What follows belongs to an exercise in optimizing a design on an open flow for small area, a short achievable clock period and few clock cycles; a production flow would make more cautious choices.
Only simulation tests tie the RTL to the original design; equivalence was not proved.
Not every run is shown, and edits may drop behaviour that the tests do not exercise.
No activity file was given, so power comes from the tool's default toggle rates.

==> flow/design.v <==
module Cache (
    clk,
    tag,
    index,
    hit,
    dataout,
    datain,
    reset,
    we,
    re,
    loade,
    cache_enable
);
  parameter CASHENTRIES = 256;
  parameter WAYS = 4;
  parameter DATALENGTH = 32;
  parameter TAGLENGTH = 8;
  parameter LRULENGTH = 32;
  localparam INDEXLENGTH = $clog2(CASHENTRIES / WAYS);
  localparam NUM_SETS = CASHENTRIES / WAYS;
  input wire clk;
  input wire [TAGLENGTH-1:0] tag;
  input wire [INDEXLENGTH-1:0] index;
  input wire reset;
  input wire we;
  input wire re;
  input wire [DATALENGTH-1:0] datain;
  input wire cache_enable;
  output reg [DATALENGTH-1:0] dataout;
  output reg hit;
  input wire loade;
  integer i, j;
  reg     [DATALENGTH-1:0] Data         [0:NUM_SETS-1][0:WAYS-1];
  reg     [ TAGLENGTH-1:0] Tag          [0:NUM_SETS-1][0:WAYS-1];
  reg                      Valid       [0:NUM_SETS-1][0:WAYS-1];
  reg     [ LRULENGTH-1:0] LRUcounter   [0:NUM_SETS-1][0:WAYS-1];
  integer                  selected_way;
  reg                      found_place;
  reg     [ LRULENGTH-1:0] min_lru;
  always @(*) begin
    hit = 0;
    if (cache_enable && (re || we)) begin
      for (i = 0; i < WAYS; i = i + 1) if (Valid[index][i] && Tag[index][i] == tag) hit = 1;
    end
  end
  always @(posedge clk or posedge reset) begin
    if (reset) begin
      dataout <= 0;
      for (j = 0; j < NUM_SETS; j = j + 1) begin
        for (i = 0; i < WAYS; i = i + 1) begin
          Valid[j][i]      <= 0;
          LRUcounter[j][i] <= 0;
        end
      end
    end else if (loade && cache_enable) begin
      found_place  = 0;
      selected_way = 0;
      for (i = 0; i < WAYS; i = i + 1) begin
        if (!Valid[index][i] && !found_place) begin
          selected_way = i;
          found_place  = 1;
        end
      end
      if (!found_place) begin
        min_lru = LRUcounter[index][0];
        selected_way = 0;
        for (i = 1; i < WAYS; i = i + 1) begin
          if (LRUcounter[index][i] < min_lru) begin
            min_lru = LRUcounter[index][i];
            selected_way = i;
          end
        end
      end
      Data[index][selected_way]  <= datain;
      Tag[index][selected_way]   <= tag;
      Valid[index][selected_way] <= 1'b1;
      for (j = 0; j < NUM_SETS; j = j + 1) begin
        for (i = 0; i < WAYS; i = i + 1) begin
          LRUcounter[j][i] <= 0;
        end
      end
      LRUcounter[index][selected_way] <= LRUcounter[index][selected_way] + 1;
    end else if (re && cache_enable) begin
      for (i = 0; i < WAYS; i = i + 1) begin
        if (Valid[index][i] && Tag[index][i] == tag) begin
          dataout              <= Data[index][i];
          LRUcounter[index][i] <= LRUcounter[index][i] + 1;
        end
      end
    end else if (we && cache_enable) begin
      for (i = 0; i < WAYS; i = i + 1) begin
        if (Valid[index][i] && Tag[index][i] == tag) begin
          Data[index][i]       <= datain;
          LRUcounter[index][i] <= LRUcounter[index][i] + 1;
        end
      end
    end
  end
endmodule
module cache_controller (
    input wire clk,
    input wire reset,
    input wire        cpu_re,
    input wire        cpu_we,
    input wire [15:0] cpu_addr,
    input wire [31:0] cpu_wdata,
    output reg [31:0] cpu_rdata,
    output reg        ready,
    output wire        mem_re,
    output wire        mem_we,
    output wire [13:0] mem_addr,
    output wire [31:0] mem_wdata,
    input  wire [31:0] mem_rdata
);
  parameter ADDRESSLENGTH = 16;
  parameter DATALENGTH = 32;
  parameter CASHENTRIES = 64;
  parameter WAYS = 4;
  parameter BLOCKSIZE = 32;
  localparam NUM_SETS = CASHENTRIES / WAYS;
  localparam INDEXLENGTH = $clog2(NUM_SETS);
  localparam OFFSETLENGTH = $clog2(BLOCKSIZE / 8);
  localparam TAGLENGTH = ADDRESSLENGTH - INDEXLENGTH - OFFSETLENGTH;
  parameter LRULENGTH = 8;
  wire [  TAGLENGTH-1:0] tag = cpu_addr[ADDRESSLENGTH-1-:TAGLENGTH];
  wire [INDEXLENGTH-1:0] index = cpu_addr[OFFSETLENGTH+:INDEXLENGTH];
  wire [           31:0] cache_rdata;
  wire [           31:0] ram_rdata;
  wire                   hit;
  reg  [           31:0] ram_rdata_reg;
  reg ram_re, ram_we;
  reg loade;
  reg cache_enable;
  localparam IDLE = 3'd0,
                CHECK_HIT1 = 3'd1,
                WAITHIT = 3'd2,
                CHECK_HIT2 = 3'd3,
                RAM_WAIT = 3'd4,
                LOAD1 = 3'd5,
                LOAD2 = 3'd6,
                DONE = 3'd7;
  reg [2:0] state, next_state;
  Cache 
  #(
    .CASHENTRIES(CASHENTRIES),
    .WAYS(WAYS),
    .DATALENGTH(DATALENGTH),
    .TAGLENGTH(TAGLENGTH),
    .LRULENGTH(LRULENGTH)
  )cache_inst (
      .clk(clk),
      .tag(tag),
      .index(index),
      .reset(reset),
      .we(cpu_we),
      .re(cpu_re),
      .datain(loade ? ram_rdata_reg : cpu_wdata),
      .dataout(cache_rdata),
      .hit(hit),
      .loade(loade),
      .cache_enable(cache_enable)
  );
  assign ram_rdata = mem_rdata;
  assign mem_re    = ram_re;
  assign mem_we    = ram_we;
  assign mem_addr  = cpu_addr[ADDRESSLENGTH-1:OFFSETLENGTH];
  assign mem_wdata = cpu_wdata;
  reg hit_q;
  always @(posedge clk or posedge reset) begin
    if (reset) state <= IDLE;
    else state <= next_state;
  end
  always @(*) begin
    next_state = state;
    case (state)
      IDLE: begin
        if (cpu_re || cpu_we) next_state = CHECK_HIT1;
      end
      CHECK_HIT1: begin
        next_state = WAITHIT;
      end
      WAITHIT: begin
        next_state = CHECK_HIT2;
      end
      CHECK_HIT2: begin
        if (cpu_re||cpu_we) begin
          if (hit) next_state = DONE;
          else next_state = RAM_WAIT;
        end
      end
      RAM_WAIT: begin
        next_state = LOAD1;
      end
      LOAD1: begin
        next_state = LOAD2;
      end
      LOAD2: begin
        next_state = DONE;
      end
      DONE: begin
        next_state = IDLE;
      end
    endcase
  end
  always @(posedge clk or posedge reset) begin
    if (reset) begin
      ready         <= 0;
      cpu_rdata     <= 0;
      ram_re        <= 0;
      ram_we        <= 0;
      loade         <= 0;
      ram_rdata_reg <= 0;
      cache_enable  <= 0;
      hit_q         <= 0;
    end else begin
      ready <= 0;
      ram_re <= 0;
      ram_we <= 0;
      loade <= 0;
      cache_enable <= 0;
      case (state)
        IDLE: begin
        end
        CHECK_HIT1: begin
          cache_enable <= 1;
        end
        WAITHIT: begin
             cache_enable <= 1;
              if (cpu_we) ram_we <= 1;
        end
        CHECK_HIT2: begin
          if (!hit) ram_re <= 1;
          hit_q <= hit;
        end
        RAM_WAIT: begin
          ram_re <= 1;
        end
        LOAD1: begin
          ram_rdata_reg <= ram_rdata;
        end
        LOAD2: begin
          loade <= 1;
          cache_enable <= 1;
        end
        DONE: begin
          cpu_rdata <= hit_q ? cache_rdata : ram_rdata_reg;
          ready <= 1;
          cache_enable <= 0;
        end
      endcase
    end
  end
endmodule
==> flow/run.sh <==
#!/bin/bash
# synth_recipe.tcl (not shown) runs the flow's synth.tcl, then flattens the netlist and writes it again
# the make line also repeats each setting of config.mk as NAME=value (left out here)
make -C /OpenROAD-flow-scripts/flow DESIGN_CONFIG=/design/flow/config.mk WORK_HOME=/design/flow/orfs CLKGATE_MAP_FILE= SYNTH_SCRIPT=/design/flow/synth_recipe.tcl finish
==> flow/config.mk <==
export PLATFORM = sky130hd
export DESIGN_NAME = cache_controller
export DESIGN_NICKNAME = cache_controller
export VERILOG_FILES = /design/flow/design.v
export SDC_FILE = /design/flow/constraint.sdc
export NUM_CORES = 4
export LEC_CHECK = 0
export CAP_MARGIN = 20
export CORE_MARGIN = 2
export CORE_UTILIZATION = 40
export PLACE_DENSITY = 0.6
export SLEW_MARGIN = 20
==> flow/constraint.sdc <==
create_clock -name core_clock -period 10.0 [get_ports {clk}]
set_input_delay 2.0000 -clock core_clock [delete_from_list [all_inputs] [get_ports {clk}]]
set_output_delay 2.0000 -clock core_clock [all_outputs]
set_load 0.01 [all_outputs]
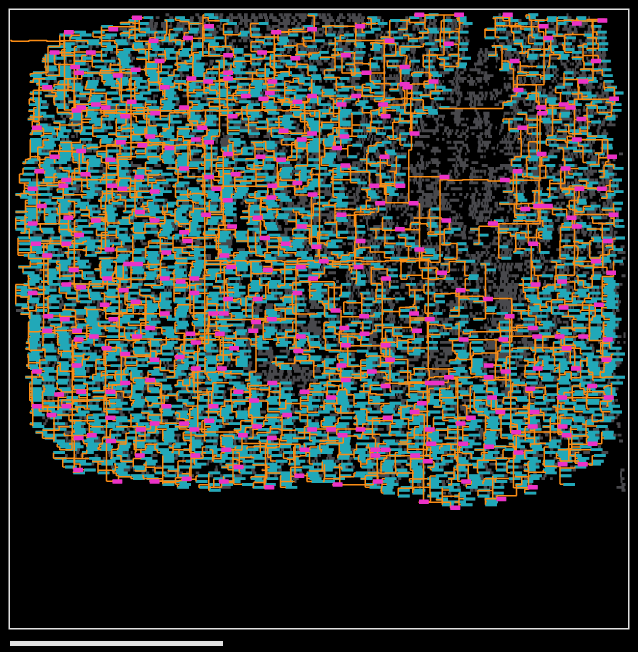
*Clock network drawn from the DEF, run 1*
Scale bar: 200 µm.
- clock wires: orange (length 38.0 mm)
- flip-flops: cyan (count 3369)
- clock-net drivers: magenta (count 333)
- routed clock nets: 334
- flops lie: widely spread
Clock Power: 12.3 mW
clk_skew: 0.06526 ns
clock network power share: 0.338
Clk Latency, worst-skew pair: 0.91 ns

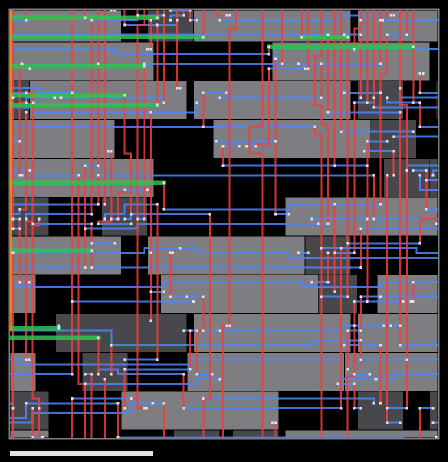
*Close-up of the layout, run 1*
Scale bar: 10 µm. Window x 420 to 450, y 130 to 160 µm. Cells in grey, sequential cells in the stronger grey; small squares are vias.
- M1: blue
- M3: green
- M2: red
- M4: orange
- netlist names of flops here include: cache_inst.Tag (19)
- most frequent: edfxtp_1 (19), a22o_1 (5), a221oi_1 (4)
- cells with their middle in the window: 31
- sequential cells in the window: 19

==> results_dict.tcl, run 1 <==
set metrics [dict create \
    status "no timing/DRC/antenna violations" \
    drive_above_1_share 0.1922 \
    holdCritPathClass "reg2reg" \
    cts_buffers 333 \
    cp-startpoint "cpu_addr[3]" \
    cts.sinks 3369 \
    largest_reg_flops 2048 \
    die_area_um2 336100 \
    route.met2.wl_um 214800 \
    drt-vias-per-instance 6.325 \
    seq_area_um2 97760 \
    num_vias 89689 \
    post_cts_buffers 8 \
    grt_pass1_vias 87333 \
    grt_antenna_before_repair 8 \
    stdcell_count 14180 \
    fin_nets 9665 \
    path_buf_inv 17 \
    nFlopsAndLatches 3369 \
    synth_seq_cells 3369 \
    synth-main-ff-cell "edfxtp_1" \
    ff2ff_setup_slack_ns 1.58 \
    nClkBuffers 425 \
    path_common_cell "buf_4" \
    synthCells 8800 \
    pin_count 165 \
    n_all_buffers 1142 \
    synthMuxAreaShare 0.02364 \
    grt_max_degree 190 \
    clock_tree_area_fraction 0.06574 \
    synth.area.top_cells "edfxtp_1 (61%), dfrtp_1 (13%), a22oi_1 (3.3%), a221oi_1 (3.0%), a22o_1 (3.0%)" \
    power.total_mw 36.29 \
    end_kind "flop" \
    met2_usage 0.4224 \
    min_period_over_period 0.9739 \
    cts_tree "built" \
    drv_cap 0 \
    sh_seq_area 0.6169 \
    cts_root_buffer "clkbuf_16" \
    synth-adder-area-share 0.002454 \
    netlist_area_um2 132600 \
    cp_slowest_stage_delay_ns 0.50 \
    post_cts_resized 26 \
    placed_cells 13540 \
    relSlewSlack 0.2062 \
    yosys_warnings 6 \
    m1WireLength_um 184500 \
    synth.net_count 8910 \
    ctsHtreeMaxLevel 5 \
    track_usage 0.2667 \
    clkTransAtPathRegs_ns 0.06 \
    ant_nets 0 \
    top_register "cache_inst.Data" \
    synthMostInstantiatedCell "edfxtp_1" \
    yosysSeqAreaShare 0.7374 \
    tightest_slew_ns 1.183 \
    std_cell_rows 211 \
    antenna_cells 5 \
    post-place-ws_ns -1.617 \
    synth_top_area_frac 0.6088 \
    drt-total-wl_um 462300 \
    post-dp-hpwl_um 274600 \
    drt_iter0_drc 11520 \
    synth_edf_count 2688 \
    reg.largest.list "cache_inst.Data x2048, cache_inst.Tag x640, cache_inst.LRUcounter x512" \
    r2r_cells 47 \
    wl_per_cell_um 32.60 \
    crit_required_ns 10.73 \
    setup_viol 0 \
    p_per_area_nw_per_um2 229.0 \
    crit_fanout 9 \
    yosys.area.top_type "edfxtp_1" \
    hold_viol_final 0 \
    syn_avg_cell_area_um2 15.07 \
    hp-start "cache_inst.Valid[44]" \
    drcViolationCount 0 \
    core-area_um2 330000 \
    fill_cells 27985 \
    post-route-util 0.4802 \
    finalCriticalPeriod_ns 9.739 \
    multi_input_area_um2 33090 \
    dr.pass1.iters 8 \
    start_kind "input pin" \
    fmax_ghz 0.1027 \
    hold_path_end "cache_inst.Valid[44]" \
    grtUsageMet1 0.3720 \
    regToRegEndpoint "cache_inst.LRUcounter[26][7]" \
    taps 4366 \
    grt_pass1_wl_um 652600 \
    inv_count 35 \
    synth-simple-area-share 0.05248 \
    holdWs_ns 0.4545 \
    stdcell_area_um2 158500 \
    syn_to_final_growth_pct 19.54 \
    multi_input_gates 4674 \
    vdd_drop_max_mv 0.1731 \
    grt.overflow.total 0 \
    cp.arrival_ns 10.47 \
    p_leak_nw 54.24 \
    buf_share 0.07322 \
    synth_top_family_by_area "compound AO/OA/AOI/OAI gates" \
    place.gp.congestion 0.9278 \
    slew_violations 0 \
    cts_buffer_depth 4 \
    synth.distinct_cells 100 \
    initial_core_util 0.4018 \
    synth.top_cells.by_count "edfxtp_1 (2688), dfrtp_1 (681), a22oi_1 (583), a221oi_1 (450), a22o_1 (450)" \
    crit_type "in2reg" \
    synthXorXnorAreaFrac 0.004332 \
]
Testbench counts for the RTL of run 1, summed over its fixed seeds: cycles 227,464.
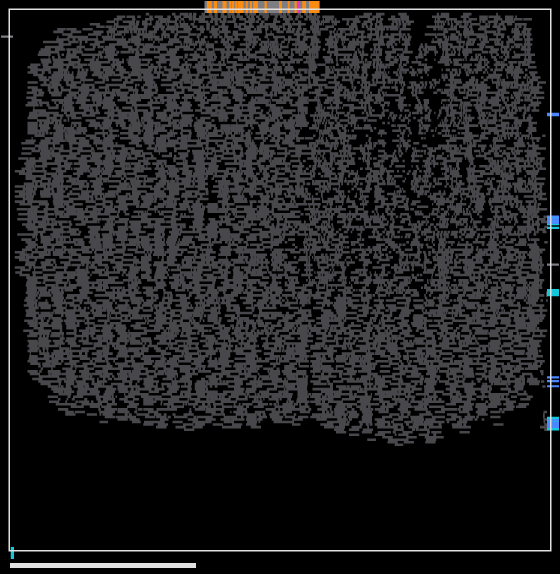
*Ports around the boundary, run 1*
Scale bar: 200 µm. Pins as bars across the die edge, other pins in grey.
- cpu_wdata: orange (pins 32; direction input; edge top)
- cpu_addr: cyan (pins 16; direction input; edge 14 right, 2 bottom)
- mem_addr: blue (pins 14; direction output; edge right)
- mem_re: magenta (pins 1; direction output; edge top)
- all pins by edge: 133 top, 29 right, 2 bottom, 1 left
Die X: 579.7 µm
I/O Buffers: 162

## run 1: cell usage in the layout (no fill, tap or decap), drive strengths merged, types with 42 or more instances in the layout
| cell | netlist | layout |
|---|---|---|
| o21a | 117 | 117 |
| o211ai | 128 | 128 |
| nand2b | 73 | 73 |
| a22oi | 583 | 583 |
| a31oi | 140 | 140 |
| dfrtp | 681 | 681 |
| mux2 | 139 | 139 |
| edfxtp | 2688 | 2688 |
| o21ai | 438 | 438 |
| clkinv | 1 | 122 |
| nor3 | 125 | 125 |
| a21oi | 391 | 391 |
| nand4 | 146 | 146 |
| nor2 | 444 | 444 |
| buf | 290 | 992 |
| nand3 | 186 | 186 |
| inv | 34 | 42 |
| and3 | 41 | 42 |
| a22o | 450 | 450 |
| mux2i | 150 | 150 |
| nand2 | 321 | 321 |
| o22ai | 42 | 42 |
| clkbuf | 433 | 428 |
| clkdlybuf4s50 | 0 | 147 |
| a221oi | 453 | 453 |
## run 1: power by group
part           leakage (nW)  switching, mW  internal [mW]  total, mW
clock                  5.09           5.34           6.92       12.3
sequential             33.2          0.537           16.6       17.2
combinational          15.9           4.31           2.56       6.87
total                  54.2           10.2           26.1       36.3
### The clock tree on the layout, run 1

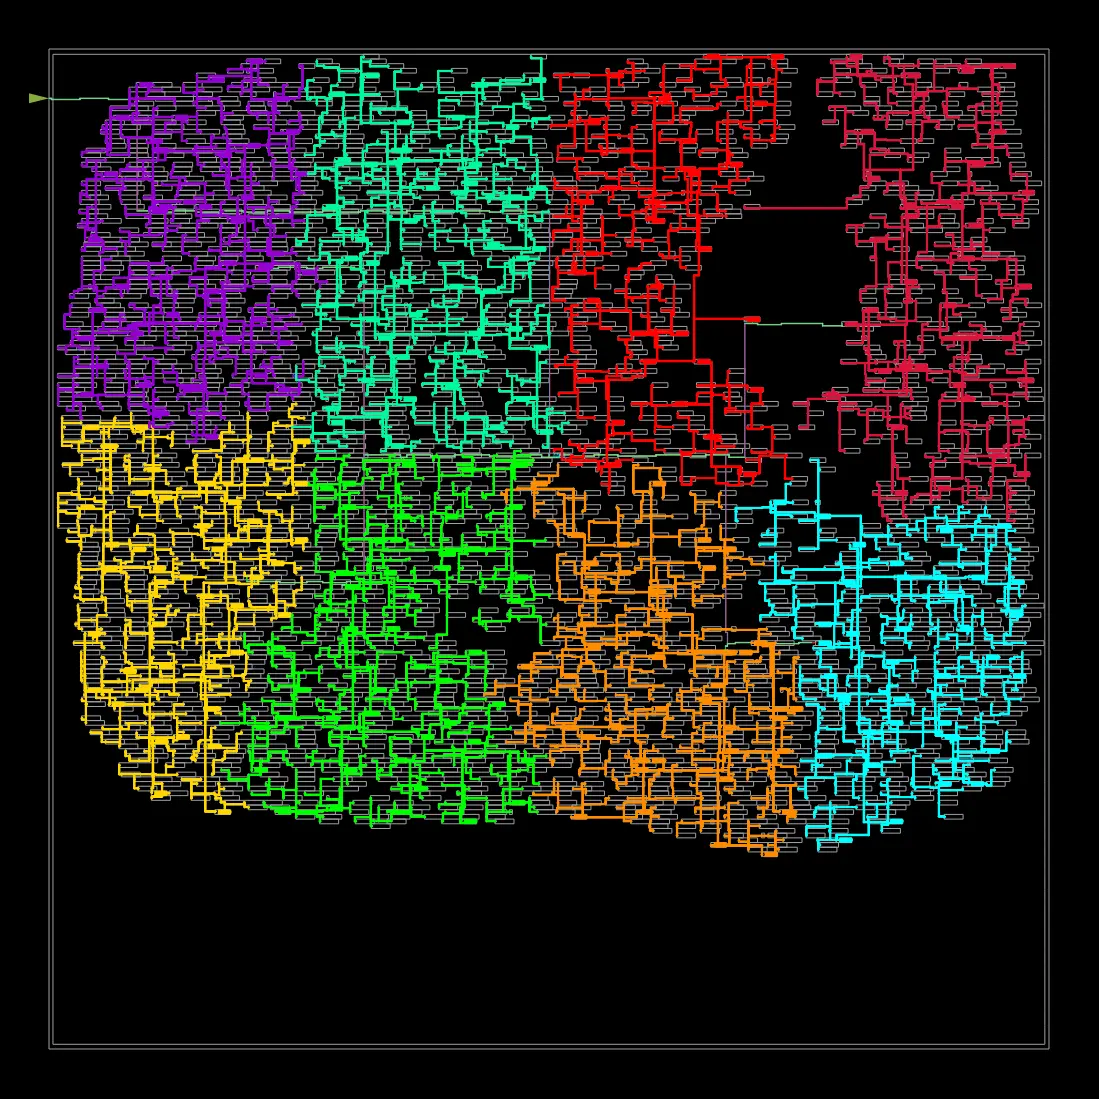

==> run 2, diff against run 1 <==
==> flow/design.v (replaced) <==
module cache_controller (
    input wire clk,
    input wire reset,
    input wire        cpu_re,
    input wire        cpu_we,
    input wire [15:0] cpu_addr,
    input wire [31:0] cpu_wdata,
    output wire [31:0] cpu_rdata,
    output reg         ready,
    output wire        mem_re,
    output wire        mem_we,
    output wire [13:0] mem_addr,
    output wire [31:0] mem_wdata,
    input  wire [31:0] mem_rdata
);
  localparam LINES = 64;
  wire [3:0] s = cpu_addr[5:2];
  wire [9:0] t = cpu_addr[15:6];
  wire req = cpu_re | cpu_we;
  reg  [LINES-1:0] V;         
  reg  [LINES-1:0] H;         
  wire [LINES*10-1:0] tag_all;
  wire [LINES*7-1:0]  u_all;
  wire [LINES*32-1:0] data_all;
  reg        odd_v;
  reg  [5:0] odd_line;
  reg        fill_pend;
  reg  [5:0] fill_line;
  reg  [5:0] line_q;
  reg        rsel_mem;
  wire [39:0] stag = tag_all[s*40 +: 40];
  wire [27:0] su   = u_all[s*28 +: 28];
  wire [3:0]  sv   = V[s*4 +: 4];
  wire [3:0]  sh   = H[s*4 +: 4];
  wire [3:0] hitw;
  wire [7:0] c [0:3];
  genvar j;
  generate
    for (j = 0; j < 4; j = j + 1) begin : way
      assign hitw[j] = sv[j] && stag[j*10 +: 10] == t;
      assign c[j] = {sh[j] ? su[j*7 +: 7] : 7'd0,
                     odd_v && odd_line == {s, j[1:0]}};
    end
  endgenerate
  wire hit = |hitw;
  wire le01 = c[0] <= c[1];
  wire le02 = c[0] <= c[2];
  wire le03 = c[0] <= c[3];
  wire le12 = c[1] <= c[2];
  wire le13 = c[1] <= c[3];
  wire le23 = c[2] <= c[3];
  reg [3:0] vict;
  always @(*) begin
    if (!sv[0])      vict = 4'b0001;
    else if (!sv[1]) vict = 4'b0010;
    else if (!sv[2]) vict = 4'b0100;
    else if (!sv[3]) vict = 4'b1000;
    else if (le01 && le02 && le03)    vict = 4'b0001;
    else if (!le01 && le12 && le13)   vict = 4'b0010;
    else if (!le02 && !le12 && le23)  vict = 4'b0100;
    else                              vict = 4'b1000;
  end
  wire [3:0] wsel = hit ? hitw : vict;       
  wire [1:0] wenc = {wsel[3] | wsel[2], wsel[3] | wsel[1]};
  wire [5:0] line = {s, wenc};
  wire [7:0] cw = (wsel[0] ? c[0] : 8'd0) | (wsel[1] ? c[1] : 8'd0) |
                  (wsel[2] ? c[2] : 8'd0) | (wsel[3] ? c[3] : 8'd0);
  wire       vw = |(wsel & sv);
  wire [7:0] old = vw ? cw : 8'd0;
  wire [6:0] u_new = old[7:1] + {6'd0, hit | old[0]};
  wire data_wr = cpu_we;                      
  wire fill_do = fill_pend && !data_wr;
  wire [31:0] wbus = data_wr ? cpu_wdata : mem_rdata;
  genvar i;
  generate
    for (i = 0; i < LINES; i = i + 1) begin : ln
      reg [9:0]  tg;
      reg [6:0]  u;
      reg [31:0] d;
      wire sel = req && line == i;
      wire fsel = fill_do && fill_line == i;
      always @(posedge clk) begin
        if (sel && !hit) tg <= t;
        if (sel) u <= u_new;
        if ((sel && data_wr) || fsel) d <= wbus;
      end
      assign tag_all[i*10 +: 10] = tg;
      assign u_all[i*7 +: 7] = u;
      assign data_all[i*32 +: 32] = d;
    end
  endgenerate
  always @(posedge clk or posedge reset) begin
    if (reset) V <= {LINES{1'b0}};
    else if (req && !hit) V[line] <= 1'b1;
  end
  always @(posedge clk) begin
    if (req) begin
      if (!hit) H <= {{(LINES-1){1'b0}}, 1'b1} << line;
      else H[line] <= 1'b1;
    end
  end
  always @(posedge clk or posedge reset) begin
    if (reset) begin
      odd_v     <= 1'b0;
      fill_pend <= 1'b0;
      ready     <= 1'b0;
    end else begin
      ready <= req;
      if (req && !hit) odd_v <= ~old[0];
      if (cpu_re && !hit) fill_pend <= 1'b1;
      else if (fill_do || (data_wr && line == fill_line)) fill_pend <= 1'b0;
    end
  end
  always @(posedge clk) begin
    if (req && !hit) odd_line <= line;
    if (cpu_re && !hit) fill_line <= line;
    line_q   <= line;
    rsel_mem <= cpu_re && !hit;
  end
  assign cpu_rdata = rsel_mem ? mem_rdata : data_all[line_q*32 +: 32];
  assign mem_re    = cpu_re && !hit && !reset;
  assign mem_we    = cpu_we && !reset;
  assign mem_addr  = cpu_addr[15:2];
  assign mem_wdata = cpu_wdata;
endmodule
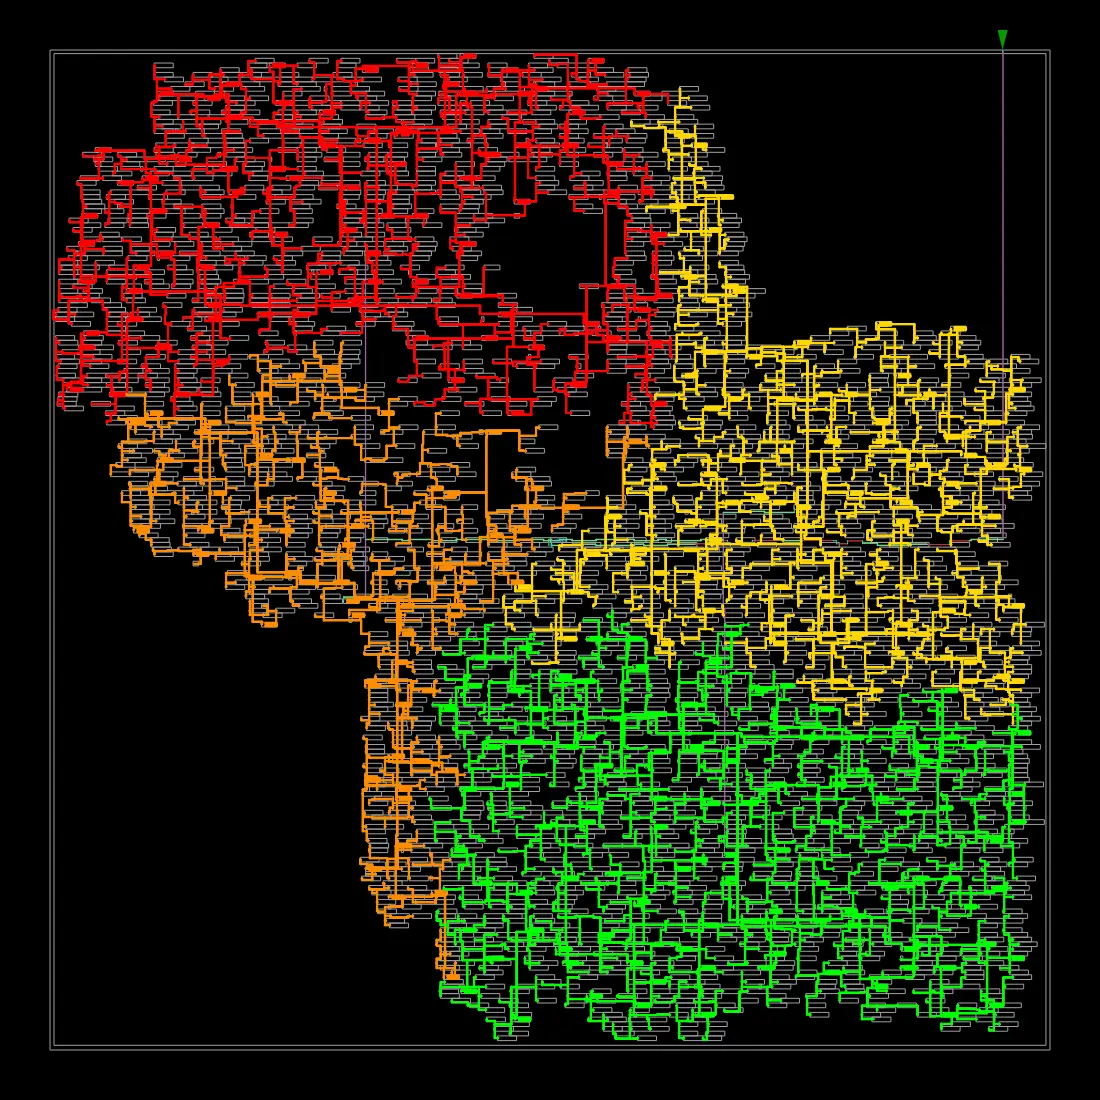
*The clock tree on the layout, run 2*
# H-tree levels: 5
Root Driver: clkbuf_16
FF+latch count: 3286

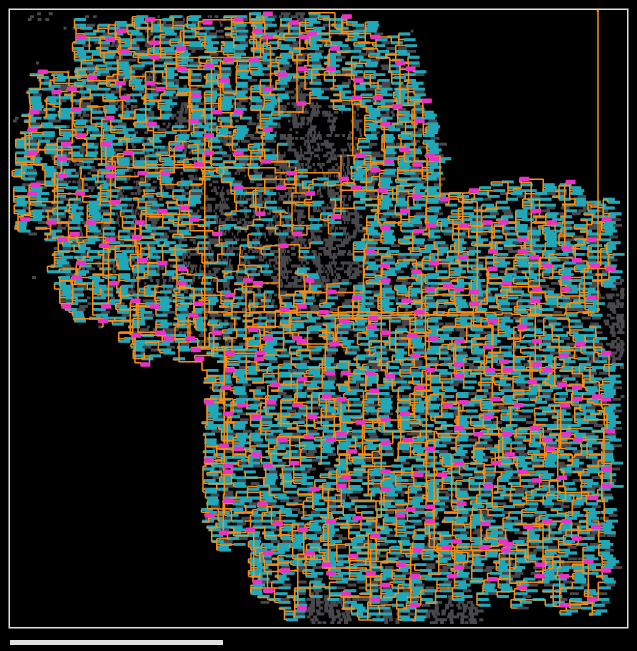
*Clock network drawn from the DEF, run 2*
Scale bar: 200 µm.
- clock-net drivers: magenta (count 346)
- clock wires: orange (length 37.9 mm)
- flip-flops: cyan (count 3286)
- routed clock nets: 347
Clock Power: 12.4 mW
clk_skew: 0.1316 ns
clock network power share: 0.364
Clk Latency, worst-skew pair: 0.97 ns

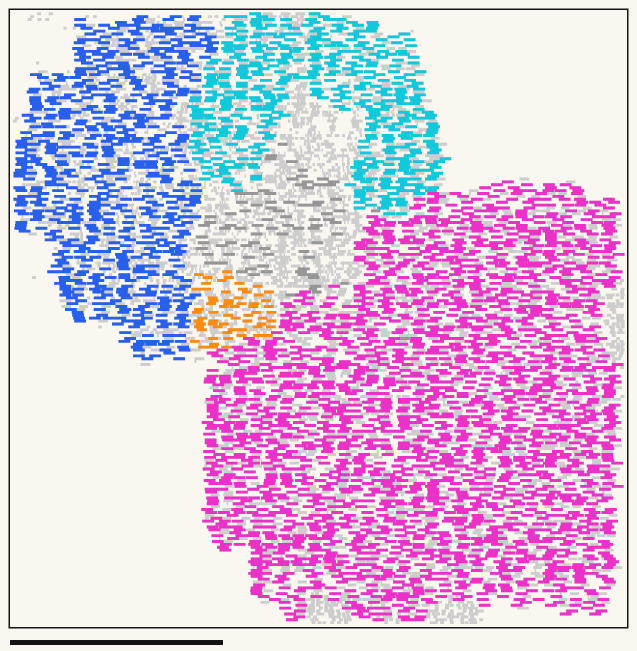
*Sequential cells coloured by netlist name, run 2*
Scale bar: 200 µm. Other sequential cells in the stronger grey, the rest of the logic in the fainter grey.
- V: orange (sequential cells 64)
- ln.d: magenta (sequential cells 2048)
- ln.u: cyan (sequential cells 448; where top centre)
- ln.tg: blue (sequential cells 640)
- not coloured: 86

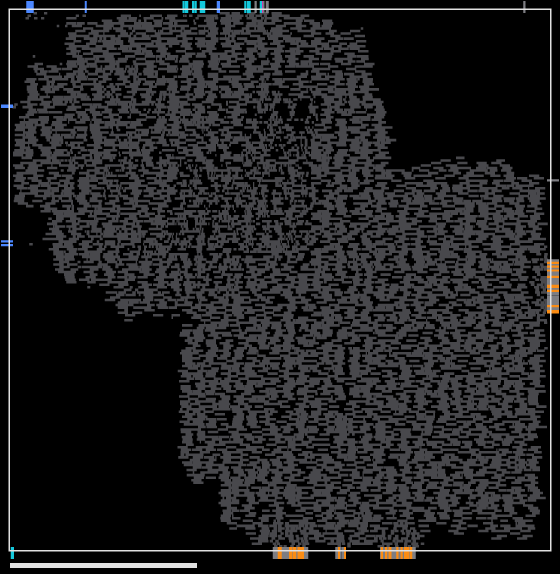
*Ports around the boundary, run 2*
Scale bar: 200 µm. Pins as bars across the die edge, other pins in grey.
- mem_addr: blue (pins 14; direction output; edge 10 top, 4 left)
- cpu_wdata: orange (pins 32; direction input; edge 22 bottom, 10 right)
- mem_re: magenta (pins 1; direction output; edge top)
- cpu_addr: cyan (pins 16; direction input; edge 14 top, 2 bottom)
- all pins by edge: 89 bottom, 42 right, 30 top, 4 left
Die X: 578.7 µm
DIE HEIGHT: 578.7 µm

==> results_dict.tcl, run 2 <==
set metrics [dict create \
    stdcell_area_um2 151800 \
    fill_cells 27223 \
    buf_share 0.03066 \
    start_kind "input pin" \
    grt_pass1_vias 66134 \
    holdCritPathClass "reg2reg" \
    post-dp-hpwl_um 196000 \
    top_register "ln.d" \
    initial_core_util 0.4010 \
    path_buf_inv 3 \
    cts_buffer_depth 4 \
    yosys.area.top_type "edfxtp_1" \
    powerComb_mw 5.92 \
    cp_slowest_stage_delay_ns 0.67 \
    dr.pass1.iters 5 \
    synth-main-ff-cell "edfxtp_1" \
    seq_area_um2 98290 \
    stdcell_count 11091 \
    hp-start "V[56]" \
    place.gp.congestion 0.8872 \
    vdd_drop_max_mv 0.2125 \
    r2r_cells 20 \
    synthCells 6052 \
    n_all_buffers 468 \
    ant_nets 0 \
    layout_commonest_cell "edfxtp_1" \
    crit_required_ns 8.00 \
    grtUsageMet1 0.2815 \
    syn_avg_cell_area_um2 21.83 \
    route.met2.wl_um 170200 \
    hold_path_end "V[56]" \
    io_buffers 162 \
    multi_input_area_um2 32370 \
    p_leak_nw 48.45 \
    hold_viol_final 0 \
    tightest_slew_ns 1.119 \
    cts_buffers 346 \
    wl_per_cell_um 30.99 \
    largest_reg_flops 2048 \
    std_cell_rows 211 \
    inv_count 35 \
    crit_fanout 52 \
    multi_input_gates 2318 \
    power.total_mw 34.16 \
    combPwrFrac 0.173 \
    drt-total-wl_um 343800 \
    fmax_ghz 0.1084 \
    post_cts_resized 0 \
    track_usage 0.2035 \
    clkTransAtPathRegs_ns 0.06 \
    drive_above_1_share 0.2954 \
    grt_pass1_wl_um 490600 \
    regToRegEndpoint "ln[34].d[27]" \
    status "no timing/DRC/antenna violations" \
    synth.net_count 6192 \
    swShare 0.2518 \
    relSlewSlack 0.2540 \
    slew_violations 0 \
    antenna_cells 5 \
    reg.largest.list "ln.d x2048, ln.tg x640, ln.u x448" \
    crit_type "in2out" \
    pg_seq_mw 15.8 \
    drv_cap 0 \
    syn_to_final_growth_pct 14.88 \
    pin_count 165 \
    grt_max_degree 143 \
    yosys_warnings 1 \
    nClkBuffers 436 \
    met2_usage 0.3388 \
    synthMostInstantiatedCell "edfxtp_1" \
    post-place-ws_ns 0.6631 \
    holdWs_ns 0.4565 \
    drt_iter0_drc 8218 \
    synth.area.top_cells "edfxtp_1 (73%), mux4_2 (16%), dfrtp_1 (1.3%), mux2i_1 (1.1%), mux2_2 (0.61%)" \
    synth_top_area_frac 0.7300 \
    cts.sinks 3286 \
    p_per_area_nw_per_um2 225.0 \
]
Testbench counts for the RTL of run 2, summed over its fixed seeds: cycles 32,000.
-- run 2: cell count changes after synthesis, sizes merged, moves of 125 or more --
cell    delta
nor2     -288
a22o     -424
a31oi    -136
a22oi    -553
o21ai    -327
a21oi    -345
nand2    -159
mux4     +966
a221oi   -445
nand4    -126
o211ai   -125
clkbuf   -249
edfxtp   +524
dfrtp    -614
-- run 2: kinds of logic after synthesis --
| family | Yosys count | synth area share |
|---|---|---|
| compound gates | 441 | 0.02484 |
| xor+xnor | 70 | 0.004697 |
| fa+ha+maj | 56 | 0.005303 |
| buf+inv | 448 | 0.01797 |
| flops | 3286 | 0.7437 |
| mux | 1184 | 0.1822 |
| simple gates | 567 | 0.02132 |
-- run 2: worst max-delay path by stage --
| stage | start | end | cells after the start |
|---|---|---|---|
| global route | cpu_addr[2] | mem_re | 12 |
| floorplan | cpu_addr[2] | ln[0].u[4] | 29 |
| CTS | cpu_addr[2] | mem_re | 12 |
| global placement | cpu_addr[2] | ln[34].d[11] | 21 |
| detailed placement | cpu_addr[2] | ln[34].d[11] | 21 |
| finish | cpu_addr[2] | mem_re | 12 |
## Run 3: files that changed since run 2, shown whole
==> flow/design.v <==
module cache_controller (
    input wire clk,
    input wire reset,
    input wire        cpu_re,
    input wire        cpu_we,
    input wire [15:0] cpu_addr,
    input wire [31:0] cpu_wdata,
    output wire [31:0] cpu_rdata,
    output reg         ready,
    output wire        mem_re,
    output wire        mem_we,
    output wire [13:0] mem_addr,
    output wire [31:0] mem_wdata,
    input  wire [31:0] mem_rdata
);
  localparam LINES = 64;
  function [6:0] inc7(input [6:0] a);
    integer n;
    reg carry;
    begin
      carry = 1'b1;
      for (n = 0; n < 7; n = n + 1) begin
        inc7[n] = a[n] ^ carry;
        carry = carry & a[n];
      end
    end
  endfunction
  function lt8(input [7:0] a, input [7:0] b);
    integer n;
    reg r;
    begin
      r = 1'b0;
      for (n = 0; n < 8; n = n + 1)
        r = (~a[n] & b[n]) | (~(a[n] ^ b[n]) & r);
      lt8 = r;
    end
  endfunction
  wire [3:0] s = cpu_addr[5:2];
  wire [9:0] t = cpu_addr[15:6];
  wire req = cpu_re | cpu_we;
  reg  [LINES-1:0] V;         
  reg  [LINES-1:0] H;         
  wire [LINES*10-1:0] tag_all;
  wire [LINES*7-1:0]  u_all;
  wire [LINES*32-1:0] data_all;
  reg        odd_v;
  reg  [5:0] odd_line;
  reg        fill_pend;
  reg  [5:0] fill_line;
  reg  [5:0] line_q;
  reg        rsel_mem;
  wire [15:0] dec = 16'd1 << s;
  wire [LINES-1:0] m;         
  reg  [27:0] su;
  reg  [3:0]  sv, sh;
  integer k;
  always @(*) begin
    su = 28'd0;
    sv = 4'd0;
    sh = 4'd0;
    for (k = 0; k < 16; k = k + 1) begin
      su = su | ({28{dec[k]}} & u_all[k*28 +: 28]);
      sv = sv | ({4{dec[k]}} & V[k*4 +: 4]);
      sh = sh | ({4{dec[k]}} & H[k*4 +: 4]);
    end
  end
  wire [3:0] hitw;
  wire [7:0] c [0:3];
  wire [6:0] cu [0:3];
  genvar j, q;
  generate
    for (q = 0; q < LINES; q = q + 1) begin : mt
      assign m[q] = V[q] && tag_all[q*10 +: 10] == t;
    end
    for (j = 0; j < 4; j = j + 1) begin : way
      wire [15:0] mw;
      for (q = 0; q < 16; q = q + 1) begin : st
        assign mw[q] = dec[q] & m[q*4+j];
      end
      assign hitw[j] = |mw;
      assign cu[j] = sh[j] ? su[j*7 +: 7] : 7'd0;
      assign c[j] = {cu[j], odd_v && odd_line == {s, j[1:0]}};
    end
  endgenerate
  wire hit = |hitw;
  wire miss = !hit;
  reg  [3:0]  ls;
  reg  [31:0] cmin_q;
  wire [15:0] ldec = 16'd1 << ls;
  reg  [27:0] lu;
  reg  [3:0]  lh;
  always @(*) begin
    lu = 28'd0;
    lh = 4'd0;
    for (k = 0; k < 16; k = k + 1) begin
      lu = lu | ({28{ldec[k]}} & u_all[k*28 +: 28]);
      lh = lh | ({4{ldec[k]}} & H[k*4 +: 4]);
    end
  end
  wire [7:0] lc [0:3];
  generate
    for (j = 0; j < 4; j = j + 1) begin : lway
      assign lc[j] = {lh[j] ? lu[j*7 +: 7] : 7'd0, odd_v && odd_line == {ls, j[1:0]}};
    end
  endgenerate
  wire lt10 = lt8(lc[1], lc[0]);
  wire lt20 = lt8(lc[2], lc[0]);
  wire lt30 = lt8(lc[3], lc[0]);
  wire lt21 = lt8(lc[2], lc[1]);
  wire lt31 = lt8(lc[3], lc[1]);
  wire lt32 = lt8(lc[3], lc[2]);
  wire [3:0] lmin;
  assign lmin[0] = !lt10 && !lt20 && !lt30;
  assign lmin[1] = lt10 && !lt21 && !lt31;
  assign lmin[2] = lt20 && lt21 && !lt32;
  assign lmin[3] = !lmin[0] && !lmin[1] && !lmin[2];
  wire [1:0] lmin_enc = {lmin[3] | lmin[2], lmin[3] | lmin[1]};
  wire [1:0] cq = cmin_q[s*2 +: 2];
  wire [1:0] cm_enc = (s == ls) ? lmin_enc : cq;
  wire [3:0] cmin = 4'd1 << cm_enc;
  always @(posedge clk) begin
    if (req) ls <= s;
    if (req && miss) cmin_q <= 32'd0;
    else cmin_q[ls*2 +: 2] <= lmin_enc;
  end
  wire [3:0] vict = !sv[0] ? 4'b0001 :
                    !sv[1] ? 4'b0010 :
                    !sv[2] ? 4'b0100 :
                    !sv[3] ? 4'b1000 : cmin;
  wire [3:0] wsel = hit ? hitw : vict;       
  wire [1:0] wenc = {wsel[3] | wsel[2], wsel[3] | wsel[1]};
  wire [5:0] line = {s, wenc};
  reg [6:0] u_new;
  reg       old0;
  always @(*) begin
    u_new = 7'd0;
    old0 = 1'b0;
    for (k = 0; k < 4; k = k + 1) begin
      if (wsel[k]) begin
        if (hit) u_new = u_new | inc7(cu[k]);
        else if (sv[k]) u_new = u_new | (c[k][0] ? inc7(cu[k]) : cu[k]);
        old0 = old0 | (sv[k] & c[k][0]);
      end
    end
  end
  wire data_wr = cpu_we;                      
  wire fill_do = fill_pend && !data_wr;
  wire [31:0] wbus = data_wr ? cpu_wdata : mem_rdata;
  wire [LINES-1:0] fdec = {{(LINES-1){1'b0}}, 1'b1} << fill_line;
  wire [LINES-1:0] sel;
  genvar i;
  generate
    for (i = 0; i < LINES; i = i + 1) begin : ln
      reg [9:0]  tg;
      reg [6:0]  u;
      reg [31:0] d;
      assign sel[i] = req && dec[i/4] && wsel[i%4];
      always @(posedge clk) begin
        if (sel[i] && miss) tg <= t;
        if (sel[i]) u <= u_new;
        if ((sel[i] && data_wr) || (fill_do && fdec[i])) d <= wbus;
      end
      assign tag_all[i*10 +: 10] = tg;
      assign u_all[i*7 +: 7] = u;
      assign data_all[i*32 +: 32] = d;
    end
  endgenerate
  always @(posedge clk or posedge reset) begin
    if (reset) V <= {LINES{1'b0}};
    else if (req && miss) V <= V | sel;
  end
  always @(posedge clk) begin
    if (req) H <= miss ? sel : (H | sel);
  end
  always @(posedge clk or posedge reset) begin
    if (reset) begin
      odd_v     <= 1'b0;
      fill_pend <= 1'b0;
      ready     <= 1'b0;
    end else begin
      ready <= req;
      if (req && miss) odd_v <= ~old0;
      if (cpu_re && miss) fill_pend <= 1'b1;
      else if (fill_do || (data_wr && line == fill_line)) fill_pend <= 1'b0;
    end
  end
  always @(posedge clk) begin
    if (req && miss) odd_line <= line;
    if (cpu_re && miss) fill_line <= line;
    line_q   <= line;
    rsel_mem <= cpu_re && miss;
  end
  wire [LINES-1:0] roh = {{(LINES-1){1'b0}}, 1'b1} << line_q;
  reg  [31:0] rd;
  always @(*) begin
    rd = 32'd0;
    for (k = 0; k < LINES; k = k + 1) rd = rd | ({32{roh[k]}} & data_all[k*32 +: 32]);
  end
  assign cpu_rdata = rsel_mem ? mem_rdata : rd;
  assign mem_re    = cpu_re && miss && !reset;
  assign mem_we    = cpu_we && !reset;
  assign mem_addr  = cpu_addr[15:2];
  assign mem_wdata = cpu_wdata;
endmodule
==> flow/config.mk <==
export PLATFORM = sky130hd
export DESIGN_NAME = cache_controller
export DESIGN_NICKNAME = cache_controller
export VERILOG_FILES = /design/flow/design.v
export SDC_FILE = /design/flow/constraint.sdc
export NUM_CORES = 4
export LEC_CHECK = 0
export CAP_MARGIN = 20
export CORE_MARGIN = 2
export CORE_UTILIZATION = 40
export PLACE_DENSITY = 0.6
export SETUP_SLACK_MARGIN = 4.0
export SLEW_MARGIN = 20
export TNS_END_PERCENT = 5
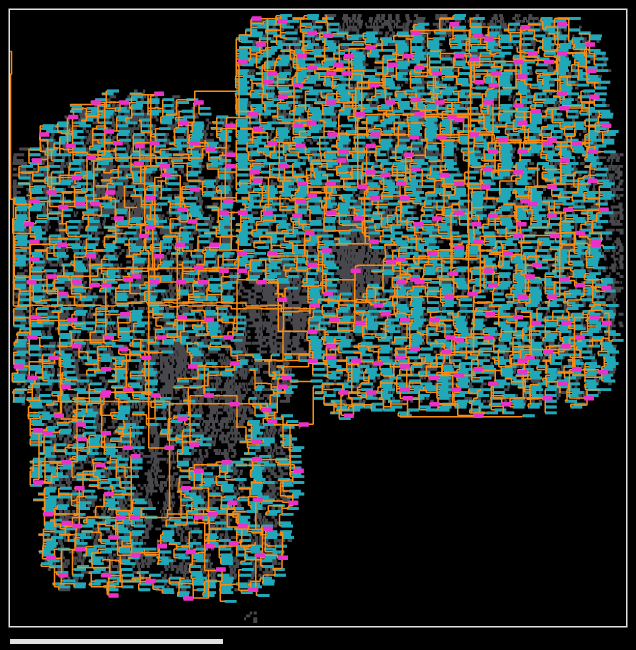
*Clock network drawn from the DEF, run 3*
Scale bar: 200 µm.
- clock wires: orange (length 37.6 mm)
- clock-net drivers: magenta (count 343)
- flip-flops: cyan (count 3322)
- flops lie: widely spread

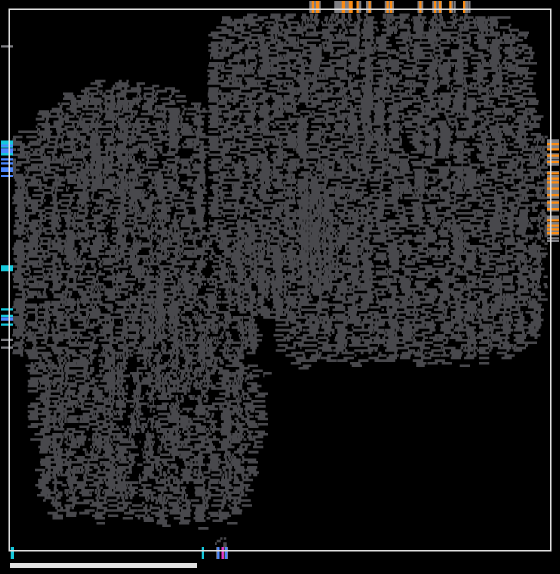
*Ports around the boundary, run 3*
Scale bar: 200 µm. Pins as bars across the die edge, other pins in grey.
- mem_re: magenta (pins 1; direction output; edge bottom)
- cpu_addr: cyan (pins 16; direction input; edge 13 left, 3 bottom)
- cpu_wdata: orange (pins 32; direction input; edge 17 top, 15 right)
- mem_addr: blue (pins 14; direction output; edge 12 left, 2 bottom)
DIE HEIGHT: 577.8 µm
Die X: 577.8 µm

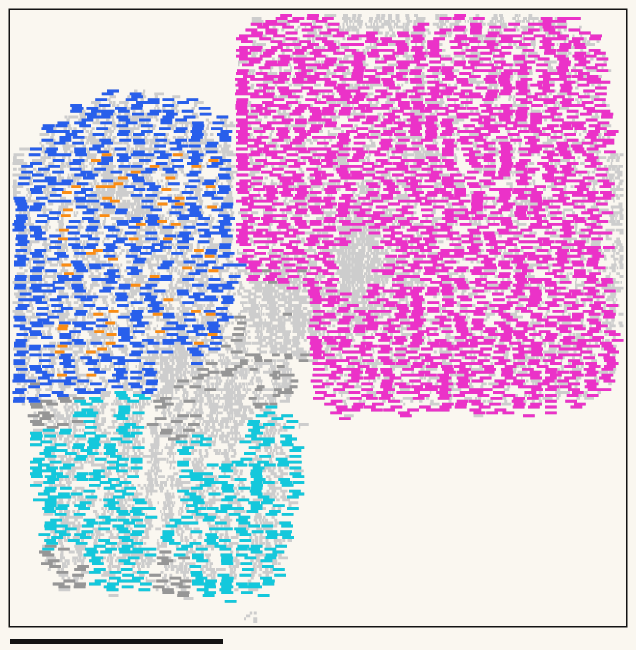
*Sequential cells coloured by netlist name, run 3*
Scale bar: 200 µm. Other sequential cells in the stronger grey, the rest of the logic in the fainter grey.
- ln.u: cyan (sequential cells 448)
- ln.d: magenta (sequential cells 2048)
- V: orange (sequential cells 64)
- ln.tg: blue (sequential cells 640)
- not coloured: 122

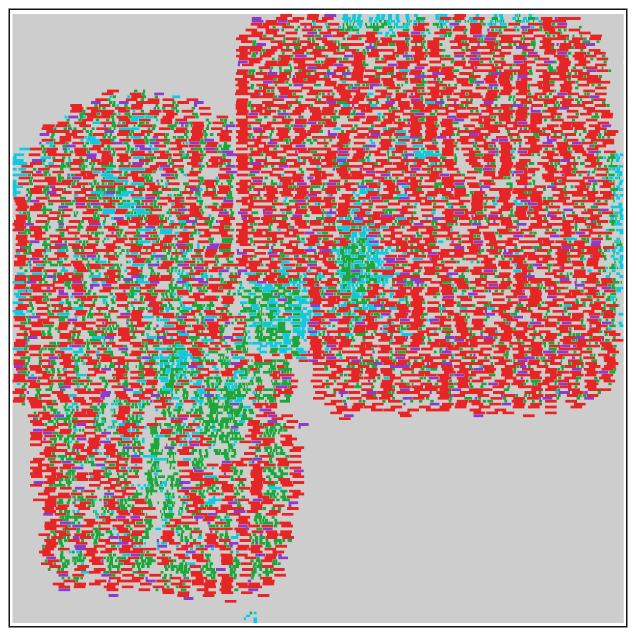
*Placement by cell class, run 3*
Fill, decap, tap and diode cells in grey.
- registers: red (cells 3322)
- remaining logic cells: green (cells 4126)
- clock drivers and dummy loads: purple (cells 625)
- remaining buffers and delay cells: cyan (cells 992)

==> results_dict.tcl, run 3 <==
set metrics [dict create \
    grt_antenna_before_repair 22 \
    initial_core_util 0.4022 \
    grt.overflow.total 0 \
    grt_max_degree 85 \
    combPwrFrac 0.102 \
    fmax_ghz 0.1549 \
    top_register "ln.d" \
    final_cell_mix "edfxtp_1 (3216), a22oi_1 (805), xnor2_1 (628), buf_4 (500), nand4_1 (369)" \
    synth-adder-area-share 0.006556 \
    std_cell_rows 210 \
    holdCritPathClass "reg2reg" \
    antenna_cells 20 \
    drt-vias-per-instance 6.794 \
    path_common_cell "nor3_4" \
    multi_input_area_um2 33440 \
    dr.pass1.iters 9 \
    crit_required_ns 8.00 \
    critical_path.top_delay_family "simple AND/OR/NAND/NOR gates" \
    relSlewSlack 0.1837 \
    drcViolationCount 0 \
    synth-simple-area-share 0.05305 \
    path_buf_inv 4 \
    cp_slowest_stage_delay_ns 0.39 \
    finClkSkew_ns 0.1065 \
    reg.largest.list "ln.d x2048, ln.tg x640, ln.u x448" \
    hold_viol_final 0 \
    cts_tree "built" \
    track_usage 0.3125 \
    tightest_slew_ns 1.222 \
    grt_pass1_vias 85438 \
    seq_area_um2 99060 \
    start_kind "input pin" \
    drt-total-wl_um 539200 \
    synth_compound_area_frac 0.1142 \
    drv_cap 0 \
    power.total_mw 31.75 \
    crit_fanout 8 \
    internal_power_mw 23.99 \
    synthCells 7988 \
    fill_cells 26883 \
    num_vias 91246 \
    inv_count 59 \
    slew_violations 0 \
    vdd_drop_max_mv 0.1453 \
    min_period_over_period 0.6456 \
    clock_tree_area_fraction 0.06768 \
    place.gp.congestion 0.9049 \
    nClkBuffers 443 \
    fin_nets 8938 \
    swShare 0.2444 \
    core-area_um2 327400 \
    cpMaxStageDelayCell "nor4_2" \
    synthXorXnorAreaFrac 0.04383 \
    yosys_warnings 1 \
    setup_viol 0 \
    synth.distinct_cells 82 \
    taps 4346 \
    ctsHtreeMaxLevel 5 \
    clkTransAtPathRegs_ns 0.06 \
    cts_buffers 343 \
    drt_iter0_drc 16907 \
    p_per_area_nw_per_um2 197.0 \
    nFlopsAndLatches 3322 \
    end_kind "primary output" \
    wl_per_cell_um 40.15 \
    finalCriticalPeriod_ns 6.456 \
    n_all_buffers 992 \
    syn_to_final_growth_pct 22.40 \
    synth.net_count 8141 \
    post-dp-hpwl_um 269700 \
    synthMuxAreaShare 0.009349 \
    synth-main-ff-cell "edfxtp_1" \
    synth_edf_count 3216 \
    synth.top_cells.by_count "edfxtp_1 (3216), a22oi_1 (812), xnor2_1 (629), nand4_1 (369), a221oi_1 (333)" \
    die_area_um2 333800 \
    cp.arrival_ns 4.46 \
    powerComb_mw 3.24 \
    largest_reg_flops 2048 \
    synth.area.top_cells "edfxtp_1 (73%), a22oi_1 (4.6%), xnor2_1 (4.2%), a221oi_1 (2.2%), a22o_1 (2.1%)" \
    grt_pass1_wl_um 717200 \
    ant_nets 0 \
    status "no timing/DRC/antenna violations" \
    clk_latency_ns 1.01 \
    drive_above_1_share 0.2084 \
    cts_buffer_depth 4 \
    crit_type "in2out" \
    buf_share 0.07487 \
    syn_avg_cell_area_um2 16.49 \
    power.switching_mw 7.758 \
    yosys.area.top_type "edfxtp_1" \
    cts.sinks 3322 \
    yosysSeqAreaShare 0.7520 \
    stdcell_area_um2 161200 \
    power.group.top "registers" \
]
Testbench counts for the RTL of run 3, summed over its fixed seeds: cycles 32,000.
-- run 3: layer usage --
layer | global-route usage | wire, µm
met1 | 0.4022 | 181300
met2 | 0.4608 | 229200
met5 | 0.003545 | 374
met4 | 0.1919 | 42920
met3 | 0.09814 | 85420
-- run 3: path summary, 6_finish.rpt --
kind	from	to	slack (ns)	cells past startpoint
max	cpu_addr[15]	mem_re	3.54	12
min	cmin_q[8]	cmin_q[8]	0.47	2
max reg2reg	ls[0]	ln[47].d[3]	3.81	25
min reg2reg	cmin_q[8]	cmin_q[8]	0.47	2
max in group asynchronous	reset	V[13]	7.20	4
min in group asynchronous	reset	odd_v	1.59	3
-- run 3: per-stage QoR --
step | utilization | cells | worst slack, ns
2_1_floorplan | - | 7988 | 3.691
3_5_place_dp | 0.4336 | 12380 | 1.206
3_3_place_gp | 0.4332 | 12375 | 1.321
5_1_grt | 0.4922 | 13413 | 3.587
4_1_cts | 0.4862 | 13316 | 3.565
6_report | 0.4923 | 13431 | 3.544
-- run 3: what timing repair did --
| action | in CTS | in global routing |
|---|---|---|
| setup buffers | 255 | 81 |
| resized for setup | 545 | 227 |
| gates cloned | 56 | 11 |
| pin swaps | 125 | 106 |
| setup endpoints to repair | 3763 | 2923 |
### The clock tree on the layout, run 3

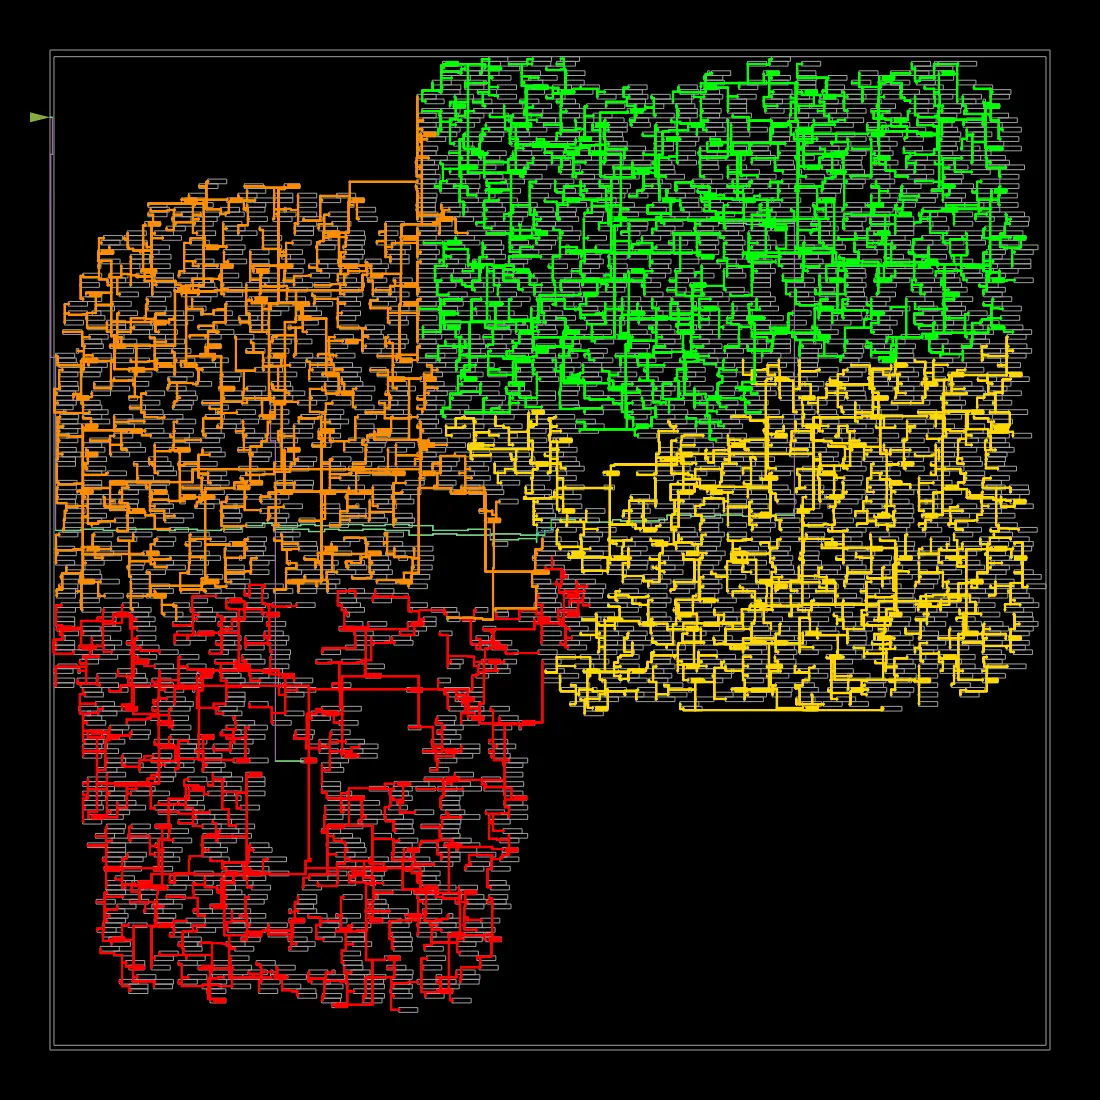

==> run 4, diff against run 3 <==
--- a/flow/design.v
+++ b/flow/design.v
@@ -86,41 +86,13 @@
   wire miss = !hit;
-  reg  [3:0]  ls;
-  reg  [31:0] cmin_q;
-  wire [15:0] ldec = 16'd1 << ls;
-  reg  [27:0] lu;
-  reg  [3:0]  lh;
-  always @(*) begin
-    lu = 28'd0;
-    lh = 4'd0;
-    for (k = 0; k < 16; k = k + 1) begin
-      lu = lu | ({28{ldec[k]}} & u_all[k*28 +: 28]);
-      lh = lh | ({4{ldec[k]}} & H[k*4 +: 4]);
-    end
-  end
-  wire [7:0] lc [0:3];
-  generate
-    for (j = 0; j < 4; j = j + 1) begin : lway
-      assign lc[j] = {lh[j] ? lu[j*7 +: 7] : 7'd0, odd_v && odd_line == {ls, j[1:0]}};
-    end
-  endgenerate
-  wire lt10 = lt8(lc[1], lc[0]);
-  wire lt20 = lt8(lc[2], lc[0]);
-  wire lt30 = lt8(lc[3], lc[0]);
-  wire lt21 = lt8(lc[2], lc[1]);
-  wire lt31 = lt8(lc[3], lc[1]);
-  wire lt32 = lt8(lc[3], lc[2]);
-  wire [3:0] lmin;
-  assign lmin[0] = !lt10 && !lt20 && !lt30;
-  assign lmin[1] = lt10 && !lt21 && !lt31;
-  assign lmin[2] = lt20 && lt21 && !lt32;
-  assign lmin[3] = !lmin[0] && !lmin[1] && !lmin[2];
-  wire [1:0] lmin_enc = {lmin[3] | lmin[2], lmin[3] | lmin[1]};
-  wire [1:0] cq = cmin_q[s*2 +: 2];
-  wire [1:0] cm_enc = (s == ls) ? lmin_enc : cq;
-  wire [3:0] cmin = 4'd1 << cm_enc;
-  always @(posedge clk) begin
-    if (req) ls <= s;
-    if (req && miss) cmin_q <= 32'd0;
-    else cmin_q[ls*2 +: 2] <= lmin_enc;
-  end
+  wire lt10 = lt8(c[1], c[0]);
+  wire lt20 = lt8(c[2], c[0]);
+  wire lt30 = lt8(c[3], c[0]);
+  wire lt21 = lt8(c[2], c[1]);
+  wire lt31 = lt8(c[3], c[1]);
+  wire lt32 = lt8(c[3], c[2]);
+  wire [3:0] cmin;
+  assign cmin[0] = !lt10 && !lt20 && !lt30;
+  assign cmin[1] = lt10 && !lt21 && !lt31;
+  assign cmin[2] = lt20 && lt21 && !lt32;
+  assign cmin[3] = !cmin[0] && !cmin[1] && !cmin[2];
   wire [3:0] vict = !sv[0] ? 4'b0001 :
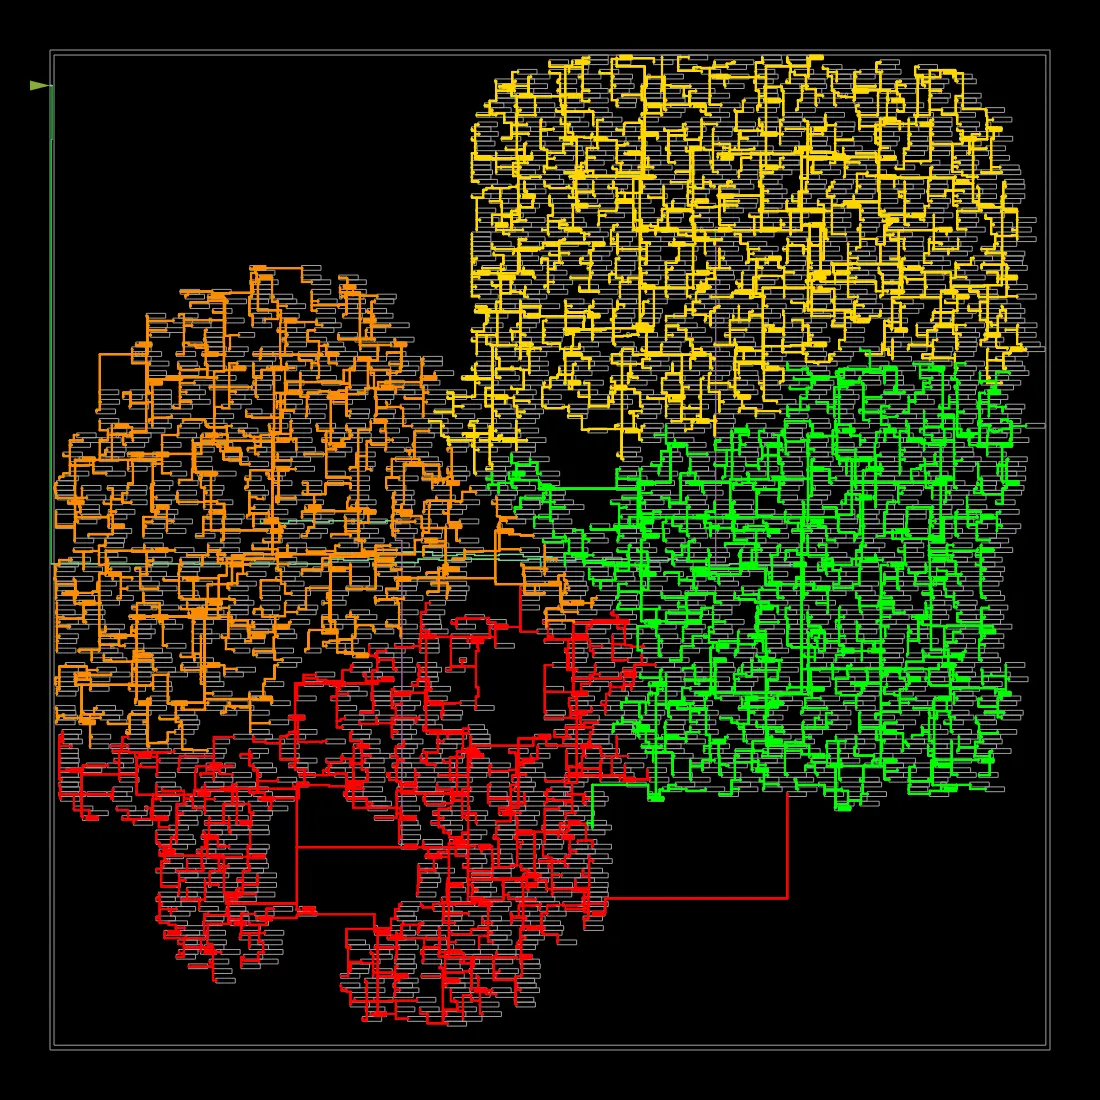
*The clock tree on the layout, run 4*
TritonCTS buffer count: 340
Clock Sinks: 3286

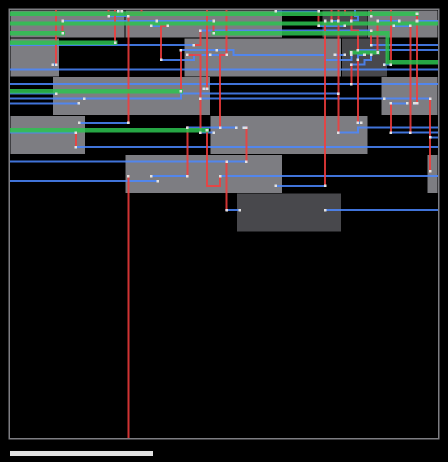
*Close-up of the layout, run 4*
Scale bar: 10 µm. Window x 411 to 441, y 127 to 157 µm. Cells in grey, sequential cells in the stronger grey; small squares are vias.
- M3: green
- M2: red
- M1: blue
- cells with their middle in the window: 9
- most frequent: edfxtp_1 (6), a22o_1 (2), buf_12 (1)
- netlist names of flops here include: ln.d (6)
- sequential cells in the window: 6

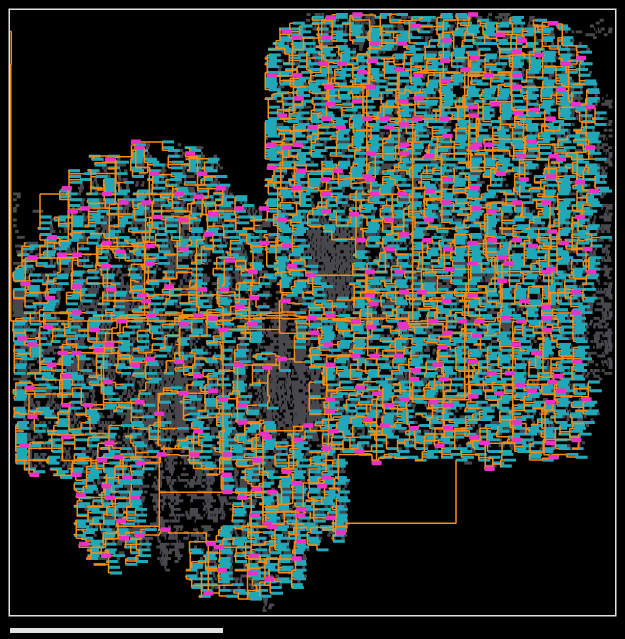
*Clock network drawn from the DEF, run 4*
Scale bar: 200 µm.
- clock wires: orange (length 36.7 mm)
- clock-net drivers: magenta (count 340)
- flip-flops: cyan (count 3286)
- flops lie: widely spread
- routed clock nets: 341

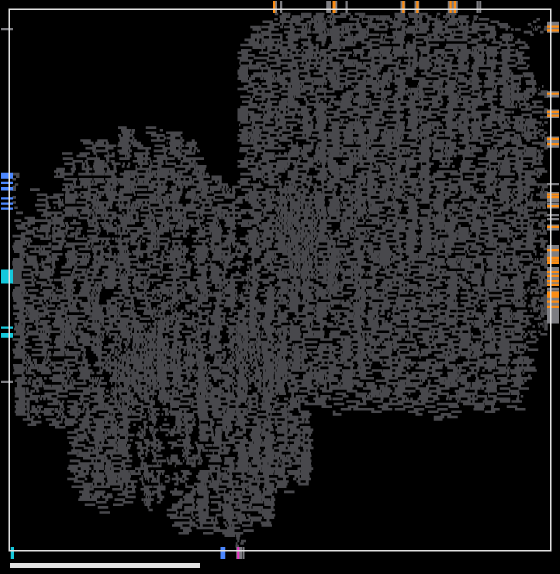
*Ports around the boundary, run 4*
Scale bar: 200 µm. Pins as bars across the die edge, other pins in grey.
- mem_re: magenta (pins 1; direction output; edge bottom)
- cpu_addr: cyan (pins 16; direction input; edge 14 left, 2 bottom)
- cpu_wdata: orange (pins 32; direction input; edge 25 right, 7 top)
- mem_addr: blue (pins 14; direction output; edge 10 left, 4 bottom)
- all pins by edge: 98 right, 30 top, 26 left, 11 bottom

==> results_dict.tcl, run 4 <==
set metrics [dict create \
    status "no timing/DRC/antenna violations" \
    fmax_ghz 0.1554 \
    synth-adder-area-share 0.006083 \
    num_vias 85321 \
    crit_required_ns 8.00 \
    syn_to_final_growth_pct 24.24 \
    synth.top_cells.by_count "edfxtp_1 (3212), xnor2_1 (635), a22oi_1 (597), nand4_1 (373), a22o_1 (364)" \
    synth-main-ff-cell "edfxtp_1" \
    taps 4180 \
    start_kind "flop" \
    pin_count 165 \
    sh_seq_area 0.6204 \
    post-place-ws_ns 0.9851 \
    netlist_area_um2 127500 \
    die_area_um2 323300 \
    io_buffers 162 \
    holdWs_ns 0.4806 \
    synthXorXnorAreaFrac 0.04458 \
    cts_buffer_depth 4 \
    wl_per_cell_um 40.02 \
    std_cell_rows 207 \
    crit_path_end "cpu_rdata[23]" \
    ant_nets 0 \
    yosysSeqAreaShare 0.7706 \
    synth_top_area_frac 0.7564 \
    synth-simple-area-share 0.05469 \
    cts_tree "built" \
    hold_viol_final 0 \
    cp_slowest_stage_delay_ns 0.71 \
    synth.area.top_cells "edfxtp_1 (76%), xnor2_1 (4.4%), a22oi_1 (3.5%), a22o_1 (2.5%), a221oi_1 (2.3%)" \
    final_cell_mix "edfxtp_1 (3212), xnor2_1 (635), a22oi_1 (592), buf_4 (475), nand4_1 (373)" \
    grt_pass1_wl_um 678000 \
    finalCriticalPeriod_ns 6.436 \
    grt_antenna_before_repair 17 \
    synth.distinct_cells 92 \
    drt_iter0_drc 16479 \
    syn_avg_cell_area_um2 17.21 \
    worstReg2RegStart "H[57]" \
    min_period_over_period 0.6436 \
    cp-startpoint "line_q[5]" \
    ff2ff_setup_slack_ns 4.86 \
    end_kind "primary output" \
    synthCells 7410 \
    track_usage 0.3051 \
    yosys_warnings 1 \
    stdcell_count 12827 \
    r2r_cells 19 \
    reg.largest.list "ln.d x2048, ln.tg x640, ln.u x448" \
    drive_above_1_share 0.2203 \
    stdcell_area_um2 158400 \
    drcViolationCount 0 \
    post-dp-hpwl_um 260300 \
    placed_cells 11748 \
    synth.net_count 7556 \
    tightest_slew_ns 1.230 \
    multi_input_area_um2 30340 \
    hp-start "V[2]" \
    top_register "ln.d" \
    fill_cells 25569 \
    n_all_buffers 1048 \
    drt-total-wl_um 513400 \
    synth_seq_cells 3286 \
    slew_violations 0 \
    antenna_cells 25 \
    cp_num_cells 10 \
    die_y_um 568.6 \
    grt_pass1_vias 79380 \
    post-route-util 0.4990 \
    die_x_um 568.6 \
    initial_core_util 0.4016 \
    ctsHtreeMaxLevel 5 \
    path_common_cell "buf_12" \
]
Testbench counts for the RTL of run 4, summed over its fixed seeds: cycles 32,000.
-- run 4: changes by cell type after synthesis, sizes merged, moves of 16 or more --
cell,before,now
a21oi,96,66
a22o,323,364
a22oi,812,597
buf,228,248
clkbuf,313,214
dfxtp,39,7
mux2,74,9
nand3,157,121
nor2,224,166
nor2b,17,33
o22ai,65,21
xor2,30,14
-- run 4: report_power, final --
part           switching (mW)  internal (mW)
combinational            1.84          0.977
sequential              0.180           15.5
clock                    5.43           7.12
total                    7.45           23.6
-- run 4: routing by layer --
layer / vias to the layer above / share of wire / global-route usage
li1: 32296 / - / -
met1: 43349 / 0.34 / 0.3937
met2: 7851 / 0.43 / 0.4525
met3: 1813 / 0.15 / 0.1005
met4: 12 / 0.070 / 0.1718
met5: - / 0.00017 / 0
-- run 4: timing repair --
item                                     CTS  global route
pin swaps                                163            48
gates resized for setup                  665           146
setup buffers                            311            42
gates cloned                              59            24
endpoints found under the setup margin  3759          3548
hold buffers                               0             0
### Sequential cells coloured by netlist name, run 4

Scale bar: 200 µm. Other sequential cells in the stronger grey, the rest of the logic in the fainter grey.
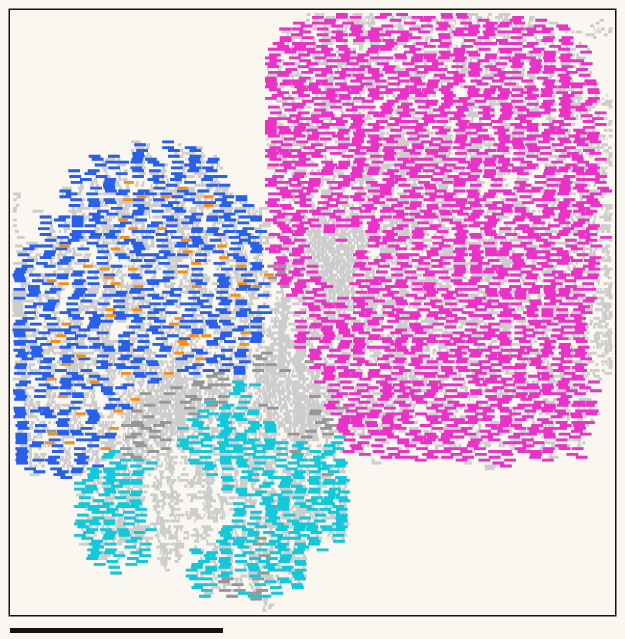

==> run 5, diff against run 4 <==
--- a/flow/config.mk
+++ b/flow/config.mk
@@ -10,2 +10,5 @@
 export CORE_UTILIZATION = 40
+export CTS_BUF_LIST = sky130_fd_sc_hd__clkbuf_16
+export CTS_CLUSTER_DIAMETER = 60
+export CTS_CLUSTER_SIZE = 20
 export PLACE_DENSITY = 0.6
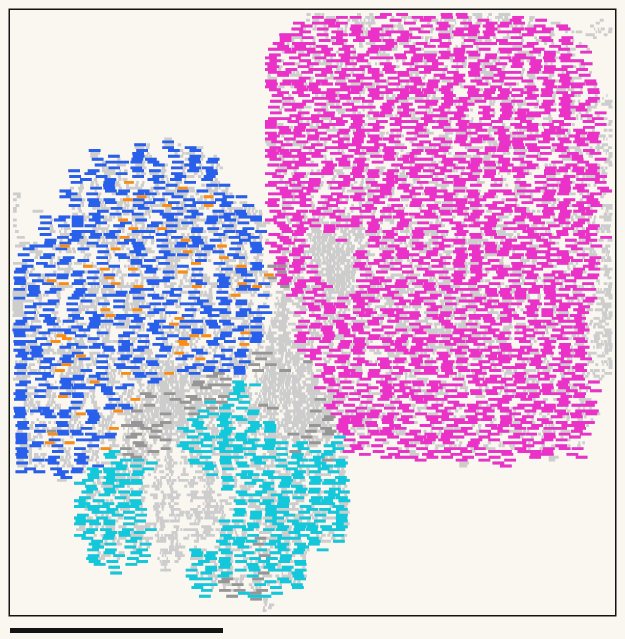
*Sequential cells coloured by netlist name, run 5*
Scale bar: 200 µm. Other sequential cells in the stronger grey, the rest of the logic in the fainter grey.
- ln.d: magenta (sequential cells 2048)
- ln.u: cyan (sequential cells 448)
- ln.tg: blue (sequential cells 640; where middle left)
- V: orange (sequential cells 64; where middle left)

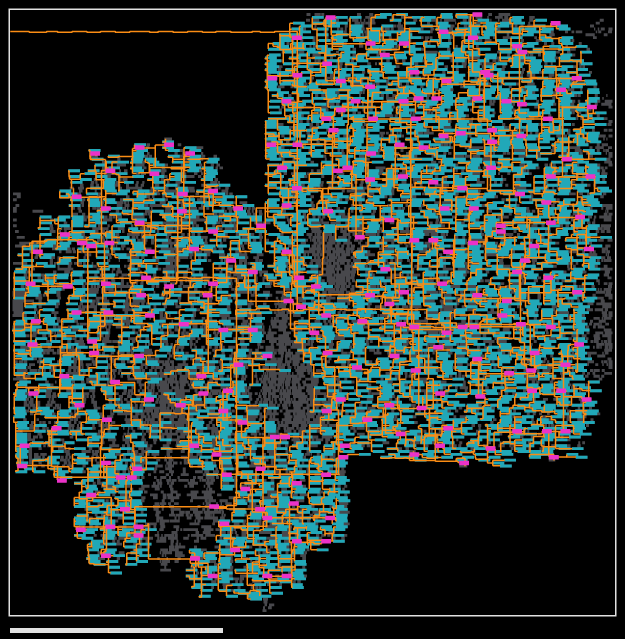
*Clock network drawn from the DEF, run 5*
Scale bar: 200 µm.
- flip-flops: cyan (count 3286)
- clock wires: orange (length 34.8 mm)
- clock-net drivers: magenta (count 231)
- routed clock nets: 232
- flops lie: widely spread

==> results_dict.tcl, run 5 <==
set metrics [dict create \
    num_vias 84526 \
    ant_nets 0 \
    post-place-ws_ns 0.9851 \
    route.met2.wl_um 220800 \
    top_register "ln.d" \
    fill_cells 25919 \
    dr.pass1.iters 8 \
    synthCells 7410 \
    die_area_um2 323300 \
    r2r_cells 21 \
    drt_iter0_drc 16459 \
    synth_seq_cells 3286 \
    hold_viol_final 0 \
    finClkSkew_ns 0.1510 \
    drcViolationCount 0 \
    m1WireLength_um 175700 \
    synth.net_count 7556 \
    stdcell_area_um2 154800 \
    critical_path.top_delay_family "simple AND/OR/NAND/NOR gates" \
    cts_tree "built" \
    wl_per_cell_um 40.75 \
    grt_antenna_before_repair 33 \
    std_cell_rows 207 \
    syn_avg_cell_area_um2 17.21 \
    synth_edf_count 3212 \
    worstReg2RegStart "H[57]" \
    largest_reg_flops 2048 \
    power.total_mw 28.28 \
    met2_usage 0.4488 \
    clk_latency_ns 1.02 \
    yosys_warnings 1 \
    yosys.area.top_type "edfxtp_1" \
    fin_nets 8356 \
    reg.largest.list "ln.d x2048, ln.tg x640, ln.u x448" \
    synth.area.top_cells "edfxtp_1 (76%), xnor2_1 (4.4%), a22oi_1 (3.5%), a22o_1 (2.5%), a221oi_1 (2.3%)" \
    place.gp.congestion 0.8650 \
    end_kind "primary output" \
    regToRegEndpoint "ln[17].d[18]" \
    synth.distinct_cells 92 \
    pin_count 165 \
    finalWorstSetupSlack_ns 3.410 \
    synth.top_cells.by_count "edfxtp_1 (3212), xnor2_1 (635), a22oi_1 (597), nand4_1 (373), a22o_1 (364)" \
    placed_cells 11748 \
    finalCriticalPeriod_ns 6.590 \
    drt-vias-per-instance 6.715 \
    crit_required_ns 8.00 \
    min_period_over_period 0.6590 \
    post-dp-hpwl_um 260300 \
    p_per_area_nw_per_um2 182.7 \
    synthMostInstantiatedCell "edfxtp_1" \
    grt_max_degree 65 \
    vdd_drop_max_mv 0.1830 \
    status "no timing/DRC/antenna violations" \
    final_cell_mix "edfxtp_1 (3212), xnor2_1 (635), a22oi_1 (591), buf_4 (465), nand4_1 (373)" \
    post-route-util 0.4876 \
    core-area_um2 317500 \
    hold_path_end "V[37]" \
    gr-max-usage-layer "met2" \
    netlist_area_um2 127500 \
    holdWs_ns 0.4787 \
    slew_violations 0 \
    drt-total-wl_um 512900 \
    cp_slowest_stage_delay_ns 0.59 \
    synth-simple-area-share 0.05469 \
    synthXorXnorAreaFrac 0.04458 \
    setup_viol 0 \
    stdcell_count 12587 \
    grt_pass1_wl_um 670700 \
    holdCritPathClass "reg2reg" \
    clkTransAtPathRegs_ns 0.08 \
    cp.arrival_ns 4.59 \
    layout_commonest_cell "edfxtp_1" \
    synth_compound_area_frac 0.1014 \
    p_leak_nw 49.56 \
    cts_buffer_depth 4 \
    track_usage 0.3022 \
    io_buffers 162 \
    cpMaxStageDelayCell "nor4_4" \
    met3_length_um 79540 \
    initial_core_util 0.4016 \
    synth_top_family_by_area "compound AO/OA/AOI/OAI gates" \
    hp-start "V[37]" \
    die_y_um 568.6 \
    fmax_ghz 0.1517 \
    die_x_um 568.6 \
    path_buf_inv 2 \
    synth-main-ff-cell "edfxtp_1" \
    relSlewSlack 0.1846 \
    drive_above_1_share 0.2103 \
    crit_type "reg2out" \
    grt.overflow.total 0 \
    top_layer_used "met5" \
    yosysSeqAreaShare 0.7706 \
    drv_cap 0 \
    start_kind "flop" \
    grtUsageMet1 0.3936 \
    use_met3 0.09721 \
    synthMuxAreaShare 0.001501 \
    synth-adder-area-share 0.006083 \
    cts_root_buffer "clkbuf_16" \
    cp_num_cells 10 \
    crit_path_end "cpu_rdata[0]" \
    cts.sinks 3286 \
    synth_top_area_frac 0.7564 \
    tightest_slew_ns 1.220 \
]
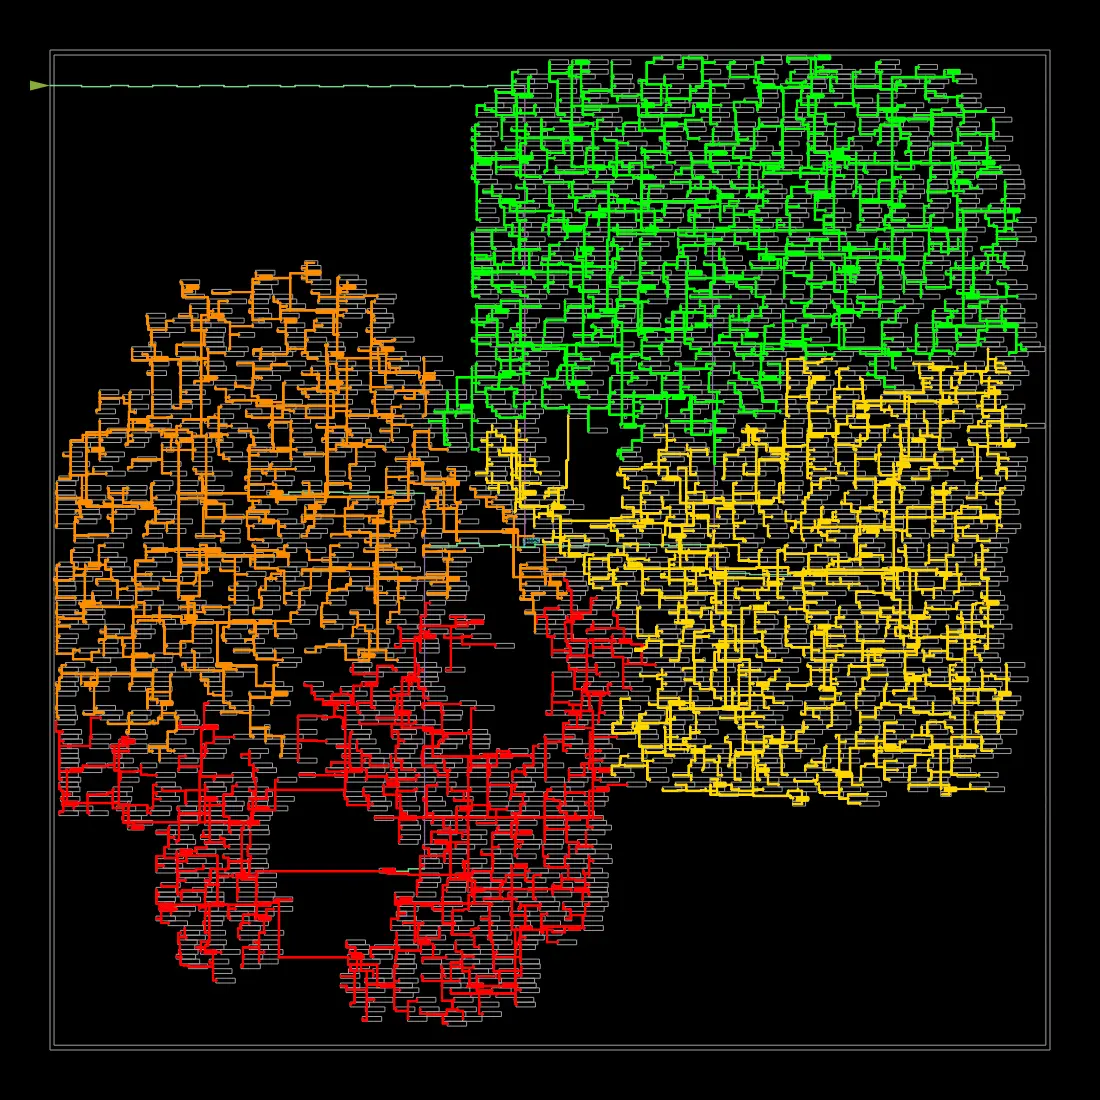
*The clock tree on the layout, run 5*
TritonCTS buffer count: 231
# H-tree levels: 4

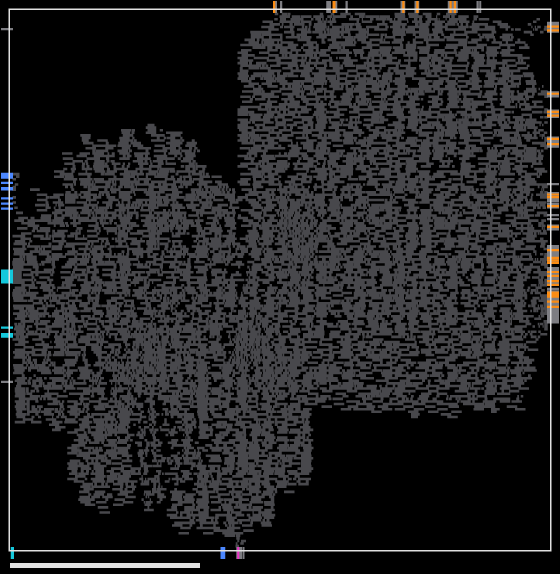
*Ports around the boundary, run 5*
Scale bar: 200 µm. Pins as bars across the die edge, other pins in grey.
- mem_re: magenta (pins 1; direction output; edge bottom)
- mem_addr: blue (pins 14; direction output; edge 10 left, 4 bottom)
- cpu_wdata: orange (pins 32; direction input; edge 25 right, 7 top)
- cpu_addr: cyan (pins 16; direction input; edge 14 left, 2 bottom)

==> run 5: cell counts after synthesis <==
Identical to the previous run, type by type.
==> run 5: layout make-up <==
cell class	instances	area, µm²	area share
sequential	3286	98300	0.6349
multi-input combinational	3608	30340	0.1960
timing repair buffer	1020	13100	0.08464
clock buffer	233	5831	0.03766
tap	4180	5230	0.03378
clock inverter	162	1682	0.01086
inverter	63	242.7	0.001568
antenna	35	87.58	0.0005657
==> run 5: cells by family after synthesis <==
kind of cell             Yosys count
AO/OA/AOI/OAI                   1638
XOR/XNOR                         649
adder cells (fa/ha/maj)           62
buffers and inverters            525
flip-flops                      3286
multiplexers                      18
AND/OR/NAND/NOR                 1232
==> run 5: power breakdown <==
part           switching, mW  total [mW]  internal [mW]
Combinational           1.84        2.81          0.969
Sequential             0.181        15.6           15.5
Clock                   5.13        9.83           4.70
Total                   7.15        28.3           21.1
==> run 5: what timing repair did <==
item,in CTS,in global routing
cloned,53,33
hold buffers,0,0
buffers inserted,214,108
pin swaps,122,78
resized for setup,546,192
setup endpoints to repair,3753,3440
### Close-up of the layout, run 5

Scale bar: 10 µm. Window x 411 to 441, y 127 to 157 µm. Cells in grey, sequential cells in the stronger grey; small squares are vias.
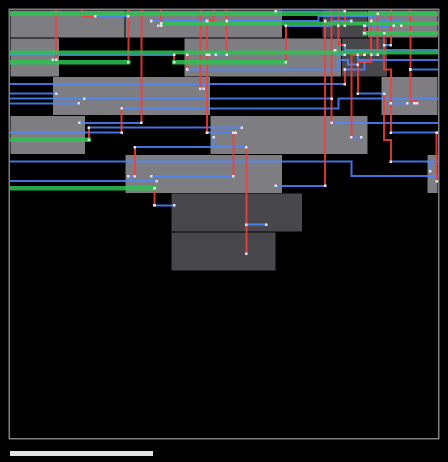

==> run 6, diff against run 5 <==
--- a/flow/config.mk
+++ b/flow/config.mk
@@ -12,3 +12,3 @@
 export CTS_CLUSTER_DIAMETER = 60
-export CTS_CLUSTER_SIZE = 20
+export CTS_CLUSTER_SIZE = 24
 export PLACE_DENSITY = 0.6
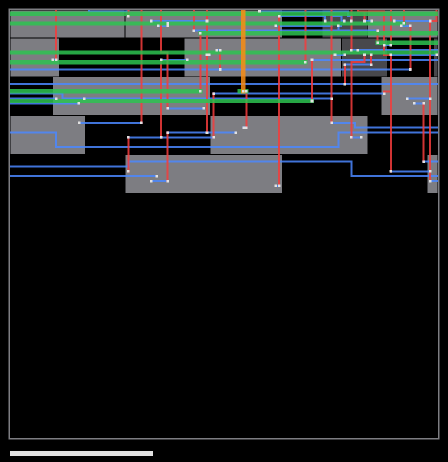
*Close-up of the layout, run 6*
Scale bar: 10 µm. Window x 411 to 441, y 127 to 157 µm. Cells in grey, sequential cells in the stronger grey; small squares are vias.
- M1: blue
- M2: red
- M3: green
- M4: orange
- cells with their middle in the window: 8
- sequential cells in the window: 6
- most frequent: edfxtp_1 (6), a22o_1 (2)
- netlist names of flops here include: ln.d (6)

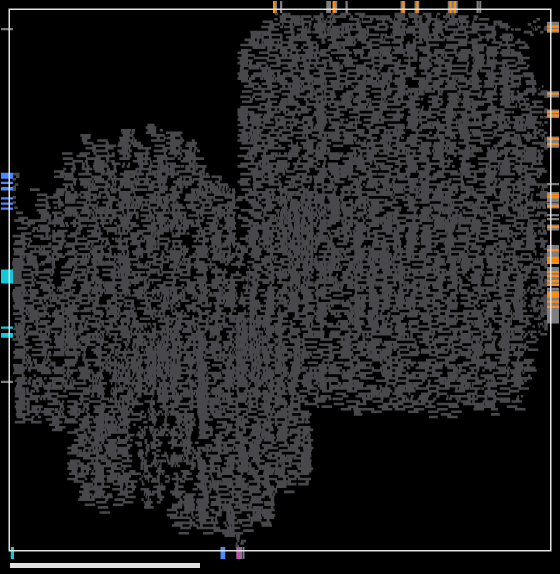
*Ports around the boundary, run 6*
Scale bar: 200 µm. Pins as bars across the die edge, other pins in grey.
- mem_addr: blue (pins 14; direction output; edge 10 left, 4 bottom)
- mem_re: magenta (pins 1; direction output; edge bottom)
- cpu_wdata: orange (pins 32; direction input; edge 25 right, 7 top)
- cpu_addr: cyan (pins 16; direction input; edge 14 left, 2 bottom)
Die X: 568.6 µm
DIE HEIGHT: 568.6 µm

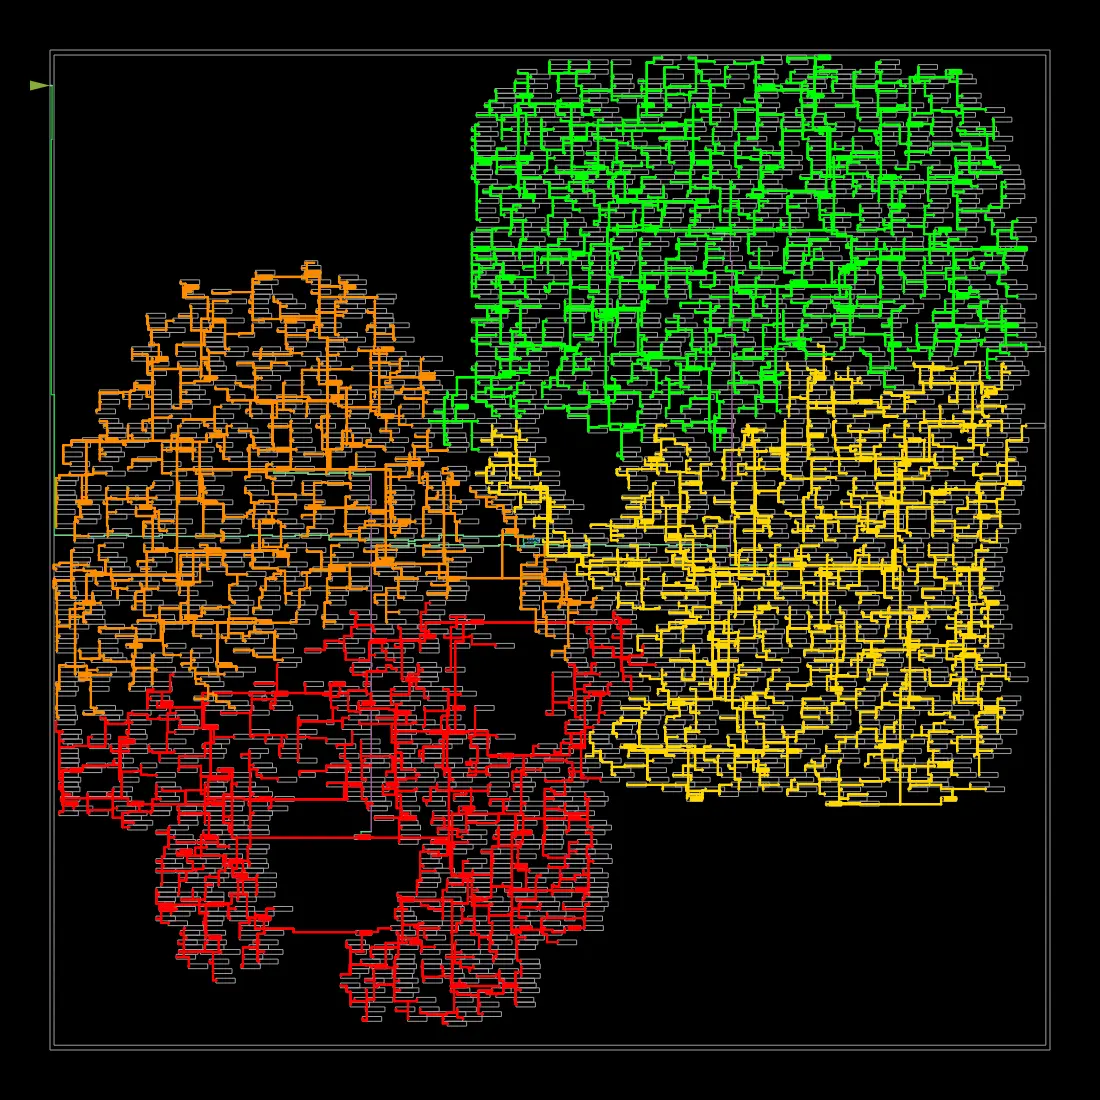
*The clock tree on the layout, run 6*
TritonCTS buffer count: 222

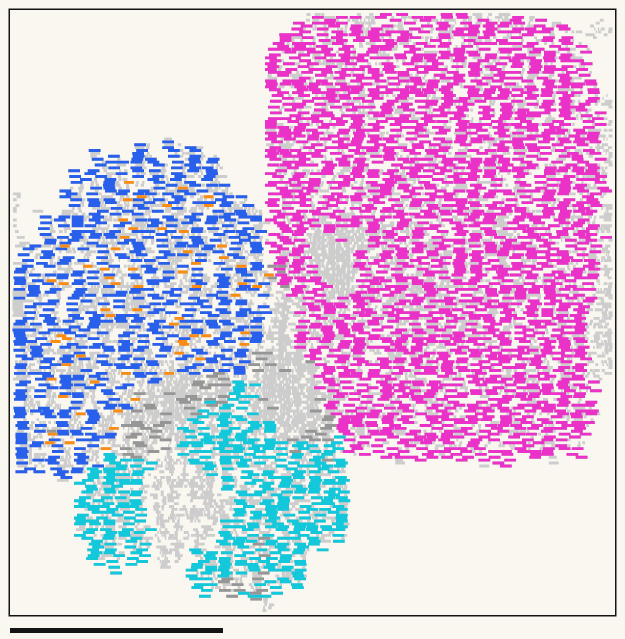
*Sequential cells coloured by netlist name, run 6*
Scale bar: 200 µm. Other sequential cells in the stronger grey, the rest of the logic in the fainter grey.
- ln.u: cyan (sequential cells 448)
- ln.tg: blue (sequential cells 640; where middle left)
- V: orange (sequential cells 64; where middle left)
- ln.d: magenta (sequential cells 2048)
- not coloured: 86

==> results_dict.tcl, run 6 <==
set metrics [dict create \
    top_register "ln.d" \
    power.group.top "registers" \
    pin_count 165 \
    critical_path.top_delay_family "simple AND/OR/NAND/NOR gates" \
    synthMostInstantiatedCell "edfxtp_1" \
    cts.sinks 3286 \
    hold_path_end "V[2]" \
    holdBufCountCts 0 \
    cp_num_cells 12 \
    cts_buffer_depth 4 \
    crit_path_end "cpu_rdata[15]" \
    start_kind "flop" \
    ant_nets 0 \
    regToRegEndpoint "ln[51].d[9]" \
    largest_reg_flops 2048 \
    grt_pass1_vias 77925 \
    cts_root_buffer "clkbuf_16" \
    track_usage 0.3055 \
    crit_required_ns 8.00 \
    initial_core_util 0.4016 \
    clk-power_mw 10.2 \
    crit_type "reg2out" \
    finalCriticalPeriod_ns 6.513 \
    relSlewSlack 0.1472 \
    post-dp-hpwl_um 260300 \
    drt-vias-per-instance 6.709 \
    drt-total-wl_um 518400 \
    cpMaxStageDelayCell "clkdlybuf4s50_1" \
    final_cell_mix "edfxtp_1 (3212), xnor2_1 (635), a22oi_1 (592), buf_4 (466), nand4_1 (373)" \
    synth.top_cells.by_count "edfxtp_1 (3212), xnor2_1 (635), a22oi_1 (597), nand4_1 (373), a22o_1 (364)" \
    ctsHtreeMaxLevel 4 \
    drive_above_1_share 0.2222 \
    min_period_over_period 0.6513 \
    synth_edf_count 3212 \
    core-area_um2 317500 \
    die_area_um2 323300 \
    synth.distinct_cells 92 \
    m1WireLength_um 175700 \
    cts_tree "built" \
    yosys.area.top_type "edfxtp_1" \
    yosysSeqAreaShare 0.7706 \
    place.gp.congestion 0.8650 \
    path_common_cell "buf_4" \
    dr.pass1.iters 6 \
    pg_seq_mw 15.6 \
    top_layer_used "met5" \
    syn_to_final_growth_pct 22.54 \
    grt_pass1_wl_um 677000 \
    drv_cap 0 \
    cp-startpoint "line_q[3]" \
    netlist_area_um2 127500 \
    swShare 0.2556 \
    slew_violations 0 \
    fmax_ghz 0.1535 \
    status "no timing/DRC/antenna violations" \
    internal_power_mw 21.38 \
    path_buf_inv 3 \
    met3_length_um 81390 \
    post_cts_buffers 292 \
    synth.area.top_cells "edfxtp_1 (76%), xnor2_1 (4.4%), a22oi_1 (3.5%), a22o_1 (2.5%), a221oi_1 (2.3%)" \
    use_met3 0.09905 \
]
## run 6: per-stage QoR
stage	util	setup slack [ns]	hold WS, ns	power [mW]	std cells
after global routing	0.4920	3.559	0.4960	29.23	12616
after floorplan	-	2.660	0.4334	17.06	7410
after detailed placement	0.4352	0.9851	0.4547	18.16	11748
after global placement	0.4349	0.9581	0.4471	18.11	11746
final	0.4921	3.487	0.4833	28.72	12629
after CTS	0.4854	3.743	0.4745	28.44	12513
## run 6: area by class of cell
cell class | instances | area (µm²) | share of cell area
clock inverters | 182 | 2345 | 0.01500
flip-flops and latches | 3286 | 98290 | 0.6290
well taps | 4180 | 5230 | 0.03347
clock buffers | 224 | 5605 | 0.03587
repair buffers | 1071 | 13930 | 0.08916
diodes | 15 | 37.54 | 0.0002402
inverters | 63 | 240.2 | 0.001537
multi-input cells | 3608 | 30580 | 0.1957
## run 6: logic make-up after synthesis
family / Yosys count / synth area share
AOI/OAI and AO/OA: 1638 / 0.1014
adders and majority gates: 62 / 0.006083
xor gates and xnor gates: 649 / 0.04458
and+or+nand+nor: 1232 / 0.05469
muxes: 18 / 0.001501
DFF: 3286 / 0.7706
buffers and inverters: 525 / 0.02115
### Clock network drawn from the DEF, run 6

Scale bar: 200 µm.
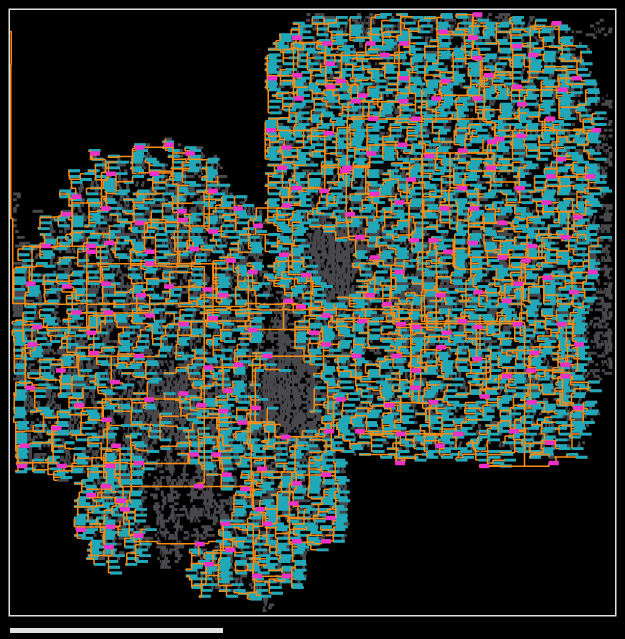

==> run 7: a larger rewrite; changed files in full <==
==> flow/design.v <==
module cache_controller (
    input wire clk,
    input wire reset,
    input wire        cpu_re,
    input wire        cpu_we,
    input wire [15:0] cpu_addr,
    input wire [31:0] cpu_wdata,
    output wire [31:0] cpu_rdata,
    output reg         ready,
    output wire        mem_re,
    output wire        mem_we,
    output wire [13:0] mem_addr,
    output wire [31:0] mem_wdata,
    input  wire [31:0] mem_rdata
);
  localparam LINES = 64;
  function [6:0] inc7(input [6:0] a);
    integer n;
    reg carry;
    begin
      carry = 1'b1;
      for (n = 0; n < 7; n = n + 1) begin
        inc7[n] = a[n] ^ carry;
        carry = carry & a[n];
      end
    end
  endfunction
  function lt8(input [7:0] a, input [7:0] b);
    integer n;
    reg r;
    begin
      r = 1'b0;
      for (n = 0; n < 8; n = n + 1)
        r = (~a[n] & b[n]) | (~(a[n] ^ b[n]) & r);
      lt8 = r;
    end
  endfunction
  wire [3:0] s = cpu_addr[5:2];
  wire [9:0] t = cpu_addr[15:6];
  wire req = cpu_re | cpu_we;
  reg  [LINES-1:0] V;         
  reg  [LINES-1:0] H;         
  wire [LINES*10-1:0] tag_all;
  wire [LINES*7-1:0]  u_all;
  wire [LINES*32-1:0] data_all;
  reg        odd_v;
  reg  [5:0] odd_line;
  reg        fill_pend;
  reg  [5:0] fill_line;
  reg  [31:0] rdata_q;
  reg         rsel_mem;
  wire [15:0] dec = 16'd1 << s;
  wire [LINES-1:0] m;
  integer k;
  wire [27:0] su = u_all[s*28 +: 28];
  wire [3:0]  sv = V[s*4 +: 4];
  wire [3:0]  sh = H[s*4 +: 4];
  wire [3:0] hitw;
  wire [7:0] c [0:3];
  wire [6:0] cu [0:3];
  genvar j, q;
  generate
    for (q = 0; q < LINES; q = q + 1) begin : mt
      wire [3:0] sq = q / 4;
      assign m[q] = &{V[q], ~(tag_all[q*10 +: 10] ^ t), ~(s ^ sq)};
    end
    for (j = 0; j < 4; j = j + 1) begin : way
      wire [15:0] mw;
      for (q = 0; q < 16; q = q + 1) begin : st
        assign mw[q] = m[q*4+j];
      end
      assign hitw[j] = |mw;
      assign cu[j] = sh[j] ? su[j*7 +: 7] : 7'd0;
      assign c[j] = {cu[j], odd_v && odd_line == {s, j[1:0]}};
    end
  endgenerate
  wire hit = |hitw;
  wire miss = !hit;
  reg  [3:0]  ls;
  reg  [31:0] cmin_q;
  wire [15:0] ldec = 16'd1 << ls;
  reg  [27:0] lu;
  reg  [3:0]  lh;
  always @(*) begin
    lu = 28'd0;
    lh = 4'd0;
    for (k = 0; k < 16; k = k + 1) begin
      lu = lu | ({28{ldec[k]}} & u_all[k*28 +: 28]);
      lh = lh | ({4{ldec[k]}} & H[k*4 +: 4]);
    end
  end
  wire [7:0] lc [0:3];
  generate
    for (j = 0; j < 4; j = j + 1) begin : lway
      assign lc[j] = {lh[j] ? lu[j*7 +: 7] : 7'd0, odd_v && odd_line == {ls, j[1:0]}};
    end
  endgenerate
  wire lt10 = lt8(lc[1], lc[0]);
  wire lt20 = lt8(lc[2], lc[0]);
  wire lt30 = lt8(lc[3], lc[0]);
  wire lt21 = lt8(lc[2], lc[1]);
  wire lt31 = lt8(lc[3], lc[1]);
  wire lt32 = lt8(lc[3], lc[2]);
  wire [3:0] lmin;
  assign lmin[0] = !lt10 && !lt20 && !lt30;
  assign lmin[1] = lt10 && !lt21 && !lt31;
  assign lmin[2] = lt20 && lt21 && !lt32;
  assign lmin[3] = !lmin[0] && !lmin[1] && !lmin[2];
  wire [1:0] lmin_enc = {lmin[3] | lmin[2], lmin[3] | lmin[1]};
  wire [1:0] cq = cmin_q[s*2 +: 2];
  wire [1:0] cm_enc = (s == ls) ? lmin_enc : cq;
  wire [3:0] cmin = 4'd1 << cm_enc;
  always @(posedge clk) begin
    if (req) ls <= s;
    if (req && miss) cmin_q <= 32'd0;
    else cmin_q[ls*2 +: 2] <= lmin_enc;
  end
  wire [3:0] vict = !sv[0] ? 4'b0001 :
                    !sv[1] ? 4'b0010 :
                    !sv[2] ? 4'b0100 :
                    !sv[3] ? 4'b1000 : cmin;
  wire [3:0] wsel = hit ? hitw : vict;       
  wire [1:0] wenc = {wsel[3] | wsel[2], wsel[3] | wsel[1]};
  wire [5:0] line = {s, wenc};
  reg [6:0] u_new;
  reg       old0;
  always @(*) begin
    u_new = 7'd0;
    old0 = 1'b0;
    for (k = 0; k < 4; k = k + 1) begin
      if (wsel[k]) begin
        if (hit) u_new = u_new | inc7(cu[k]);
        else if (sv[k]) u_new = u_new | (c[k][0] ? inc7(cu[k]) : cu[k]);
        old0 = old0 | (sv[k] & c[k][0]);
      end
    end
  end
  wire data_wr = cpu_we;                      
  wire fill_do = fill_pend && !data_wr;
  wire [31:0] wbus = data_wr ? cpu_wdata : mem_rdata;
  wire [LINES-1:0] fdec = {{(LINES-1){1'b0}}, 1'b1} << fill_line;
  reg  [31:0] rd_arr;
  reg         fwd;
  always @(*) begin
    rd_arr = 32'd0;
    fwd = 1'b0;
    for (k = 0; k < LINES; k = k + 1) begin
      rd_arr = rd_arr | ({32{dec[k/4] & hitw[k%4]}} & data_all[k*32 +: 32]);
      fwd = fwd | (dec[k/4] & hitw[k%4] & fdec[k]);
    end
  end
  wire [31:0] rd = (fwd && fill_pend) ? mem_rdata : rd_arr;
  wire [LINES-1:0] sel;
  genvar i;
  generate
    for (i = 0; i < LINES; i = i + 1) begin : ln
      reg [9:0]  tg;
      reg [6:0]  u;
      reg [31:0] d;
      assign sel[i] = req && dec[i/4] && wsel[i%4];
      always @(posedge clk) begin
        if (sel[i] && miss) tg <= t;
        if (sel[i]) u <= u_new;
        if ((sel[i] && data_wr) || (fill_do && fdec[i])) d <= wbus;
      end
      assign tag_all[i*10 +: 10] = tg;
      assign u_all[i*7 +: 7] = u;
      assign data_all[i*32 +: 32] = d;
    end
  endgenerate
  always @(posedge clk or posedge reset) begin
    if (reset) V <= {LINES{1'b0}};
    else if (req && miss) V <= V | sel;
  end
  always @(posedge clk) begin
    if (req) H <= miss ? sel : (H | sel);
  end
  always @(posedge clk or posedge reset) begin
    if (reset) begin
      odd_v     <= 1'b0;
      fill_pend <= 1'b0;
      ready     <= 1'b0;
    end else begin
      ready <= req;
      if (req && miss) odd_v <= ~old0;
      if (cpu_re && miss) fill_pend <= 1'b1;
      else if (fill_do || (data_wr && line == fill_line)) fill_pend <= 1'b0;
    end
  end
  always @(posedge clk) begin
    if (req && miss) odd_line <= line;
    if (cpu_re && miss) fill_line <= line;
    rdata_q  <= rd;
    rsel_mem <= cpu_re && miss;
  end
  assign cpu_rdata = rsel_mem ? mem_rdata : rdata_q;
  assign mem_re    = cpu_re && miss && !reset;
  assign mem_we    = cpu_we && !reset;
  assign mem_addr  = cpu_addr[15:2];
  assign mem_wdata = cpu_wdata;
endmodule
==> flow/config.mk <==
export PLATFORM = sky130hd
export DESIGN_NAME = cache_controller
export DESIGN_NICKNAME = cache_controller
export VERILOG_FILES = /design/flow/design.v
export SDC_FILE = /design/flow/constraint.sdc
export NUM_CORES = 4
export LEC_CHECK = 0
export CAP_MARGIN = 20
export CORE_MARGIN = 2
export CORE_UTILIZATION = 40
export CTS_BUF_LIST = sky130_fd_sc_hd__clkbuf_16
export CTS_CLUSTER_DIAMETER = 60
export CTS_CLUSTER_SIZE = 20
export PLACE_DENSITY = 0.6
export SETUP_SLACK_MARGIN = 4.0
export SLEW_MARGIN = 20
export TNS_END_PERCENT = 5
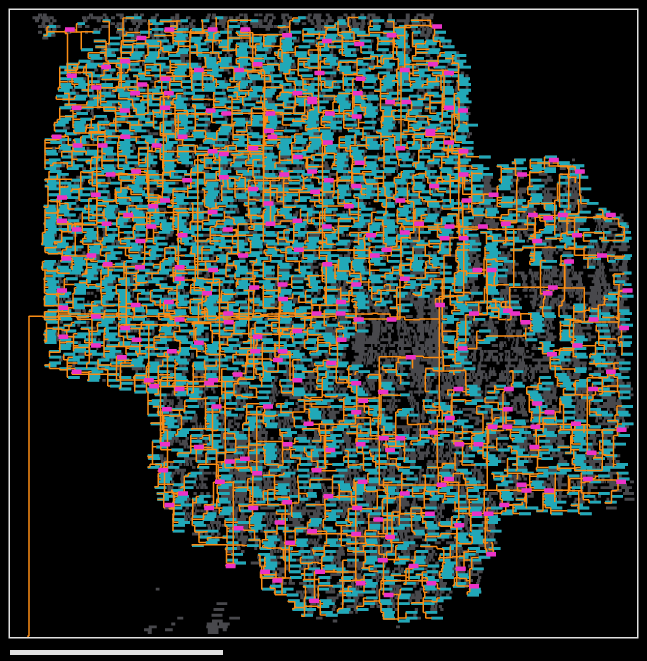
*Clock network drawn from the DEF, run 7*
Scale bar: 200 µm.
- clock wires: orange (length 37.2 mm)
- flip-flops: cyan (count 3348)
- clock-net drivers: magenta (count 263)
- flops lie: widely spread

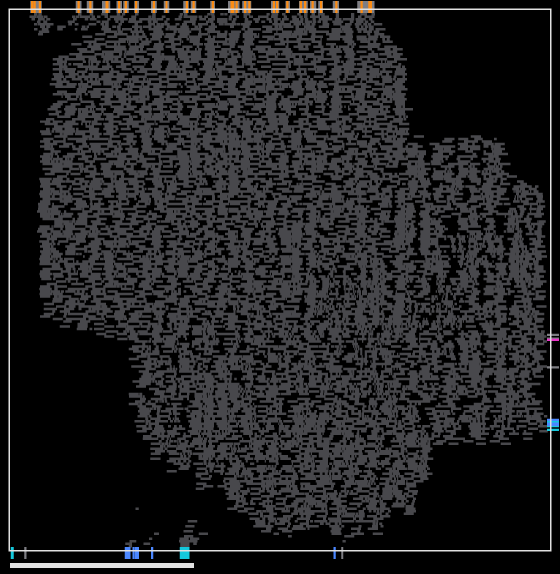
*Ports around the boundary, run 7*
Scale bar: 200 µm. Pins as bars across the die edge, other pins in grey.
- mem_addr: blue (pins 14; direction output; edge 11 bottom, 3 right)
- mem_re: magenta (pins 1; direction output; edge right)
- cpu_wdata: orange (pins 32; direction input; edge top)
- cpu_addr: cyan (pins 16; direction input; edge 12 bottom, 4 right)

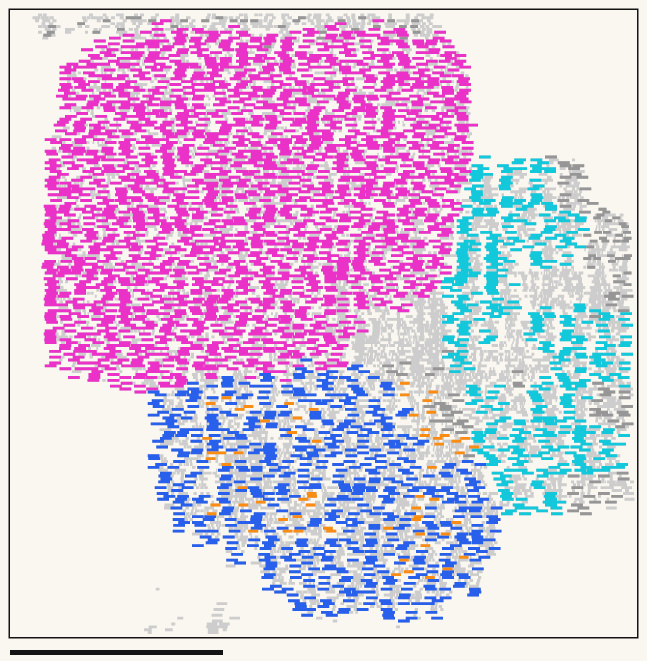
*Sequential cells coloured by netlist name, run 7*
Scale bar: 200 µm. Other sequential cells in the stronger grey, the rest of the logic in the fainter grey.
- ln.d: magenta (sequential cells 2048)
- V: orange (sequential cells 64; where bottom centre)
- ln.u: cyan (sequential cells 448; where middle right)
- ln.tg: blue (sequential cells 640; where bottom centre)
- not coloured: 148
Core Util, Final: 0.4782
fraction of area in registers: 0.6131
P_seq: 16.2 mW
register area: 99550 µm²

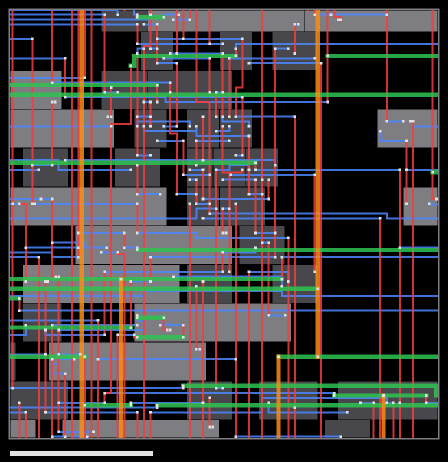
*Close-up of the layout, run 7*
Scale bar: 10 µm. Window x 426 to 456, y 132 to 162 µm. Cells in grey, sequential cells in the stronger grey; small squares are vias.
- M2: red
- M3: green
- M1: blue
- M4: orange
- most frequent: xnor2_1 (10), edfxtp_1 (8), nand4_1 (6)
- sequential cells in the window: 8
- cells with their middle in the window: 32
- netlist names of flops here include: ln.tg (7), ln.u (1)

==> results_dict.tcl, run 7 <==
set metrics [dict create \
    ant_nets 0 \
    vdd_drop_max_mv 0.1573 \
    power.group.top "registers" \
    num_vias 93610 \
    pin_count 165 \
    ff2ff_setup_slack_ns 3.68 \
    r2r_cells 24 \
    m1WireLength_um 194600 \
    regToRegEndpoint "ln[13].d[21]" \
    setup_viol 0 \
    stdcell_count 13582 \
    crit_type "in2out" \
    synthMostInstantiatedCell "edfxtp_1" \
    io_buffers 162 \
    hold_viol_final 0 \
    final_cell_mix "edfxtp_1 (3216), xnor2_1 (628), buf_4 (457), a22oi_1 (432), nand4_1 (407)" \
    cts_tree "built" \
    met2_usage 0.4698 \
    end_kind "primary output" \
    syn_avg_cell_area_um2 16.74 \
    reg.largest.list "ln.d x2048, ln.tg x640, ln.u x448" \
    cp.arrival_ns 4.39 \
    slew_violations 12 \
    hp-start "V[38]" \
    clkTransAtPathRegs_ns 0.07 \
    clkPwrFrac 0.364 \
    cts_buffers 263 \
    internal_power_mw 22.47 \
    use_met3 0.08852 \
    synth_seq_cells 3348 \
    yosysSeqAreaShare 0.7296 \
    top_layer_used "met5" \
    powerComb_mw 3.11 \
    cts_buffer_depth 4 \
    synth-main-ff-cell "edfxtp_1" \
    swShare 0.2602 \
    synth_top_area_frac 0.7078 \
    post-dp-hpwl_um 294100 \
    cp_num_cells 11 \
    finalCriticalPeriod_ns 6.388 \
    post-place-ws_ns 1.815 \
    p_leak_nw 53.01 \
    synth.area.top_cells "edfxtp_1 (71%), xnor2_1 (4.1%), mux4_2 (2.8%), a22o_1 (2.7%), a221oi_1 (2.4%)" \
    p_per_area_nw_per_um2 187.0 \
    synth.net_count 8304 \
    yosys.area.top_type "edfxtp_1" \
    finalWorstSetupSlack_ns 3.612 \
    drive_above_1_share 0.2092 \
    yosys_warnings 1 \
    largest_reg_flops 2048 \
    die_x_um 588.0 \
    netlist_area_um2 136400 \
    violations "capacitance limit, slew limit" \
    cp-startpoint "cpu_addr[3]" \
    met3_length_um 87650 \
    cpMaxStageDelayCell "nor4_4" \
    ctsHtreeMaxLevel 5 \
    dr.pass1.iters 7 \
    start_kind "input pin" \
    crit_fanout 15 \
    clk_latency_ns 1.02 \
    place.gp.congestion 0.9315 \
    grt_pass1_vias 85843 \
    worstReg2RegStart "ls[3]" \
    path_buf_inv 2 \
    drt_iter0_drc 18283 \
    wl_per_cell_um 42.30 \
    crit_required_ns 8.00 \
    initial_core_util 0.4019 \
    fill_cells 28285 \
    hold_path_end "V[38]" \
    syn_to_final_growth_pct 19.00 \
    grt_antenna_before_repair 43 \
    combPwrFrac 0.103 \
    grtUsageMet1 0.4094 \
    drv_cap 1 \
    drt-vias-per-instance 6.892 \
    fin_nets 8968 \
    top_register "ln.d" \
    grt_max_degree 82 \
    cp_slowest_stage_delay_ns 0.71 \
    stdcell_area_um2 162400 \
    status "finished with violations" \
    holdWs_ns 0.4779 \
    grt_pass1_wl_um 749000 \
    crit_path_end "mem_re" \
    std_cell_rows 214 \
    min_period_over_period 0.6388 \
    tightest_slew_ns 1.585 \
    grt.overflow.total 0 \
    finClkSkew_ns 0.1108 \
    synth_edf_count 3216 \
    synth.distinct_cells 91 \
    critical_path.top_delay_family "simple AND/OR/NAND/NOR gates" \
    power.total_mw 30.37 \
    synthCells 8151 \
    power.switching_mw 7.902 \
    relSlewSlack -0.05732 \
    core-area_um2 339500 \
    synth.top_cells.by_count "edfxtp_1 (3216), xnor2_1 (639), a22oi_1 (434), a22o_1 (422), nand4_1 (407)" \
    holdCritPathClass "reg2reg" \
    gr-max-usage-layer "met2" \
    whs_path_depth 1 \
    pwr-share-seq 0.533 \
]
Testbench counts for the RTL of run 7, summed over its fixed seeds: cycles 32,000.
==> run 7: cell count changes after synthesis, moves of 40 or more <==
cell / change
a22o_1: +58
mux4_2: +170
nor4_1: +52
nor3_1: -54
clkbuf_1: +70
or2_1: -40
a221oi_1: +44
a22oi_1: -163
nand3_1: +46
mux2_2: +138
nand2_1: +182
dfxtp_1: +58
==> run 7: cells by family after synthesis <==
kind of cell             share of synthesized area
AO/OA/AOI/OAI                              0.09578
XOR/XNOR                                   0.04211
adder cells (fa/ha/maj)                   0.006328
buffers and inverters                      0.02012
flip-flops                                  0.7296
multiplexers                               0.04523
AND/OR/NAND/NOR                            0.06081
==> run 7: what timing repair did <==
| action | in CTS | in global routing |
|---|---|---|
| setup buffers | 188 | 77 |
| gates cloned | 54 | 25 |
| pin swaps | 65 | 56 |
| endpoints found under the setup margin | 3760 | 3365 |
| resized for setup | 344 | 191 |
| hold buffers | 0 | 0 |
==> run 7: cell type report <==
type	count	area (µm²)	area share
diodes	37	92.59	0.0005702
clock buffers	268	6706	0.04130
clock inverters	191	2117	0.01304
inverters	54	219.0	0.001349
multi-input cells	4241	36730	0.2262
flip-flops and latches	3348	99550	0.6131
well taps	4536	5675	0.03495
repair buffers	907	11280	0.06946

-- port drivers added, routing unchanged --
Ports are ideal in the flow. The routed layouts listed here were re-timed in OpenROAD.
Step 1: set_driving_cell puts a clkbuf_16 on clk and a buf_2 on each other input, an assumption about the parent block.
Step 2 adds t to the input delays and takes it off the output delays; t is the mean of the earliest and latest rising clock arrival at the registers after step 1. Input paths then give back, and output paths get back, about the clock's delay inside the block.
Three values: ideal ports, drivers, drivers and shift; two values: the first two.
run	shift t [ns]	setup slack, ns	worst hold slack (ns)	cell pins on the clock port's net
run 1	0.982	0.261 / 0.321 / -0.661	0.454 / 0.454 / 0.454	1
run 2	1.011	0.771 / 0.724 / 0.485	0.457 / 0.457 / 0.457	1
run 3	1.068	3.544 / 3.188 / 2.599	0.467 / 0.467 / 0.467	1
run 4	1.032	3.564 / 3.336 / 2.304	0.481 / 0.481 / 0.481	1
run 5	1.046	3.410 / 3.259 / 2.291	0.479 / 0.479 / 0.479	1
run 6	1.042	3.487 / 3.325 / 2.426	0.483 / 0.483 / 0.483	1
run 7	1.059	3.612 / 3.379 / 2.639	0.478 / 0.478 / 0.478	1
With both steps, setup timing fails in run 1, where it was met with ideal ports. The setup slack of run 4, which loses most, moves by -0.228 ns with the drivers and by -1.260 ns with both steps.
